Background: an optimization exercise with open tools, aiming at small area. Do not read the settings as production practice.
Function was checked by simulation only, so behaviour that the tests miss may differ from the original.
The series may have gaps, and a smaller design here may also do less where the tests do not look.
No activity file was given, so power comes from the tool's default toggle rates.

Figure 1. Path with the least slack (run 1).
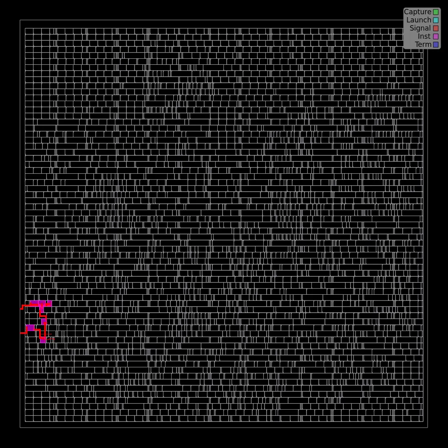
Figure 2. Cells coloured by class (run 1).
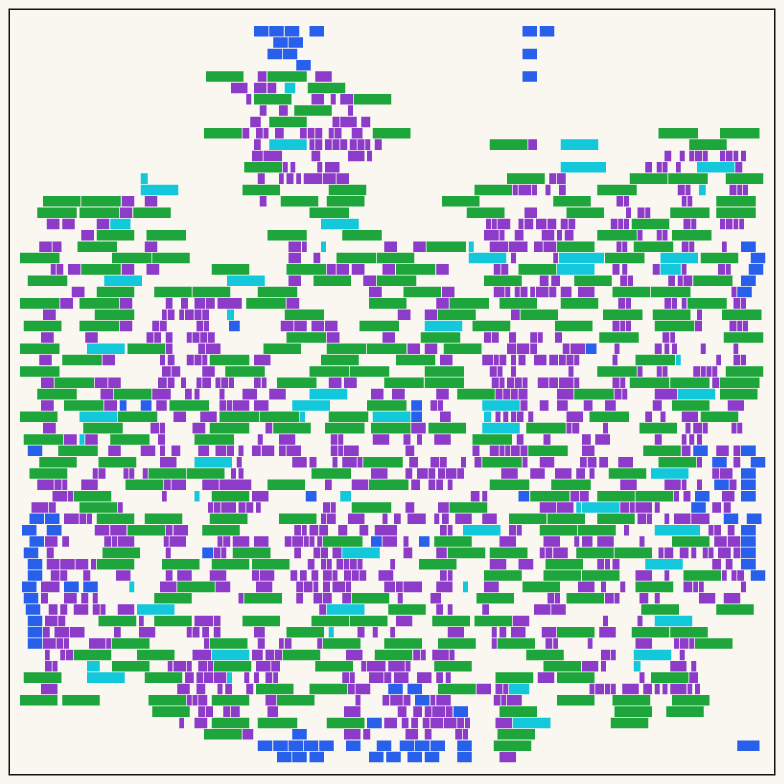
Figure 3. Port wiring (run 1).
Bar = 50 um.
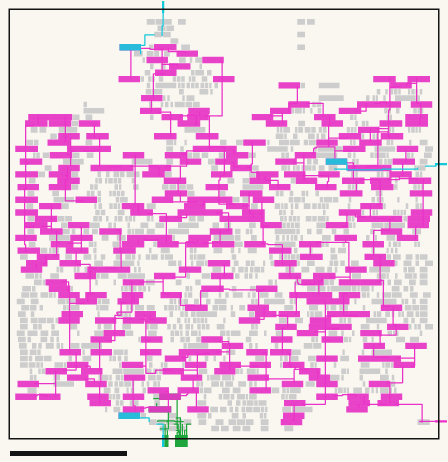
$ cat design/flow/config.mk
export PLATFORM = sky130hd
export DESIGN_NAME = gate_sip_soc
export DESIGN_NICKNAME = gate_sip_soc
export VERILOG_FILES = /design/flow/design.v
export SDC_FILE = /design/flow/constraint.sdc
export NUM_CORES = 4
export LEC_CHECK = 0
export CAP_MARGIN = 20
export CORE_MARGIN = 2
export CORE_UTILIZATION = 40
export SLEW_MARGIN = 20
$ cat design/flow/constraint.sdc
create_clock -name core_clock -period 10.0 [get_ports {TCK}]
set_input_delay 2.0000 -clock core_clock [delete_from_list [all_inputs] [get_ports {TCK}]]
set_output_delay 2.0000 -clock core_clock [all_outputs]
set_load 0.01 [all_outputs]
$ cat design/flow/design.v
`timescale 1ns / 1ps
module tap_controller (
    input  wire        TCK,
    input  wire        CE,
    input  wire        TMS,
    input  wire        TRST_N,
    output reg  [3:0]  tap_state
);
parameter TEST_LOGIC_RESET    = 4'd0;
parameter RUN_TEST_IDLE       = 4'd1;
parameter SELECT_DR_SCAN      = 4'd2;
parameter CAPTURE_DR          = 4'd3;
parameter SHIFT_DR            = 4'd4;
parameter EXIT1_DR            = 4'd5;
parameter PAUSE_DR            = 4'd6;
parameter EXIT2_DR            = 4'd7;
parameter UPDATE_DR           = 4'd8;
parameter SELECT_IR_SCAN      = 4'd9;
parameter CAPTURE_IR          = 4'd10;
parameter SHIFT_IR            = 4'd11;
parameter EXIT1_IR            = 4'd12;
parameter PAUSE_IR            = 4'd13;
parameter EXIT2_IR            = 4'd14;
parameter UPDATE_IR           = 4'd15;
always @(posedge TCK or negedge TRST_N) begin
    if (!TRST_N) begin
        tap_state <= TEST_LOGIC_RESET;
    end else if (CE) begin
        case (tap_state)
            TEST_LOGIC_RESET: tap_state <= (TMS) ? TEST_LOGIC_RESET : RUN_TEST_IDLE;
            RUN_TEST_IDLE:    tap_state <= (TMS) ? SELECT_DR_SCAN : RUN_TEST_IDLE;
            SELECT_DR_SCAN:   tap_state <= (TMS) ? SELECT_IR_SCAN : CAPTURE_DR;
            CAPTURE_DR:       tap_state <= (TMS) ? EXIT1_DR : SHIFT_DR;
            SHIFT_DR:         tap_state <= (TMS) ? EXIT1_DR : SHIFT_DR;
            EXIT1_DR:         tap_state <= (TMS) ? UPDATE_DR : PAUSE_DR;
            PAUSE_DR:         tap_state <= (TMS) ? EXIT2_DR : PAUSE_DR;
            EXIT2_DR:         tap_state <= (TMS) ? UPDATE_DR : SHIFT_DR;
            UPDATE_DR:        tap_state <= (TMS) ? SELECT_DR_SCAN : RUN_TEST_IDLE;
            SELECT_IR_SCAN:   tap_state <= (TMS) ? TEST_LOGIC_RESET : CAPTURE_IR;
            CAPTURE_IR:       tap_state <= (TMS) ? EXIT1_IR : SHIFT_IR;
            SHIFT_IR:         tap_state <= (TMS) ? EXIT1_IR : SHIFT_IR;
            EXIT1_IR:         tap_state <= (TMS) ? UPDATE_IR : PAUSE_IR;
            PAUSE_IR:         tap_state <= (TMS) ? EXIT2_IR : PAUSE_IR;
            EXIT2_IR:         tap_state <= (TMS) ? UPDATE_IR : SHIFT_IR;
            UPDATE_IR:        tap_state <= (TMS) ? SELECT_DR_SCAN : RUN_TEST_IDLE;
            default:          tap_state <= TEST_LOGIC_RESET;
        endcase
    end
end
endmodule
`timescale 1ns / 1ps
module instruction_register (
    input  wire        TCK,
    input  wire        CE,
    input  wire        TRST_N,
    input  wire        TDI,
    input  wire [3:0]  tap_state,
    output reg  [3:0]  IR,
    output wire        IR_tdo
);
parameter SHIFT_IR = 4'd11;
parameter CAPTURE_IR = 4'd10;
parameter UPDATE_IR = 4'd15;
reg [3:0] ir_shift;
always @(posedge TCK or negedge TRST_N) begin
    if (!TRST_N) begin
        IR <= 4'hF;
        ir_shift <= 4'hF;
    end else if (CE) begin
        case (tap_state)
            CAPTURE_IR: ir_shift <= {2'b01, IR[3:2]};
            SHIFT_IR: ir_shift <= {TDI, ir_shift[3:1]};
            UPDATE_IR: IR <= ir_shift;
        endcase
    end
end
assign IR_tdo = ir_shift[0];
endmodule
`timescale 1ns / 1ps
module config_3d_register (
    input  wire        TCK,
    input  wire        CE,
    input  wire        TRST_N,
    input  wire        TDI,
    input  wire [3:0]  tap_state,
    input  wire [3:0]  IR,
    output reg  [7:0]  config_reg,
    output wire        config_tdo
);
parameter SHIFT_DR = 4'd4;
parameter CAPTURE_DR = 4'd3;
parameter UPDATE_DR = 4'd8;
parameter CONFIG_3D = 4'h3;
reg [7:0] config_shift;
always @(posedge TCK or negedge TRST_N) begin
    if (!TRST_N) begin
        config_reg <= 8'h00;
        config_shift <= 8'h00;
    end else if (CE) begin
        if (IR == CONFIG_3D) begin
            case (tap_state)
                CAPTURE_DR: config_shift <= config_reg;
                SHIFT_DR: config_shift <= {TDI, config_shift[7:1]};
                UPDATE_DR: config_reg <= config_shift;
            endcase
        end
    end
end
assign config_tdo = config_shift[0];
endmodule
`timescale 1ns / 1ps
module die_wrapper_register (
    input  wire        TCK,
    input  wire        CE,
    input  wire        TRST_N,
    input  wire        TDI,
    input  wire [3:0]  tap_state,
    input  wire [3:0]  IR,
    input  wire [7:0]  func_in,
    output reg  [7:0]  wrapper_out,
    output wire        wrapper_tdo
);
parameter SHIFT_DR = 4'd4;
parameter CAPTURE_DR = 4'd3;
parameter UPDATE_DR = 4'd8;
parameter EXTEST = 4'h0;
reg [7:0] wrapper_shift;
always @(posedge TCK or negedge TRST_N) begin
    if (!TRST_N) begin
        wrapper_out <= 8'h00;
        wrapper_shift <= 8'h00;
    end else if (CE) begin
        if (IR == EXTEST) begin
            case (tap_state)
                CAPTURE_DR: wrapper_shift <= func_in;
                SHIFT_DR: wrapper_shift <= {TDI, wrapper_shift[7:1]};
                UPDATE_DR: wrapper_out <= wrapper_shift;
            endcase
        end
    end
end
assign wrapper_tdo = wrapper_shift[0];
endmodule
`timescale 1ns / 1ps
module idcode_register (
    input  wire        TCK,
    input  wire        CE,
    input  wire        TRST_N,
    input  wire        TDI,
    input  wire [3:0]  tap_state,
    input  wire [3:0]  IR,
    input  wire [31:0] die_id,
    output wire        idcode_tdo
);
parameter SHIFT_DR = 4'd4;
parameter CAPTURE_DR = 4'd3;
parameter IDCODE = 4'h1;
reg [31:0] idcode_shift;
always @(posedge TCK or negedge TRST_N) begin
    if (!TRST_N) begin
        idcode_shift <= 32'hDEADBEEF;
    end else if (CE) begin
        if (IR == IDCODE) begin
            case (tap_state)
                CAPTURE_DR: idcode_shift <= die_id;
                SHIFT_DR: idcode_shift <= {TDI, idcode_shift[31:1]};
            endcase
        end
    end
end
assign idcode_tdo = idcode_shift[0];
endmodule
`timescale 1ns / 1ps
module bypass_register (
    input  wire        TCK,
    input  wire        CE,
    input  wire        TRST_N,
    input  wire        TDI,
    input  wire [3:0]  tap_state,
    input  wire [3:0]  IR,
    output wire        bypass_tdo
);
parameter SHIFT_DR = 4'd4;
parameter BYPASS = 4'hF;
reg bypass_ff;
always @(posedge TCK or negedge TRST_N) begin
    if (!TRST_N) begin
        bypass_ff <= 1'b0;
    end else if (CE) begin
        if (IR == BYPASS && tap_state == SHIFT_DR) begin
            bypass_ff <= TDI;
        end
    end
end
assign bypass_tdo = bypass_ff;
endmodule
`timescale 1ns / 1ps
module stap_interface (
    input  wire        CE,
    input  wire        TMS,
    input  wire        TDI,
    input  wire [7:0]  config_reg,
    output wire        SCE,
    output wire        STMS,
    output wire        STDI
);
assign SCE  = CE & config_reg[0];
assign STMS = TMS;
assign STDI = TDI;
endmodule
`timescale 1ns / 1ps
module tamper_detection_controller (
    input  wire        clk,
    input  wire        CE,
    input  wire        rst_n,
    input  wire        auth_success,
    input  wire        struct_test_fail,
    input  wire        embedded_auth_fail,
    output reg         tamper_flag,
    output reg  [3:0]  attack_type,
    output reg         stop_test,
    output wire        send_dummy_patterns,
    output reg  [7:0]  security_status
);
parameter ATTACK_NONE = 4'd0;
parameter ATTACK_MITM = 4'd1;
parameter ATTACK_TAMPER = 4'd2;
reg [2:0] tamper_state;
reg [7:0] dummy_counter;
parameter IDLE = 3'd0;
parameter CHECK_AUTH = 3'd1;
parameter DETECT_ATTACK = 3'd2;
parameter SEND_DUMMIES = 3'd3;
parameter REPORT = 3'd4;
always @(posedge clk or negedge rst_n) begin
    if (!rst_n) begin
        tamper_state <= IDLE;
        tamper_flag <= 1'b0;
        attack_type <= ATTACK_NONE;
        stop_test <= 1'b0;
        security_status <= 8'hAA;
        dummy_counter <= 8'h0;
    end else if (CE) begin
        case (tamper_state)
            IDLE: begin
                tamper_flag <= 1'b0;
                attack_type <= ATTACK_NONE;
                stop_test <= 1'b0;
                security_status <= 8'hAA;
                if (!auth_success) begin
                    tamper_state <= DETECT_ATTACK;
                    attack_type <= ATTACK_MITM;
                    security_status <= 8'h55;
                end else if (struct_test_fail && embedded_auth_fail) begin
                    tamper_state <= DETECT_ATTACK;
                    attack_type <= ATTACK_TAMPER;
                    security_status <= 8'hCC;
                end
            end
            DETECT_ATTACK: begin
                tamper_flag <= 1'b1;
                tamper_state <= SEND_DUMMIES;
                dummy_counter <= 8'h0;
            end
            SEND_DUMMIES: begin
                dummy_counter <= dummy_counter + 1'b1;
                if (dummy_counter >= 8'd20) begin
                    tamper_state <= REPORT;
                end
            end
            REPORT: begin
                stop_test <= 1'b1;
                tamper_state <= IDLE;
            end
        endcase
    end
end
assign send_dummy_patterns = (tamper_state == SEND_DUMMIES);
endmodule
`timescale 1ns / 1ps
module tdo_mux_secure (
    input  wire [3:0]  tap_state,
    input  wire [3:0]  IR,
    input  wire        ir_tdo,
    input  wire        bypass_tdo,
    input  wire        idcode_tdo,
    input  wire        config_tdo,
    input  wire        wrapper_tdo,
    input  wire        puf_tdo,
    input  wire        sec_cfg_tdo,
    input  wire        stdo,
    output wire        TDO
);
parameter SHIFT_IR = 4'd11;
parameter SHIFT_DR = 4'd4;
parameter IDCODE = 4'h1;
parameter EXTEST = 4'h0;
parameter CONFIG_3D = 4'h3;
parameter PUF_CHALLENGE = 4'h6;
parameter SEC_CONFIG_ENC = 4'h7;
parameter BYPASS = 4'hF;
assign TDO = (tap_state == SHIFT_IR) ? ir_tdo :
             (tap_state == SHIFT_DR && IR == IDCODE) ? idcode_tdo :
             (tap_state == SHIFT_DR && IR == EXTEST) ? wrapper_tdo :
             (tap_state == SHIFT_DR && IR == CONFIG_3D) ? config_tdo :
             (tap_state == SHIFT_DR && IR == PUF_CHALLENGE) ? puf_tdo :
             (tap_state == SHIFT_DR && IR == SEC_CONFIG_ENC) ? sec_cfg_tdo :
             (tap_state == SHIFT_DR && IR == BYPASS) ? bypass_tdo : stdo;
endmodule
`timescale 1ns / 1ps
module gate_sip_chiplet (
    input  wire        TCK,
    input  wire        CE,
    input  wire        TMS,
    input  wire        TDI,
    input  wire        TRST_N,
    output wire        TDO,
    output wire        SCE,
    output wire        STMS,
    output wire        STDI,
    input  wire        STDO,
    input  wire [7:0]  func_in,
    output wire [7:0]  func_out,
    input  wire        scan_in,
    output wire        scan_out,
    input  wire [31:0] die_id,
    output wire [7:0]  security_status,
    output wire        tamper_detected
);
wire [3:0] tap_state;
tap_controller tap_ctrl (.TCK(TCK), .CE(CE), .TMS(TMS), .TRST_N(TRST_N), .tap_state(tap_state));
wire [3:0] IR;
wire ir_tdo;
instruction_register ir_reg (.TCK(TCK), .CE(CE), .TRST_N(TRST_N), .TDI(TDI), .tap_state(tap_state), .IR(IR), .IR_tdo(ir_tdo));
wire [7:0] config_reg;
wire config_tdo;
config_3d_register config_3d (.TCK(TCK), .CE(CE), .TRST_N(TRST_N), .TDI(TDI), .tap_state(tap_state), .IR(IR), .config_reg(config_reg), .config_tdo(config_tdo));
wire [7:0] wrapper_out;
wire wrapper_tdo;
die_wrapper_register dwr (.TCK(TCK), .CE(CE), .TRST_N(TRST_N), .TDI(TDI), .tap_state(tap_state), .IR(IR), .func_in(func_in), .wrapper_out(wrapper_out), .wrapper_tdo(wrapper_tdo));
wire idcode_tdo;
idcode_register idcode (.TCK(TCK), .CE(CE), .TRST_N(TRST_N), .TDI(TDI), .tap_state(tap_state), .IR(IR), .die_id(die_id), .idcode_tdo(idcode_tdo));
wire bypass_tdo;
bypass_register bypass (.TCK(TCK), .CE(CE), .TRST_N(TRST_N), .TDI(TDI), .tap_state(tap_state), .IR(IR), .bypass_tdo(bypass_tdo));
stap_interface stap (.CE(CE), .TMS(TMS), .TDI(TDI), .config_reg(config_reg), .SCE(SCE), .STMS(STMS), .STDI(STDI));
wire tamper_flag, tamper_stop;
tamper_detection_controller tamper_ctrl (.clk(TCK), .CE(CE), .rst_n(TRST_N), .auth_success(1'b0), .struct_test_fail(1'b0), .embedded_auth_fail(1'b0), .tamper_flag(tamper_flag), .attack_type(), .stop_test(tamper_stop), .send_dummy_patterns(), .security_status(security_status));
tdo_mux_secure tdo_mux (.tap_state(tap_state), .IR(IR), .ir_tdo(ir_tdo), .bypass_tdo(bypass_tdo), .idcode_tdo(idcode_tdo), .config_tdo(config_tdo), .wrapper_tdo(wrapper_tdo), .puf_tdo(1'b0), .sec_cfg_tdo(1'b0), .stdo(STDO), .TDO(TDO));
wire [7:0] internal_logic_out;
assign internal_logic_out = func_in + 8'd1;
assign func_out = (IR == 4'h0) ? wrapper_out : internal_logic_out;
assign scan_out = scan_in;
assign tamper_detected = tamper_flag;
endmodule
`timescale 1ns / 1ps
module gate_sip_soc (
    input  wire        TCK,
    input  wire        TMS,
    input  wire        TDI,
    input  wire        TRST_N,
    output wire        TDO,
    input  wire [7:0]  func_in_die0,
    output wire [7:0]  func_out_die0,
    input  wire [7:0]  func_in_die1,
    output wire [7:0]  func_out_die1,
    input  wire [7:0]  func_in_die2,
    output wire [7:0]  func_out_die2,
    input  wire        scan_in,
    output wire        scan_out_die0,
    output wire        scan_out_die1,
    output wire        scan_out_die2,
    output wire [7:0]  security_status_die0,
    output wire [7:0]  security_status_die1,
    output wire [7:0]  security_status_die2,
    output wire [2:0]  tamper_detected
);
parameter DIE0_ID = 32'h00001000;
parameter DIE1_ID = 32'h00002000;
parameter DIE2_ID = 32'h00003000;
wire sce_die0, stms_die0, stdi_die0, stdo_die0;
wire sce_die1, stms_die1, stdi_die1, stdo_die1;
gate_sip_chiplet die0 (.TCK(TCK), .CE(1'b1), .TMS(TMS), .TDI(TDI), .TRST_N(TRST_N), .TDO(TDO), .SCE(sce_die0), .STMS(stms_die0), .STDI(stdi_die0), .STDO(stdo_die0), .func_in(func_in_die0), .func_out(func_out_die0), .scan_in(scan_in), .scan_out(scan_out_die0), .die_id(DIE0_ID), .security_status(security_status_die0), .tamper_detected(tamper_detected[0]));
gate_sip_chiplet die1 (.TCK(TCK), .CE(sce_die0), .TMS(stms_die0), .TDI(stdi_die0), .TRST_N(TRST_N), .TDO(stdo_die0), .SCE(sce_die1), .STMS(stms_die1), .STDI(stdi_die1), .STDO(stdo_die1), .func_in(func_in_die1), .func_out(func_out_die1), .scan_in(scan_out_die0), .scan_out(scan_out_die1), .die_id(DIE1_ID), .security_status(security_status_die1), .tamper_detected(tamper_detected[1]));
gate_sip_chiplet die2 (.TCK(TCK), .CE(sce_die1), .TMS(stms_die1), .TDI(stdi_die1), .TRST_N(TRST_N), .TDO(stdo_die1), .SCE(), .STMS(), .STDI(), .STDO(1'b0), .func_in(func_in_die2), .func_out(func_out_die2), .scan_in(scan_out_die1), .scan_out(scan_out_die2), .die_id(DIE2_ID), .security_status(security_status_die2), .tamper_detected(tamper_detected[2]));
endmodule
$ cat design/flow/run.sh
#!/bin/bash
# synth_recipe.tcl (not shown) runs the flow's synth.tcl, then flattens the netlist and writes it again
# the make line also repeats each setting of config.mk as NAME=value (left out here)
make -C /OpenROAD-flow-scripts/flow DESIGN_CONFIG=/design/flow/config.mk WORK_HOME=/design/flow/orfs CLKGATE_MAP_FILE= SYNTH_SCRIPT=/design/flow/synth_recipe.tcl finish
==> metrics.csv, run 1 <==
metric;value;unit
number of antenna violations at the first check in global routing;0;
largest net degree at the start of global routing;125;
RSZ-0062 raised after global routing;false;
CP Capture Type;primary output;
Int Pwr;2020;uW
CP max-delay cell;clkdlybuf4s50_1;
Commonest cells post-synth;nand2_1 (178), dfrtp_1 (174), dfstp_2 (99), o21ai_0 (92), mux2_2 (70);
Die X;183;um
clock group total power;1120;uW
Top power group;registers;
HP Class;flip-flop to flip-flop;
die height;183;um
cells after synthesis;1237;
EDFF count, synth;0;
Worst-Margin Slew;1.01;ns
Sink Count;273;
hpwl dp;15.0;mm
worst skew pair latency;0.54;ns
DRC;0;
die area;33600;sq um
sw frac;0.252;
outcome;complete, no violations;
clk slew on worst S/H paths;0.05;ns
Initial Utilization;0.406;
switching pwr;682;uW
top flop regs;die0.idcode.idcode_shift: 32 flops, die1.idcode.idcode_shift: 32 flops, die2.idcode.idcode_shift: 32 flops;
initial DRC count;463;
async set or reset register ratio after synthesis;1.00;
top-area cell type share of the netlist area;0.339;
cells on worst reg2reg path;5;
Seq pwr share;0.455;
Mapped Avg Cell Area;10.4;sq um
drt first pass iters;4;
WP data required;8.00;ns
fmax;169;MHz
clk_skew;0.00790;ns
design area;14700;sq um
share of cells above drive strength 1;0.192;
# nets final;1297;
antenna-violating nets left;0;
Site Rows;65;
GRT overflow;0;
Worst path top cell family by delay;buffers and inverters;
synth top area cells;dfrtp_1 (34%), dfstp_2 (20%), mux2_2 (6.1%);
Crit. Startpoint;func_in_die0[2];
sequential element share of the synthesized area;0.541;
CTS resizes;0;
setup TNS;0;ns
DR vias/cell;5.24;
count leader, synth;nand2_1;
Yosys Warn Count;7;
setup slack, reg-to-reg;7.27;ns
maximum VDD drop;153;uV
PortBufs;79;
max-cap violations;0;
Synth Flop Type;dfrtp_1;
Critical Path Start Type;input port;
Buffers & Inverters on Critical Path;2;
Clock Tree Buf Depth;3;
Layout area overhead;14.6;%
Max stage delay on crit path;0.57;ns
setup bufs post-CTS;0;
worst reg2reg startpoint;die2.tap_ctrl.tap_state[1];
WL per Instance;14.1;um
Setup crit end;func_out_die0[7];
first-pass GRT wire length;41.4;mm
number of top-level pins;84;
Final Max Tran Viols;0;
Worst EP arrival;3.90;ns
Pwr Density;184;nW/um^2
Syn Nets;1275;
Hold Violations, Final;0;
GP Congestion;0.772;
critical-path maximum fanout;5;
CTS Buf Count;31;
via count;8826;
sequential cell power;1230;uW
Total GRT Usage;0.144;
crit path kind;input port to primary output;
post-place instance area;13700;sq um
Post-Syn Area;12900;sq um
Combinational Power Share;0.131;
DRT Wirelength;23.8;mm
Crit Reg-Reg Endpoint;die2.idcode.idcode_shift[31];
Power, Total;2710;uW
Clock power frac;0.414;
CP Depth;7;
CTS root buf;clkbuf_16;
number of global-route vias before repair;8641;
post-synth cell types;64;
cell taking the most area after synthesis;dfrtp_1;
core footprint;31600;sq um
Comb group;354;uW
crit share post-route;0.590;
hold_buf cts;0;
crit-path cells;clkdlybuf4s50_1 > and3_1 > and3_1 > nand3_1 > xor2_1 > o21ai_0 > clkdlybuf4s50_1;
# diodes;0;
post-synthesis register bit count;273;
relative max-transition margin;0.325;
Pleak;0.00619;uW
CTS tree;built;
final setup vio count;0;
H-tree Lvls;1;
## Picture notes: Figure 1
worst setup margin: 4.10 ns
Period minus WS final: 5.90 ns
Finished Core Util: 0.465

## Picture notes: Figure 2
clock drivers and dummy loads -> cyan  # cells 57
remaining buffers and delay cells -> blue  # cells 89
registers -> green  # cells 273
remaining logic cells -> purple  # cells 864

## Picture notes: Figure 3
security_status_die1 -> green  # bits 8, direction output, edge bottom, end cells 2, buffers 8, wire 106 um
tamper_detected -> cyan  # bits 3, direction output, edge 1 top, 1 bottom, 1 right, end cells 3, buffers 3, wire 83.4 um
TRST_N -> magenta  # bits 1, direction input, edge right, end cells 273, buffers 3, wire 1980 um

==> run 1: through the flow <==
stage / cells / hold slack (ns) / worst slack, ns / util
3_3_place_gp: 1628 / 0.450 / 4.10 / 0.433
5_1_grt: 1685 / 0.475 / 3.91 / 0.465
2_1_floorplan: 1237 / 0.440 / 5.16 / -
6_report: 1685 / 0.460 / 4.10 / 0.465
3_5_place_dp: 1628 / 0.454 / 4.10 / 0.433
4_1_cts: 1685 / 0.463 / 4.09 / 0.466
==> run 1: layout by cell type (no fill, tap or decap), types with 14 or more instances in the layout <==
master           Yosys  routed
clkbuf_16            0      32
nand2_1            178     178
a22o_1              66      66
a21oi_1             56      56
and3_1              14      14
dfrtp_1            174     174
mux2_2              70      70
inv_1               27      27
nor3_1              19      18
nor2_1              68      68
xor2_1              21      21
o21ai_1             31      31
a31oi_1             21      21
nand3_1             38      38
dfstp_2             99      99
nand4_1             15      15
mux2i_1             39      39
clkdlybuf4s50_1      0      77
o21ai_0             92      92
==> run 1: cells by family after synthesis <==
family,synth area share
AND/OR/NAND/NOR,0.141
AO/OA/AOI/OAI,0.148
flip-flops,0.541
buffers and inverters,0.0501
multiplexers,0.0929
XOR/XNOR,0.0184
adder cells (fa/ha/maj),0.00876
==> run 1: layout make-up <==
type	count	area, sq um
Clock inverter	11	139
Fill cell	2904	16900
Tap cell	402	503
Multi-Input combinational cell	837	5280
Timing Repair Buffer	89	866
Clock buffer	46	883
Inverter	27	101
Sequential cell	273	6960
==> run 1: worst min path at each step <==
stage	startpoint	endpoint	slack [ns]	cells past startpoint
2_1_floorplan	die1.idcode.idcode_shift[13]	die1.idcode.idcode_shift[13]	0.44	2
3_3_place_gp	die2.idcode.idcode_shift[21]	die2.idcode.idcode_shift[21]	0.45	2
3_5_place_dp	die2.idcode.idcode_shift[27]	die2.idcode.idcode_shift[27]	0.45	2
4_1_cts	die2.idcode.idcode_shift[27]	die2.idcode.idcode_shift[27]	0.46	2
5_1_grt	die2.idcode.idcode_shift[27]	die2.idcode.idcode_shift[27]	0.48	2
6_report	die2.idcode.idcode_shift[27]	die2.idcode.idcode_shift[27]	0.46	2
==> run 1: layer usage <==
metal	GRT usage	wire length, um	vias up
met5	0	0	-
met4	0.0301	362	0
met3	0.0240	855	28
met2	0.233	10800	116
met1	0.206	11700	4300
li1	-	-	4382
--- run 2 (changed files replaced; the others as in run 1) ---
==> design/flow/design.v <==
`timescale 1ns / 1ps
module tap_controller (
    input  wire        TCK,
    input  wire        CE,
    input  wire        TMS,
    input  wire        TRST_N,
    output reg  [3:0]  tap_state
);
localparam TLR = 4'h0, RTI = 4'h3, SDR = 4'h8, CDR = 4'h9, SHDR = 4'hD,
           E1DR = 4'hE, PDR = 4'hC, E2DR = 4'hF, UDR = 4'hA,
           SIR = 4'hB, CIR = 4'h1, SHIR = 4'h5, E1IR = 4'h6, PIR = 4'h4,
           E2IR = 4'h7, UIR = 4'h2;
reg [3:0] nxt;
always @(*) begin
    case (tap_state)
        TLR:  nxt = TMS ? TLR  : RTI;
        RTI:  nxt = TMS ? SDR  : RTI;
        SDR:  nxt = TMS ? SIR  : CDR;
        CDR:  nxt = TMS ? E1DR : SHDR;
        SHDR: nxt = TMS ? E1DR : SHDR;
        E1DR: nxt = TMS ? UDR  : PDR;
        PDR:  nxt = TMS ? E2DR : PDR;
        E2DR: nxt = TMS ? UDR  : SHDR;
        UDR:  nxt = TMS ? SDR  : RTI;
        SIR:  nxt = TMS ? TLR  : CIR;
        CIR:  nxt = TMS ? E1IR : SHIR;
        SHIR: nxt = TMS ? E1IR : SHIR;
        E1IR: nxt = TMS ? UIR  : PIR;
        PIR:  nxt = TMS ? E2IR : PIR;
        E2IR: nxt = TMS ? UIR  : SHIR;
        default: nxt = TMS ? SDR : RTI;  
    endcase
end
always @(posedge TCK or negedge TRST_N) begin
    if (!TRST_N)
        tap_state <= TLR;
    else if (CE)
        tap_state <= nxt;
end
endmodule
`timescale 1ns / 1ps
module gate_sip_chiplet (
    input  wire        TCK,
    input  wire        CE,
    input  wire        TMS,
    input  wire        TDI,
    input  wire        TRST_N,
    output wire        TDO,
    output wire        SCE,
    output wire        STMS,
    output wire        STDI,
    input  wire        STDO,
    input  wire [7:0]  func_in,
    output wire [7:0]  func_out,
    input  wire        scan_in,
    output wire        scan_out,
    input  wire [31:0] die_id,
    output wire [7:0]  security_status,
    output wire        tamper_detected
);
localparam CDR = 4'h9, SHDR = 4'hD, UDR = 4'hA, CIR = 4'h1, SHIR = 4'h5, UIR = 4'h2;
wire [3:0] st;
tap_controller tap_ctrl (.TCK(TCK), .CE(CE), .TMS(TMS), .TRST_N(TRST_N), .tap_state(st));
wire sh_dr = (st == SHDR);
wire sh_ir = (st == SHIR);
wire up_dr = (st == UDR);
wire up_ir = (st == UIR);
wire sr_load  = ~st[2];
wire sr_shift = st[2] & ~st[1] & st[0];
wire ir_col   = ~st[3];
reg  [3:0] ir_n;
wire [3:0] IR = ~ir_n;
wire ir_extest = (IR == 4'h0);
wire ir_idcode = (IR == 4'h1);
wire ir_config = (IR == 4'h3);
wire ir_bypass = (IR == 4'hF);
wire ir_zero   = (IR == 4'h6) | (IR == 4'h7);
reg [7:0]  config_reg;
reg [7:0]  wrapper_out;
reg        bypass_ff;
reg [31:0] sr;
wire [31:0] dr_cap = IR[1] ? {die_id[31:8], config_reg} :
                     IR[0] ? die_id : {die_id[31:8], func_in};
wire [31:0] cap = ir_col ? {dr_cap[31:4], 2'b01, IR[3:2]} : dr_cap;
wire        in8 = ~(IR[0] & ~IR[1]);
wire [31:0] shf = {TDI, sr[31:9], in8 ? TDI : sr[8], sr[7:5], ir_col ? TDI : sr[4], sr[3:1]};
wire sr_ld = CE & sr_load;
wire sr_sh = CE & sr_shift;
wire sr_hd = ~(sr_ld | sr_sh);
always @(posedge TCK)
    sr <= ({32{sr_ld}} & cap) | ({32{sr_sh}} & shf) | ({32{sr_hd}} & sr);
always @(posedge TCK or negedge TRST_N) begin
    if (!TRST_N) begin
        ir_n        <= 4'h0;
        config_reg  <= 8'h00;
        wrapper_out <= 8'h00;
        bypass_ff   <= 1'b0;
    end else if (CE) begin
        if (up_ir)
            ir_n <= ~sr[3:0];
        if (up_dr && ir_config)
            config_reg <= sr[7:0];
        if (up_dr && ir_extest)
            wrapper_out <= sr[7:0];
        if (sh_dr && ir_bypass)
            bypass_ff <= TDI;
    end
end
assign SCE  = CE & config_reg[0];
assign STMS = TMS;
assign STDI = TDI;
wire own = sh_ir | (sh_dr & (ir_extest | ir_idcode | ir_config));
assign TDO = own ? sr[0] :
             (sh_dr & ir_bypass) ? bypass_ff :
             (sh_dr & ir_zero) ? 1'b0 : STDO;
reg [4:0] tcnt;
always @(posedge TCK or negedge TRST_N) begin
    if (!TRST_N)
        tcnt <= 5'd0;
    else if (CE)
        tcnt <= (tcnt == 5'd24) ? 5'd1 : tcnt + 5'd1;
end
wire started = |tcnt;
assign security_status = started ? 8'h55 : 8'hAA;
assign tamper_detected = |tcnt[4:1];
assign func_out = ir_extest ? wrapper_out : func_in + 8'd1;
assign scan_out = scan_in;
endmodule
`timescale 1ns / 1ps
module gate_sip_soc (
    input  wire        TCK,
    input  wire        TMS,
    input  wire        TDI,
    input  wire        TRST_N,
    output wire        TDO,
    input  wire [7:0]  func_in_die0,
    output wire [7:0]  func_out_die0,
    input  wire [7:0]  func_in_die1,
    output wire [7:0]  func_out_die1,
    input  wire [7:0]  func_in_die2,
    output wire [7:0]  func_out_die2,
    input  wire        scan_in,
    output wire        scan_out_die0,
    output wire        scan_out_die1,
    output wire        scan_out_die2,
    output wire [7:0]  security_status_die0,
    output wire [7:0]  security_status_die1,
    output wire [7:0]  security_status_die2,
    output wire [2:0]  tamper_detected
);
parameter DIE0_ID = 32'h00001000;
parameter DIE1_ID = 32'h00002000;
parameter DIE2_ID = 32'h00003000;
wire sce_die0, stms_die0, stdi_die0, stdo_die0;
wire sce_die1, stms_die1, stdi_die1, stdo_die1;
gate_sip_chiplet die0 (.TCK(TCK), .CE(1'b1), .TMS(TMS), .TDI(TDI), .TRST_N(TRST_N), .TDO(TDO), .SCE(sce_die0), .STMS(stms_die0), .STDI(stdi_die0), .STDO(stdo_die0), .func_in(func_in_die0), .func_out(func_out_die0), .scan_in(scan_in), .scan_out(scan_out_die0), .die_id(DIE0_ID), .security_status(security_status_die0), .tamper_detected(tamper_detected[0]));
gate_sip_chiplet die1 (.TCK(TCK), .CE(sce_die0), .TMS(stms_die0), .TDI(stdi_die0), .TRST_N(TRST_N), .TDO(stdo_die0), .SCE(sce_die1), .STMS(stms_die1), .STDI(stdi_die1), .STDO(stdo_die1), .func_in(func_in_die1), .func_out(func_out_die1), .scan_in(scan_out_die0), .scan_out(scan_out_die1), .die_id(DIE1_ID), .security_status(security_status_die1), .tamper_detected(tamper_detected[1]));
gate_sip_chiplet die2 (.TCK(TCK), .CE(sce_die1), .TMS(stms_die1), .TDI(stdi_die1), .TRST_N(TRST_N), .TDO(stdo_die1), .SCE(), .STMS(), .STDI(), .STDO(1'b0), .func_in(func_in_die2), .func_out(func_out_die2), .scan_in(scan_out_die1), .scan_out(scan_out_die2), .die_id(DIE2_ID), .security_status(security_status_die2), .tamper_detected(tamper_detected[2]));
endmodule
Figure 4. Port wiring (run 2).
Bar = 50 um.
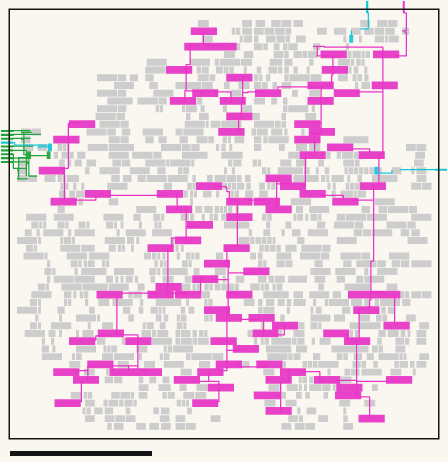
tamper_detected -> cyan  # bits 3, direction output, edge 1 top, 1 left, 1 right, end cells 3, buffers 3, wire 48.4 um
TRST_N -> magenta  # bits 1, direction input, edge top, end cells 90, buffers 2, wire 860 um
security_status_die1 -> green  # bits 8, direction output, edge left, end cells 2, buffers 8, wire 115 um

Figure 5. Congestion heat map (run 2).
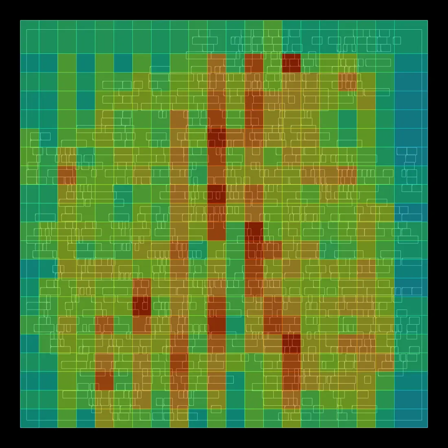
met2 Track Usage GR: 0.259
met3 Resource Use GR: 0.0409
gr busiest metal: met2

==> metrics.csv, run 2 <==
metric;value;unit;change
Pleak;0.00417;uW;-33%
clk slew on worst S/H paths;0.07;ns;+0.02 ns
die height;150;um;-18%
hpwl dp;11.2;mm;-25%
initial DRC count;352;;-24%
Critical Path Start Type;input port;;
hold_buf cts;0;;unchanged
max-cap violations;0;;unchanged
WL per Instance;14.5;um;+2.7%
number of global-route vias before repair;6040;;-30%
Crit. Startpoint;func_in_die2[2];;
WP data required;8.00;ns;about the same
sequential element share of the synthesized area;0.488;;-0.0534
final setup vio count;0;;unchanged
crit share post-route;0.592;;+0.00147
Combinational Power Share;0.221;;+0.090
Max stage delay on crit path;0.55;ns;-0.02 ns
switching pwr;643;uW;-5.8%
Die X;150;um;-18%
Post-Syn Area;8560;sq um;-33%
Site Rows;53;;-18%
largest net degree at the start of global routing;68;;-46%
RSZ-0062 raised after global routing;false;;
CP Capture Type;primary output;;
post-synthesis register bit count;186;;-32%
outcome;complete, no violations;;
CTS resizes;0;;unchanged
most common cell after layout, fill and taps aside;nand2_1;;
Total GRT Usage;0.163;;+0.0187
crit path kind;input port to primary output;;
async set or reset register ratio after synthesis;0.484;;-0.516
Crit Reg-Reg Endpoint;die1.wrapper_out[2];;
Worst-Margin Slew;0.933;ns;-0.0807 ns
DRT Wirelength;17.4;mm;-27%
EDFF count, synth;0;;unchanged
Hold WS;0.446;ns;-0.0145 ns
Clock power frac;0.330;;-0.084
CTS root buf;clkbuf_16;;
relative max-transition margin;0.377;;+0.0523
GP Congestion;0.745;;-3.5%
CTS tree;built;;
setup bufs post-CTS;0;;unchanged
Clock Tree Buf Depth;2;;-1
critical-path maximum fanout;4;;-1
top-area cell type share of the netlist area;0.263;;-0.0756
DRC;0;;unchanged
sw frac;0.314;;+0.0624
Buffers & Inverters on Critical Path;2;;unchanged
DR vias/cell;5.24;;about the same
worst reg2reg startpoint;die1.ir_n[1];;
Synth Flop Type;dfxtp_1;;
Commonest cells post-synth;nand2_1 (124), dfxtp_1 (96), dfrtp_1 (90), mux2_2 (64), o21ai_0 (61);;
Initial Utilization;0.407;;+0.000810
number of top-level pins;84;;unchanged
Mapped Avg Cell Area;9.65;sq um;-7.1%
setup TNS;0;ns;unchanged
core footprint;21000;sq um;-34%
Int Pwr;1400;uW;-31%
die area;22600;sq um;-33%
cell taking the most area after synthesis;dfrtp_1;;
synth top area cells;dfrtp_1 (26%), dfxtp_1 (22%), mux2_2 (8.4%);;
via count;6295;;-29%
H-tree Lvls;4;;+3
GRT overflow;0;;unchanged
CTS Buf Count;17;;-45%
fmax;169;MHz;-0.25%
maximum VDD drop;155;uV;+1.2%
post-synth cell types;57;;-11%
Seq pwr share;0.450;;-0.005
HP Class;flip-flop to flip-flop;;
share of cells above drive strength 1;0.129;;-0.0632
CP Depth;7;;unchanged
worst skew pair latency;0.43;ns;-0.11 ns
cells after synthesis;887;;-28%
drt first pass iters;4;;unchanged
setup slack, reg-to-reg;7.51;ns;+0.24 ns
Power, Total;2040;uW;-25%
antenna-violating nets left;0;;unchanged
cells on worst reg2reg path;5;;unchanged
# diodes;0;;unchanged
clk_skew;0.0130;ns;+0.00509 ns
number of antenna violations at the first check in global routing;0;;unchanged
CP max-delay cell;clkdlybuf4s50_1;;
Worst EP arrival;3.92;ns;+0.02 ns
PortBufs;79;;unchanged
Worst path top cell family by delay;buffers and inverters;;
# nets final;951;;-27%
Setup crit end;func_out_die2[7];;
count leader, synth;nand2_1;;
Layout area overhead;15.9;%;
Final Max Tran Viols;0;;unchanged
crit-path cells;clkdlybuf4s50_1 > nand3_1 > nor2_1 > nand3_1 > xor2_1 > o21ai_0 > clkdlybuf4s50_1;;
Syn Nets;925;;-27%
first-pass GRT wire length;29.5;mm;-29%
Figure 6. Cells coloured by class (run 2).
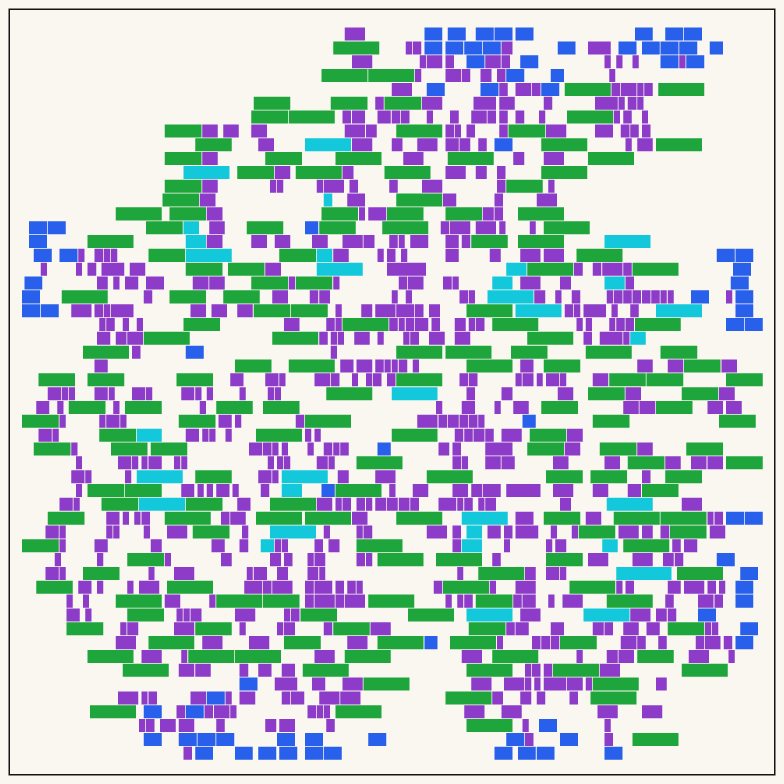
registers -> green  # cells 186
clock drivers and dummy loads -> cyan  # cells 32
remaining logic cells -> purple  # cells 623
remaining buffers and delay cells -> blue  # cells 85

Figure 7. Path with the least slack (run 2).
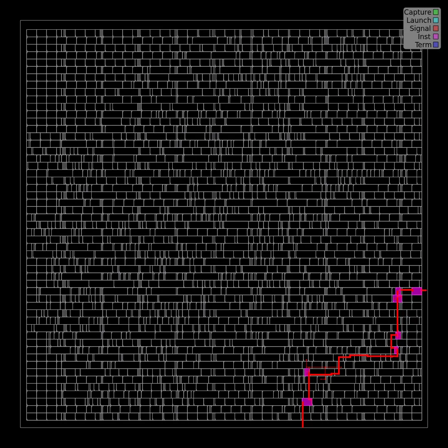
Period minus WS final: 5.92 ns
Finished Core Util: 0.472
Finished Layout Cells: 1201
worst setup margin: 4.08 ns

-- run 2: cells by family (layout without fill, tap and decap cells) --
| kind of cell | after synthesis | in the layout | share of synthesized area |
|---|---|---|---|
| compound gates | 240 | 240 | 0.183 |
| flops | 186 | 186 | 0.488 |
| xor+xnor | 19 | 19 | 0.0194 |
| simple gates | 264 | 264 | 0.149 |
| buf+inv | 102 | 141 | 0.0597 |
| mux | 67 | 67 | 0.0877 |
| fa+ha+maj | 9 | 9 | 0.0132 |
-- run 2: area by class of cell --
class                      count  area [sq um]
clock inverter                14           154
inverter                      24          90.1
fill                        1971         11100
tap                          275           344
sequential                   186          4170
clock buffer                  18           439
timing repair buffer          85           833
multi-input combinational    599          3880
-- run 2: worst min path at each step --
stage	cells after the start	from	slack, ns	endpoint
floorplan	2	die1.sr[31]	0.42	die1.sr[31]
global placement	2	die2.sr[31]	0.43	die2.sr[31]
detailed placement	2	die2.sr[31]	0.44	die2.sr[31]
CTS	2	die2.sr[31]	0.45	die2.sr[31]
global route	2	die1.sr[31]	0.47	die1.sr[31]
finish	2	die2.sr[31]	0.45	die2.sr[31]
-- run 2: tightest hold or removal path, delay by kind of cell (launching register included) --
kind	cells	cell delay, ns
flip-flops	1	0.31
AND/OR/NAND/NOR	2	0.09
-- run 2: power groups by stage --
stage / clock, uW / combinational, uW / sequential, uW
CTS: 700 / 460 / 919
global route: 730 / 506 / 936
floorplan: 0 / 340 / 898
finish: 674 / 451 / 919
detailed placement: 0 / 455 / 935
global placement: 0 / 452 / 934
-- run 2: routing by layer --
metal | GRT usage | wire length (um) | vias to the layer above | share of wire
li1 | - | - | 3160 | -
met1 | 0.216 | 8390 | 3027 | 0.48
met2 | 0.259 | 8180 | 93 | 0.47
met3 | 0.0409 | 610 | 15 | 0.035
met4 | 0.0571 | 214 | 0 | 0.012
met5 | 0 | 0 | - | 0
-- run 2: per-stage QoR --
step	instances	instance area (sq um)	setup slack (ns)	utilization
after floorplan	887	8560	5.16	-
after global placement	1169	9320	4.09	0.444
after detailed placement	1169	9320	4.08	0.444
after CTS	1201	9920	4.08	0.472
after global routing	1201	9920	3.93	0.472
final	1201	9920	4.08	0.472
==> run 3, diff against run 2 <==
--- a/design/flow/design.v
+++ b/design/flow/design.v
@@ -115,12 +115,12 @@
              (sh_dr & ir_zero) ? 1'b0 : STDO;
-reg [4:0] tcnt;
+reg  [4:0] tq;
+wire       tfb = ~((tq[1] & tq[3]) | (tq[1] & tq[4]) | (tq[3] & tq[4])) | (tq[1] & tq[3] & tq[4]);
 always @(posedge TCK or negedge TRST_N) begin
     if (!TRST_N)
-        tcnt <= 5'd0;
+        tq <= 5'd0;
     else if (CE)
-        tcnt <= (tcnt == 5'd24) ? 5'd1 : tcnt + 5'd1;
+        tq <= {tq[3:0], tfb};
 end
-wire started = |tcnt;
-assign security_status = started ? 8'h55 : 8'hAA;
-assign tamper_detected = |tcnt[4:1];
+assign security_status = (|tq) ? 8'h55 : 8'hAA;
+assign tamper_detected = |tq[4:1];
 assign func_out = ir_extest ? wrapper_out : func_in + 8'd1;
==> design/flow/flow/run.sh (new file) <==
#!/bin/bash
# Own layout flow: the standard flow (standard.sh) with these changes:
#  - synthesis: ABC maps with flow/area.abc (area-oriented) instead of the speed script;
#    the rest of the synthesis script is synth_recipe.tcl unchanged;
#  - the port buffers are the smallest buffer (buf_1) instead of clkdlybuf4s50_1;
#  - the clock tree uses small clock buffers and no dummy loads.
# The make output goes to flow_make.log; each ORFS step logs under orfs/logs/.
set -euo pipefail
HERE=$(pwd)
{ head -n 1 synth_recipe.tcl
  sed "s|@ABC_SCRIPT@|$HERE/flow/area.abc|" flow/abc_override.tcl
  tail -n +2 synth_recipe.tcl; } > own_synth.tcl
sed "s|SYNTH_SCRIPT=[^ ]*|SYNTH_SCRIPT=$HERE/own_synth.tcl|" standard.sh > own_standard.sh
export BUFFER_PORTS_ARGS="-buffer_cell sky130_fd_sc_hd__buf_1"
export CTS_ARGS="-sink_clustering_enable -repair_clock_nets -dont_use_dummy_load -buf_list {sky130_fd_sc_hd__clkbuf_8} -root_buf sky130_fd_sc_hd__clkbuf_8"
bash own_standard.sh > flow_make.log 2>&1
==> design/flow/flow/abc_override.tcl (new file) <==
# Own synthesis: ABC maps the logic with an area-oriented script (flow/area.abc) in place of
# ORFS's speed script, and without the o22ai cells (amap pairs them with an inverter per
# input where an a22o does the same job in less area). Everything else is the standard
# synthesis, so the registers are the same.
proc abc {args} {
  set i [lsearch -exact $args -script]
  if {$i >= 0} { lset args [expr {$i + 1}] @ABC_SCRIPT@ }
  yosys abc {*}$args -dont_use sky130_fd_sc_hd__o22ai_1 -dont_use sky130_fd_sc_hd__o22ai_2 -dont_use sky130_fd_sc_hd__o22ai_4
}
==> design/flow/flow/area.abc (new file) <==
strash
dc2
dch -f
amap
topo
==> design/flow/standard.sh (new file) <==
#!/bin/bash
# synth_recipe.tcl (not shown) runs the flow's synth.tcl, then flattens the netlist and writes it again
# the make line also repeats each setting of config.mk as NAME=value (left out here)
make -C /OpenROAD-flow-scripts/flow DESIGN_CONFIG=/design/flow/config.mk WORK_HOME=/design/flow/orfs CLKGATE_MAP_FILE= SYNTH_SCRIPT=/design/flow/synth_recipe.tcl "${@:-finish}"
--- a/design/flow/config.mk
+++ b/design/flow/config.mk
@@ -9,3 +9,3 @@
 export CORE_MARGIN = 2
-export CORE_UTILIZATION = 40
+export CORE_UTILIZATION = 65
 export SLEW_MARGIN = 20
removed: design/flow/run.sh
Figure 8. Port wiring (run 3).
Bar = 20 um.
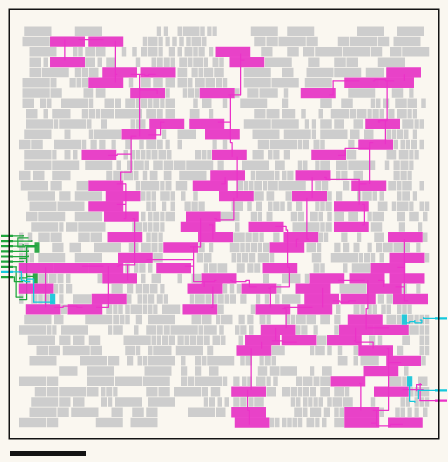
tamper_detected -> cyan  # bits 3, direction output, edge 2 right, 1 left, end cells 3, buffers 3, wire 43.5 um
TRST_N -> magenta  # bits 1, direction input, edge right, end cells 90, buffers 2, wire 594 um
security_status_die1 -> green  # bits 8, direction output, edge left, end cells 2, buffers 8, wire 74.3 um

Figure 9. Wire density map (run 3).
Bar = 20 um. 23 x 23 tiles, from white (low) to dark blue (high), scaled to the fullest tile. Values are wire area over tile area, all layers added.
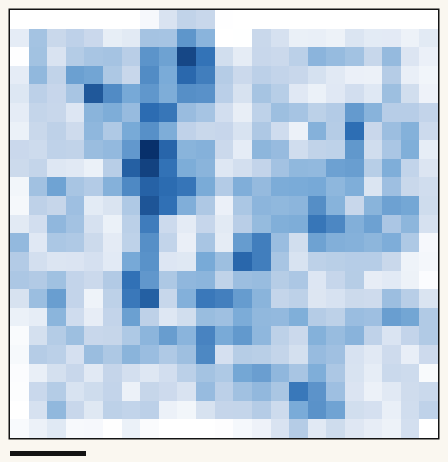
densest ninth of the die = middle
fullest tile = 0.66
mean over tiles = 0.20
tiles over half the peak = 14%
nearly empty tiles = 6.0%

Figure 10. Path with the least slack (run 3).
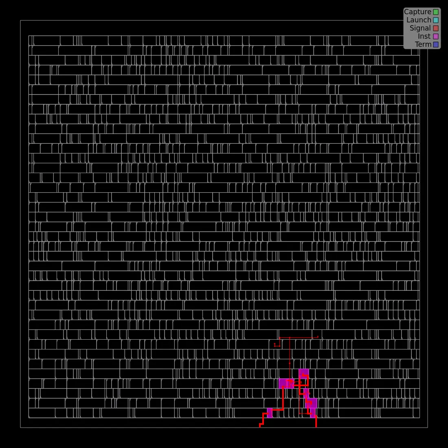
setup TNS: 0 ns
worst setup margin: 4.76 ns
Finished Layout Cells: 1053
Finished Core Util: 0.723

Figure 11. Congestion heat map (run 3).
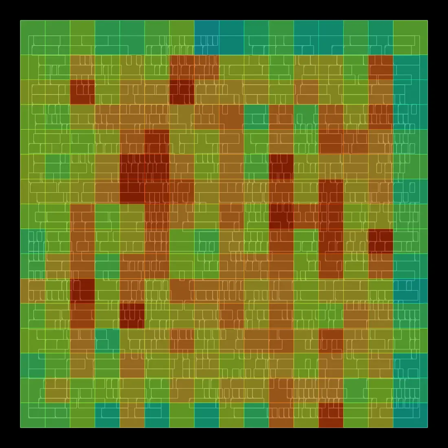
Total GRT Usage: 0.268
WL per Instance: 15.3 um
met2 Track Usage GR: 0.420
GR Layer Usage met1: 0.369
met3 Resource Use GR: 0.0536

==> metrics.csv, run 3 <==
metric;value;unit;change
async set or reset register ratio after synthesis;0.484;;unchanged
cells on worst reg2reg path;8;;+3
Syn Nets;862;;-6.8%
DR vias/cell;6.14;;+17%
cell count after placement;1036;;-11%
multiplexer area fraction after synthesis;0;;-0.0877
most frequent cells in the layout;clkinv_1 (106), dfxtp_1 (96), o21ai_0 (94);;
CTS resizes;0;;unchanged
relative max-transition margin;0.375;;-0.00189
Hold Violations, Final;0;;
# diodes;0;;unchanged
Sink Count;186;;
number of antenna violations at the first check in global routing;0;;unchanged
M1 wire length;7.34;mm;-13%
Yosys Warn Count;2;;
routed wl met3;908;um;+49%
adder-cell share of the synthesized area;0.00486;;-0.00830
HP Class;flip-flop to flip-flop;;
most common cell after layout, fill and taps aside;clkinv_1;;
RSZ-0062 raised after global routing;false;;
post-synthesis register bit count;186;;unchanged
number of top-level pins;84;;unchanged
largest net degree at the start of global routing;91;;+34%
max-cap violations;0;;unchanged
final setup vio count;0;;unchanged
via count;6462;;+2.7%
PortBufs;79;;unchanged
CTS root buf;clkbuf_8;;
Power, Total;1660;uW;-19%
Layout area overhead;7.72;%;
Site Rows;39;;-26%
die height;113;um;-25%
crit share post-route;0.524;;-0.0679
Post-Syn Area;7730;sq um;-9.7%
DRT Wirelength;16.1;mm;-7.2%
outcome;complete, no violations;;
design area;8330;sq um;-16%
antenna-violating nets left;0;;unchanged
EDFF count, synth;0;;unchanged
post-place instance area;8090;sq um;-13%
WP data required;8.00;ns;about the same
switching pwr;551;uW;-14%
hpwl dp;11.6;mm;+3.7%
setup bufs post-CTS;0;;unchanged
Int Pwr;1110;uW;-21%
crit path kind;input port to primary output;;
Seq pwr share;0.543;;+0.093
Critical Path Start Type;input port;;
CTS Buf Count;17;;unchanged
top flop regs;die0.sr: 32 flops, die1.sr: 32 flops, die2.sr: 32 flops;;
xor and xnor area share after synthesis;0;;-0.0194
CP Capture Type;primary output;;
clk_skew;0.0319;ns;+0.0189 ns
Final Max Tran Viols;0;;unchanged
core footprint;11500;sq um;-45%
maximum VDD drop;153;uV;-0.94%
number of global-route vias before repair;6111;;+1.2%
Synth Flop Type;dfxtp_1;;
Combinational Power Share;0.238;;+0.017
hold_buf cts;0;;unchanged
GRT overflow;0;;unchanged
Commonest cells post-synth;clkinv_1 (106), dfxtp_1 (96), o21ai_0 (94), dfrtp_1 (90), nand2_1 (85);;
Clock power frac;0.219;;-0.111
Pwr Density;199;nW/um^2;
die area;12800;sq um;-43%
Die X;113;um;-25%
first-pass GRT wire length;28.0;mm;-5.1%
drt first pass iters;16;;+12
Pleak;0.00340;uW;-18%
Period minus WS final;5.24;ns;-0.679 ns
area share of and/or/nand/nor cells after synthesis;0.112;;-0.0370
critical-path maximum fanout;4;;unchanged
worst skew pair latency;0.47;ns;+0.04 ns
Top Metal Used;met4;;
fmax;191;MHz;+13%
post-synth cell types;36;;-37%
cells after synthesis;830;;-6.4%
Initial Utilization;0.671;;+0.264
H-tree Lvls;4;;unchanged
DRC;0;;unchanged
Clock Tree Buf Depth;2;;unchanged
cell taking the most area after synthesis;dfrtp_1;;
Mapped Avg Cell Area;9.31;sq um;-3.4%
clk slew on worst S/H paths;0.07;ns;about the same
setup slack, reg-to-reg;5.79;ns;-1.72 ns
largest family of logic cells by synthesized area;compound AO/OA/AOI/OAI gates;;
worst hold path stage count;0;;-2
share of cells above drive strength 1;0.0286;;-0.0999
top-area cell type share of the netlist area;0.291;;+0.0281
synth top area cells;dfrtp_1 (29%), dfxtp_1 (25%), a22oi_1 (7.2%);;
Worst EP arrival;3.24;ns;-0.68 ns
metal2 WL;7.57;mm;-7.4%
# nets final;944;;-0.74%
count leader, synth;clkinv_1;;
sequential element share of the synthesized area;0.540;;+0.0521
sw frac;0.332;;+0.0177
GP Congestion;0.946;;+27%
Worst-Margin Slew;0.931;ns;-0.00206 ns
post-synthesis compound-gate area fraction;0.268;;+0.0852
CTS tree;built;;
initial DRC count;560;;+59%
run 3: routing by layer:
layer,up-vias,track usage
met2,239,0.420
met5,-,0
met3,32,0.0536
li1,3114,-
met4,0,0.111
met1,3077,0.369
run 3: critical path, cell delays in order:
cell and delay, ns:
buf_1 0.17, and3_1 0.22, nand3_1 0.12, nor3b_1 0.27, nor2_1 0.07, o32ai_1 0.21, buf_1 0.17
run 3: power by group through the flow:
stage                     Clock [uW]  Combinational (uW)  Sequential [uW]
after detailed placement           0                 389              913
after global routing             402                 441              910
after CTS                        375                 392              897
after floorplan                    0                 297              892
final                            364                 394              900
after global placement             0                 374              909
run 3: logic make-up after synthesis:
group,after synthesis
simple gates,205
buf+inv,130
flops,186
compound gates,306
fa+ha+maj,3
run 3: path summary, 6_finish.rpt:
check,from,endpoint
hold reg to reg,die0.tq[2],die0.tq[3]
setup reg to reg,die0.config_reg[0],die2.config_reg[6]
hold / removal,die0.tq[2],die0.tq[3]
setup / recovery,func_in_die1[0],func_out_die1[7]
min in group asynchronous,TRST_N,die0.tq[0]
max in group asynchronous,TRST_N,die0.config_reg[1]
run 3: stage by stage:
stage	worst slack [ns]	hold WS (ns)
floorplan	5.10	0.354
finish	4.76	0.384
detailed placement	4.77	0.369
global route	4.55	0.402
global placement	4.84	0.363
CTS	4.77	0.384
run 3: final cells by class:
type / instances / area [sq um]
clock buffers: 17 / 234
fillers: 913 / 3190
inverters: 106 / 398
multi-input cells: 514 / 2980
flip-flops and latches: 186 / 4170
well taps: 143 / 179
repair buffers: 87 / 364
==> run 4, diff against run 3 <==
--- a/design/flow/design.v
+++ b/design/flow/design.v
@@ -81,7 +81,9 @@
 reg [31:0] sr;
-wire [31:0] dr_cap = IR[1] ? {die_id[31:8], config_reg} :
-                     IR[0] ? die_id : {die_id[31:8], func_in};
+wire [31:0] dr_cap = {die_id[31:8], IR[0] ? 7'd0 : func_in[7:1],
+                      IR[1] ? config_reg[0] : (~IR[0] & func_in[0])};
 wire [31:0] cap = ir_col ? {dr_cap[31:4], 2'b01, IR[3:2]} : dr_cap;
 wire        in8 = ~(IR[0] & ~IR[1]);
-wire [31:0] shf = {TDI, sr[31:9], in8 ? TDI : sr[8], sr[7:5], ir_col ? TDI : sr[4], sr[3:1]};
+wire        cfg_sh = IR[1] & ~ir_col;
+wire [31:0] shf = {TDI, sr[31:9], in8 ? TDI : sr[8], sr[7:5], ir_col ? TDI : sr[4], sr[3:2],
+                   cfg_sh ? config_reg[1] : sr[1]};
 wire sr_ld = CE & sr_load;
@@ -100,4 +102,6 @@
             ir_n <= ~sr[3:0];
+        if (sh_dr && ir_config)
+            config_reg[7:1] <= {TDI, config_reg[7:2]};
         if (up_dr && ir_config)
-            config_reg <= sr[7:0];
+            config_reg[0] <= sr[0];
         if (up_dr && ir_extest)
Figure 12. Path with the least slack (run 4).
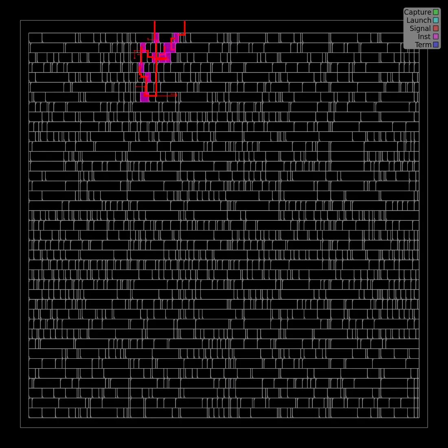
worst setup margin: 4.79 ns
Finished Layout Cells: 1034

Figure 13. Congestion heat map (run 4).
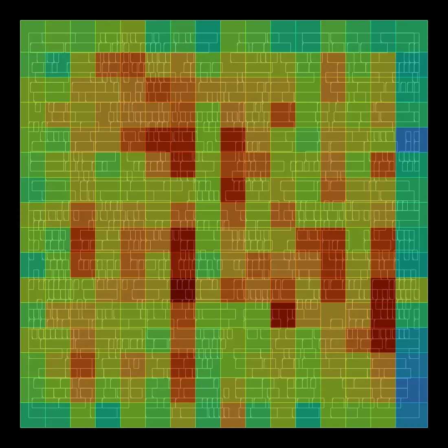
met3 Resource Use GR: 0.0470
Total GRT Usage: 0.252

Figure 14. Port wiring (run 4).
Bar = 20 um.
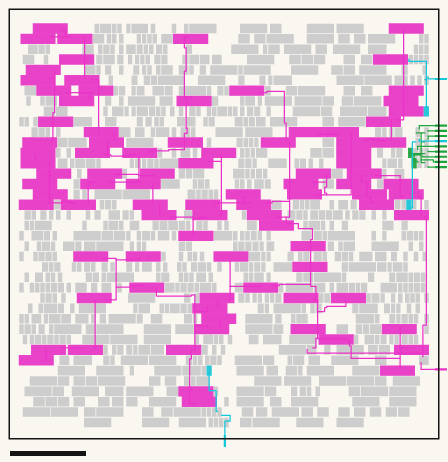
security_status_die1 -> green  # bits 8, direction output, edge right, end cells 2, buffers 8, wire 50.3 um
tamper_detected -> cyan  # bits 3, direction output, edge 2 right, 1 bottom, end cells 3, buffers 3, wire 66.1 um
TRST_N -> magenta  # bits 1, direction input, edge right, end cells 90, buffers 2, wire 711 um

Figure 15. Cells coloured by class (run 4).
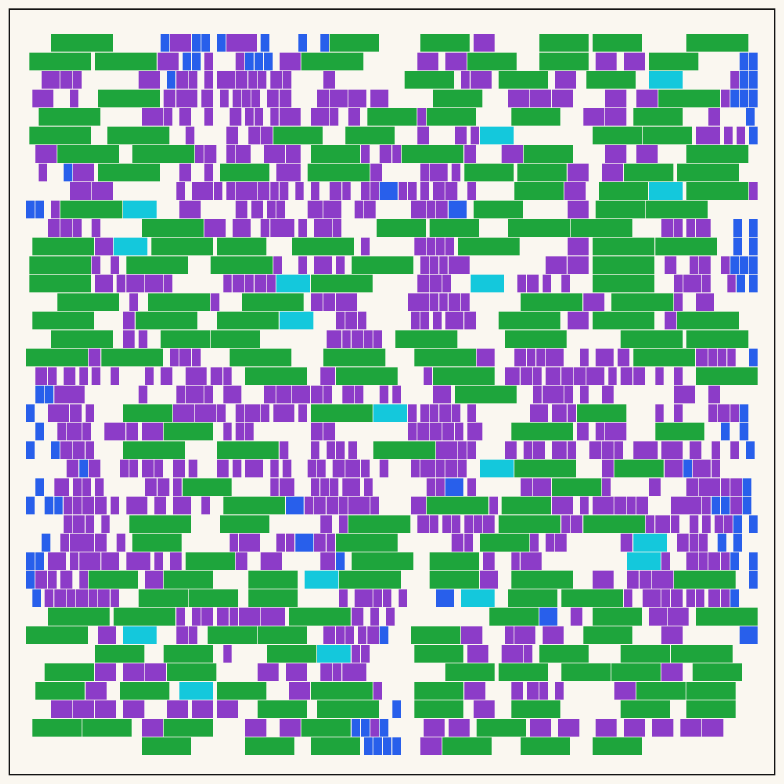
remaining logic cells -> purple  # cells 602
registers -> green  # cells 186
clock-net drivers -> cyan  # cells 17
remaining buffers and delay cells -> blue  # cells 86

==> metrics.csv, run 4 <==
metric;value;unit;change
outcome;complete, no violations;;
antenna-violating nets left;0;;unchanged
Die X;112;um;-0.69%
crit path kind;input port to primary output;;
die area;12600;sq um;-1.4%
die height;112;um;-0.69%
hold_buf cts;0;;unchanged
Power, Total;1620;uW;-2.4%
top flop regs;die0.sr: 32 flops, die1.sr: 32 flops, die2.sr: 32 flops;;
RSZ-0062 raised after global routing;false;;
DR vias/cell;5.98;;-2.5%
Syn Nets;844;;-2.1%
Pleak;0.00335;uW;-1.5%
number of top-level pins;84;;unchanged
H-tree Lvls;4;;unchanged
setup bufs post-CTS;0;;unchanged
worst skew pair latency;0.45;ns;-0.02 ns
final setup vio count;0;;unchanged
clk slew on worst S/H paths;0.09;ns;+0.02 ns
Critical Path Start Type;input port;;
Final Max Tran Viols;0;;unchanged
Mapped Avg Cell Area;9.39;sq um;+0.76%
Period minus WS final;5.21;ns;-0.0334 ns
HP Class;flip-flop to flip-flop;;
DRT Wirelength;15.4;mm;-4.6%
Yosys Warn Count;2;;unchanged
DRC;0;;unchanged
CP max-delay cell;and3_1;;
largest net degree at the start of global routing;69;;-24%
Initial Utilization;0.667;;-0.00390
# nets final;925;;-2.0%
most common cell after layout, fill and taps aside;nor2_1;;
GRT overflow;0;;unchanged
crit share post-route;0.521;;-0.00334
cells on worst reg2reg path;7;;-1
async set or reset register ratio after synthesis;0.484;;unchanged
via count;6184;;-4.3%
fmax;192;MHz;+0.64%
Worst-Margin Slew;0.880;ns;-0.0506 ns
maximum VDD drop;130;uV;-15%
Site Rows;39;;unchanged
setup TNS;0;ns;unchanged
CTS Buf Count;17;;unchanged
hpwl dp;11.0;mm;-5.3%
CP Capture Type;primary output;;
Commonest cells post-synth;nor2_1 (100), o21ai_0 (98), clkinv_1 (97), dfxtp_1 (96), a22o_1 (91);;
PortBufs;79;;unchanged
CTS root buf;clkbuf_8;;
top-area cell type share of the netlist area;0.296;;+0.00421
core footprint;11400;sq um;-0.85%
cell taking the most area after synthesis;dfrtp_1;;
Pwr Density;197;nW/um^2;-0.93%
fill count;902;;-1.2%
Worst path top cell family by delay;simple AND/OR/NAND/NOR gates;;
WL per Instance;14.9;um;-2.9%
Sink Count;186;;unchanged
Post-Syn Area;7620;sq um;-1.4%
first-pass GRT wire length;26.2;mm;-6.4%
Clock Tree Buf Depth;2;;unchanged
post-synth cell types;38;;+5.6%
WP data required;8.00;ns;about the same
cells after synthesis;812;;-2.2%
number of antenna violations at the first check in global routing;0;;unchanged
post-synthesis register bit count;186;;unchanged
share of cells above drive strength 1;0.0281;;-0.000513
Hold Violations, Final;0;;unchanged
worst hold path stage count;0;;unchanged
sequential element share of the synthesized area;0.548;;+0.00780
drt first pass iters;5;;-11
Max stage delay on crit path;0.20;ns;-0.07 ns
GP Congestion;0.969;;+2.4%
EDFF count, synth;0;;unchanged
# diodes;0;;unchanged
relative max-transition margin;0.413;;+0.0385
clk_skew;0.0200;ns;-0.0119 ns
crit-path cells;buf_1 > and3_1 > nand2_1 > nor2_1 > nand2_1 > nor2_1 > nor2_1 > a21oi_1 > a22o_1 > buf_1;;
most frequent cells in the layout;nor2_1 (100), o21ai_0 (98), clkinv_1 (97);;
count leader, synth;nor2_1;;
number of global-route vias before repair;5734;;-6.2%
initial DRC count;536;;-4.3%
CP Depth;10;;+3
critical-path maximum fanout;4;;unchanged
Layout area overhead;7.68;%;about the same
Buffers & Inverters on Critical Path;2;;unchanged
synth top area cells;dfrtp_1 (30%), dfxtp_1 (25%), a22o_1 (10%);;
max-cap violations;0;;unchanged
CTS resizes;0;;unchanged
## run 4: changes by cell type in the layout (fill, tap and decap cells not counted), sizes merged, moves of 4 or more
cell / previous run / this run
a21oi: 38 / 29
nand4: 2 / 6
nor2: 73 / 100
clkinv: 106 / 97
o21ai: 94 / 98
a22o: 63 / 91
a22oi: 74 / 26
nand2: 85 / 78
## run 4: cell families after synthesis
logic type                 synth area share
adders and majority gates           0.00493
DFF                                   0.548
and+or+nand+nor                       0.117
buffers and inverters                0.0714
AOI/OAI and AO/OA                     0.259
## run 4: layout make-up
| cell class | instances | area (sq um) | area share |
|---|---|---|---|
| inverter | 97 | 364 | 0.0444 |
| tap | 143 | 179 | 0.0218 |
| sequential | 186 | 4170 | 0.509 |
| multi-input combinational | 505 | 2900 | 0.354 |
| clock buffer | 17 | 234 | 0.0285 |
| timing repair buffer | 86 | 353 | 0.0430 |
## run 4: metrics by stage
step                cells  utilization  area, sq um  setup WS, ns  hold WS [ns]
floorplan             812            -         7620          5.17         0.354
global placement     1017        0.698         7970          4.88         0.364
detailed placement   1017        0.698         7970          4.82         0.371
CTS                  1034        0.719         8210          4.81         0.393
global route         1034        0.719         8210          4.63         0.404
finish               1034        0.719         8210          4.79         0.388
## run 4: report_power, final
group | total (uW) | switching (uW) | internal, uW
clock network | 366 | 216 | 150
logic | 350 | 231 | 119
registers | 903 | 75.5 | 827
## run 4: final timing paths
path                                            end  slack, ns          startpoint
worst max-delay path               func_out_die1[7]       4.79     func_in_die1[0]
worst min-delay path                     die0.tq[1]       0.39          die0.tq[0]
worst max register to register   die1.config_reg[3]       6.78  die0.config_reg[0]
worst min register to register           die0.tq[1]       0.39          die0.tq[0]
max in group asynchronous       die1.wrapper_out[2]       7.35              TRST_N
min in group asynchronous                die0.tq[2]       1.46              TRST_N
## run 4: metal layers
layer  track usage  part of all wire  up-vias
met1         0.350              0.47     2932
met5             0                 0        -
met4        0.0967             0.016        0
met2         0.398              0.46      199
met3        0.0470             0.049       23
li1              -                 -     3030
Figure 16. Routed metal, one colour a layer (run 4).
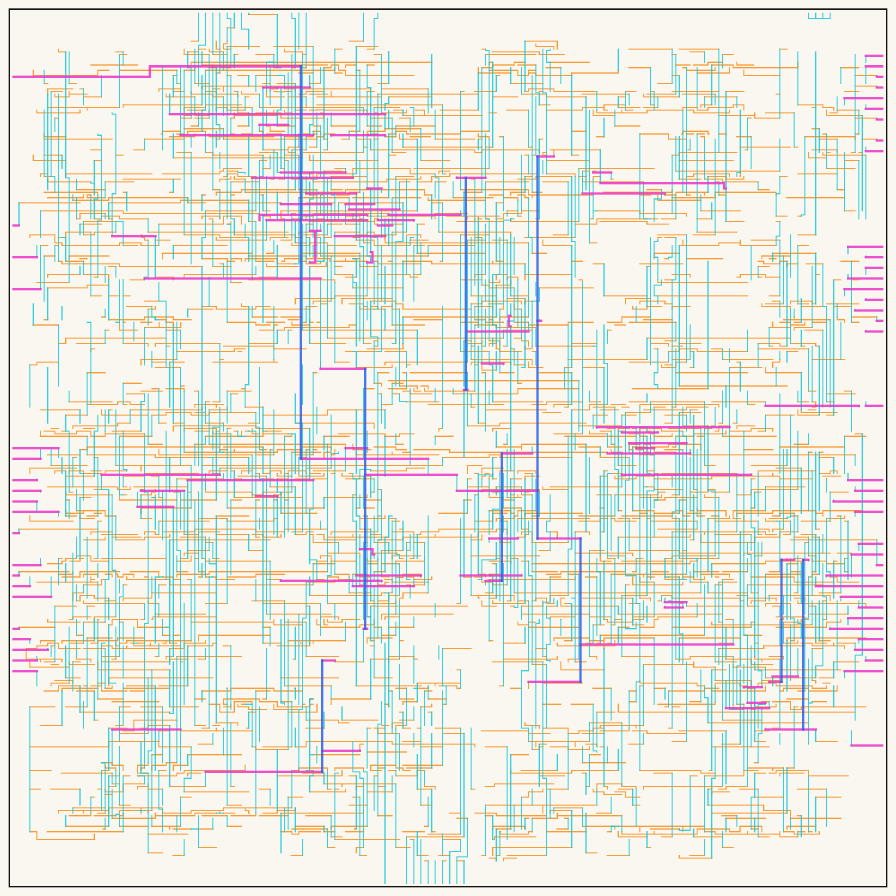

==> run 5, diff against run 4 <==
--- a/design/flow/flow/run.sh
+++ b/design/flow/flow/run.sh
@@ -2,3 +2,3 @@
 # Own layout flow: the standard flow (standard.sh) with these changes:
-#  - synthesis: ABC maps with flow/area.abc (area-oriented) instead of the speed script;
+#  - synthesis: ABC maps with flow/area.abc (area-oriented: compress2rs-style resynthesis, then amap) instead of the speed script;
 #    the rest of the synthesis script is synth_recipe.tcl unchanged;
==> design/flow/flow/area.abc (replaced) <==
strash
balance -l
resub -K 6 -l
rewrite -l
resub -K 6 -N 2 -l
refactor -l
resub -K 8 -l
balance -l
resub -K 8 -N 2 -l
rewrite -l
resub -K 10 -l
rewrite -z -l
resub -K 10 -N 2 -l
balance -l
resub -K 12 -l
refactor -z -l
resub -K 12 -N 2 -l
rewrite -z -l
balance -l
dc2
dch -f
amap -E 0.01
topo
Figure 17. Routed metal, one colour a layer (run 5).
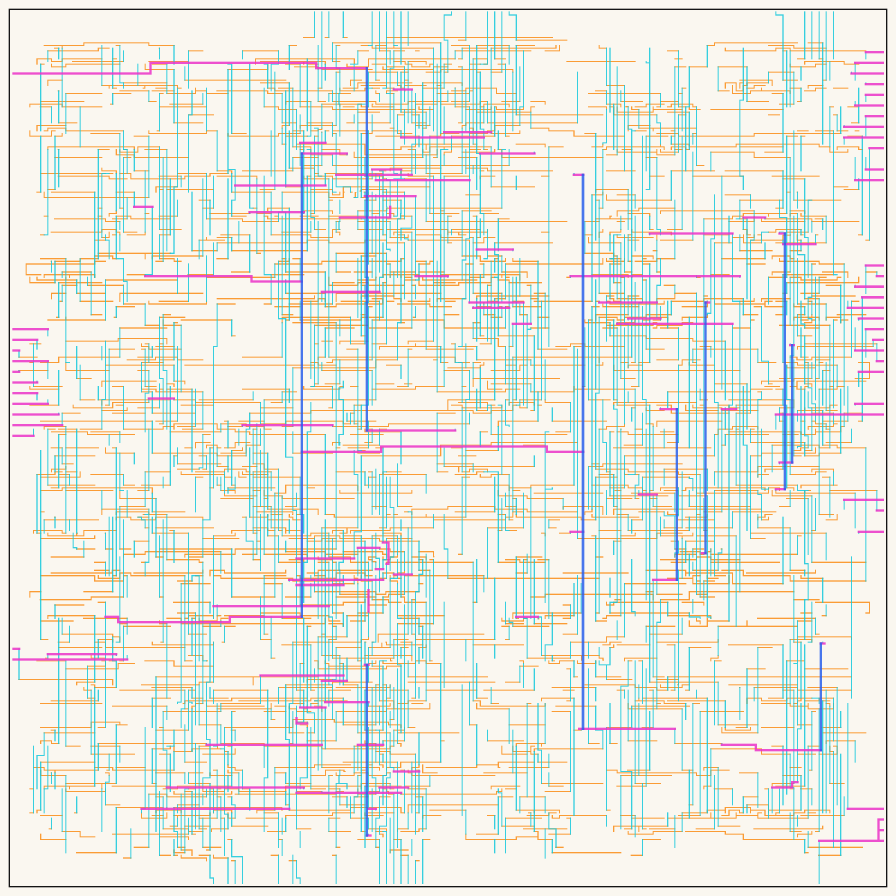
M4 -> blue  # wire length 313 um
M3 -> magenta  # wire length 718 um
M2 -> cyan  # wire length 7830 um
M1 -> orange  # wire length 7330 um

Figure 18. Path with the least slack (run 5).
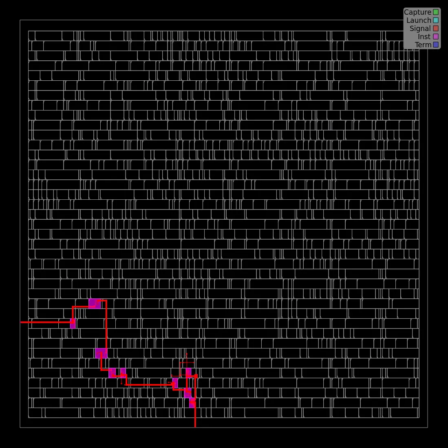
Period minus WS final: 5.38 ns
Finished Layout Cells: 944
Finished Core Util: 0.718

Figure 19. Port wiring (run 5).
Bar = 20 um.
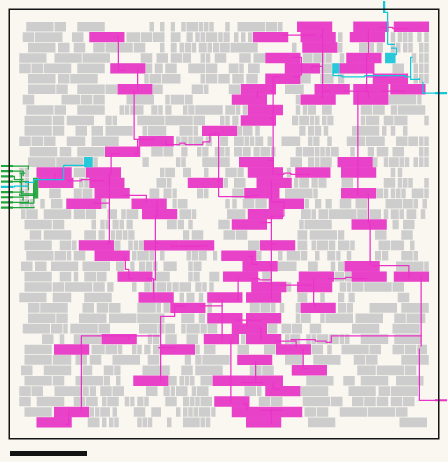
tamper_detected -> cyan  # bits 3, direction output, edge 1 top, 1 left, 1 right, end cells 3, buffers 3, wire 78.1 um
TRST_N -> magenta  # bits 1, direction input, edge right, end cells 90, buffers 2, wire 689 um
security_status_die1 -> green  # bits 8, direction output, edge left, end cells 2, buffers 8, wire 60.7 um

Figure 20. Congestion heat map (run 5).
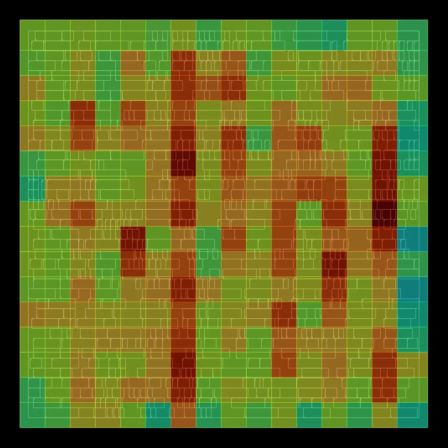
met2 Track Usage GR: 0.444
WL per Instance: 17.1 um
met3 Resource Use GR: 0.0523
GR Layer Usage met1: 0.370

==> metrics.csv, run 5 <==
metric;value;unit;change
drt first pass iters;5;;unchanged
final setup vio count;0;;unchanged
Pwr Density;207;nW/um^2;+4.9%
cells on worst reg2reg path;7;;unchanged
Hold Violations, Final;0;;unchanged
RSZ-0062 raised after global routing;false;;
fill count;875;;-3.0%
post-synth cell types;42;;+11%
Sink Count;186;;unchanged
outcome;complete, no violations;;
DRT Wirelength;16.2;mm;+5.1%
multi-input logic area;2860;sq um;-1.5%
Pleak;0.00331;uW;-1.3%
CP max-delay cell;nor3_1;;
Worst EP arrival;3.38;ns;
CP most frequent cell;buf_1;;
hold_buf cts;0;;unchanged
top-area cell type share of the netlist area;0.298;;+0.00254
initial DRC count;427;;-20%
CTS root buf;clkbuf_8;;
Yosys Warn Count;2;;unchanged
Clock Tree Buf Depth;2;;unchanged
Synth Flop Type;dfxtp_1;;
cells after synthesis;721;;-11%
DRC;0;;unchanged
setup TNS;0;ns;unchanged
crit path kind;input port to primary output;;
number of antenna violations at the first check in global routing;0;;unchanged
# nets final;835;;-9.7%
top flop regs;die0.sr: 32 flops, die1.sr: 32 flops, die2.sr: 32 flops;;
CTS Buf Count;17;;unchanged
Total GRT Usage;0.275;;+0.0226
Site Rows;39;;unchanged
synth top area cells;dfrtp_1 (30%), dfxtp_1 (25%), a22o_1 (13%);;
CTS tree;built;;
worst skew pair latency;0.45;ns;about the same
hpwl dp;11.5;mm;+5.1%
number of global-route vias before repair;5836;;+1.8%
DR vias/cell;6.36;;+6.3%
core footprint;11400;sq um;-0.43%
async set or reset register ratio after synthesis;0.484;;unchanged
CTS resizes;0;;unchanged
via count;6003;;-2.9%
die area;12500;sq um;-0.83%
number of top-level pins;84;;unchanged
crit-path cells;buf_1 > clkinv_1 > nor3_1 > nand2_1 > nor2_1 > nand3_1 > xor2_1 > a2bb2oi_1 > buf_1;;
critical-path maximum fanout;4;;unchanged
cell count after placement;927;;-8.8%
setup bufs post-CTS;0;;unchanged
antenna-violating nets left;0;;unchanged
H-tree Lvls;4;;unchanged
most common cell after layout, fill and taps aside;a22o_1;;
register area;4170;sq um;unchanged
count leader, synth;a22o_1;;
Crit Reg-Reg Endpoint;die2.wrapper_out[2];;
Layout area overhead;8.05;%;
Die X;112;um;-0.41%
clk slew on worst S/H paths;0.07;ns;-0.02 ns
largest net degree at the start of global routing;60;;-13%
post-synthesis register bit count;186;;unchanged
clk_skew;0.0220;ns;+0.00195 ns
Worst path top cell family by delay;simple AND/OR/NAND/NOR gates;;
PortBufs;79;;unchanged
Post-Syn Area;7560;sq um;-0.85%
worst hold path stage count;0;;unchanged
cell taking the most area after synthesis;dfrtp_1;;
fmax;186;MHz;-3.2%
Critical Path Start Type;input port;;
share of cells above drive strength 1;0.0362;;+0.00815
EDFF count, synth;0;;unchanged
most frequent cells in the layout;a22o_1 (108), dfxtp_1 (96), clkinv_1 (95);;
Hold Path Origin;die0.tq[2];;
# diodes;0;;unchanged
GRT overflow;0;;unchanged
Worst Hold Path EP;die0.tq[3];;
Commonest cells post-synth;a22o_1 (108), dfxtp_1 (96), clkinv_1 (95), dfrtp_1 (90), nor2_1 (53);;
first-pass GRT wire length;27.9;mm;+6.6%
die height;112;um;-0.41%
Final Max Tran Viols;0;;unchanged
HP Class;flip-flop to flip-flop;;
CP Capture Type;primary output;;
Worst-Margin Slew;0.952;ns;+0.0721 ns
maximum VDD drop;161;uV;+24%
worst reg2reg startpoint;die0.config_reg[0];;
Max stage delay on crit path;0.24;ns;+0.04 ns
Syn Nets;753;;-11%
WP data required;8.00;ns;about the same
max-cap violations;0;;unchanged
Hold WS;0.384;ns;-0.00448 ns
Initial Utilization;0.665;;-0.00286
setup slack, reg-to-reg;6.78;ns;about the same
GP Congestion;0.911;;-5.9%
relative max-transition margin;0.360;;-0.0530
crit share post-route;0.538;;+0.0174
sequential element share of the synthesized area;0.552;;+0.00472
Mapped Avg Cell Area;10.5;sq um;+12%
Buffers & Inverters on Critical Path;3;;+1
[run 5: routing by layer]
metal | up-vias | part of all wire | track usage | routed length [um]
met5 | - | 0 | 0 | 0
met4 | 0 | 0.019 | 0.109 | 312
met3 | 23 | 0.044 | 0.0523 | 717
met2 | 180 | 0.48 | 0.444 | 7830
met1 | 2937 | 0.45 | 0.370 | 7330
li1 | 2863 | - | - | -
[run 5: final cells by class]
cell class | instances | area share
Sequential cell | 186 | 0.511
Clock buffer | 17 | 0.0287
Multi-Input combinational cell | 416 | 0.350
Tap cell | 143 | 0.0219
Inverter | 95 | 0.0437
Timing Repair Buffer | 87 | 0.0441
[run 5: logic make-up after synthesis]
kind of cell | after synthesis | synth area share
and+or+nand+nor | 127 | 0.0745
xor gates and xnor gates | 1 | 0.00116
AOI/OAI and AO/OA | 285 | 0.296
buffers and inverters | 119 | 0.0710
DFF | 186 | 0.552
adders and majority gates | 3 | 0.00497
[run 5: power by group]
part           internal (uW)  switching (uW)
clock network            150             217
registers                839            93.1
logic                    142             248
[run 5: worst max path at each step]
| stage | startpoint | end | slack [ns] | cells after the start |
|---|---|---|---|---|
| global placement | func_in_die1[2] | func_out_die1[7] | 4.69 | 9 |
| floorplan | func_in_die1[0] | func_out_die1[7] | 5.06 | 7 |
| finish | func_in_die1[2] | func_out_die1[7] | 4.62 | 9 |
| detailed placement | func_in_die1[2] | func_out_die1[7] | 4.65 | 9 |
| global route | func_in_die1[2] | func_out_die1[7] | 4.44 | 9 |
| CTS | func_in_die1[2] | func_out_die1[7] | 4.64 | 9 |
[run 5: worst register-to-register path, cell delays in order, from the launching register on]
cell and delay [ns]:
dfrtp_1 0.61, nand2_1 0.37, nor2_1 0.24, clkinv_1 0.17, or3_1 0.45, nor2_1 0.55
clkinv_1 0.42, a22o_1 0.30
[run 5: stage by stage]
stage | power, uW | area, sq um | worst slack [ns] | utilization
2_1_floorplan | 1210 | 7560 | 5.06 | -
5_1_grt | 1790 | 8160 | 4.44 | 0.718
3_3_place_gp | 1310 | 7920 | 4.69 | 0.697
3_5_place_dp | 1330 | 7920 | 4.65 | 0.697
6_report | 1690 | 8160 | 4.62 | 0.718
4_1_cts | 1690 | 8150 | 4.64 | 0.717

static timing again, ports no longer ideal:
The results above use ideal ports. As a check the final layouts listed here were re-extracted and re-timed, cells and wires unchanged.
Step 1, drivers: a clkbuf_16 drives TCK and a buf_2 each remaining input, both assumed.
Step 2 adds t to the input delays and takes it off the output delays; t is the mean of the earliest and latest rising clock arrival at the registers after step 1. Input paths then give back, and output paths get back, about the clock's delay inside the block.
Slacks: no drivers / after step 1 / after step 2; pairs: no drivers / after step 1.
run	t, ns	slack for setup (ns)	worst data-port slew with drivers (ns)
run 1	0.583	4.096 / 4.072 / 4.072	0.15
run 2	0.474	4.081 / 4.056 / 4.056	0.15
run 3	0.485	4.760 / 4.738 / 4.738	0.15
run 4	0.479	4.794 / 4.771 / 4.771	0.15
run 5	0.481	4.619 / 4.594 / 4.594	0.16
After both steps every run listed still meets setup and hold.
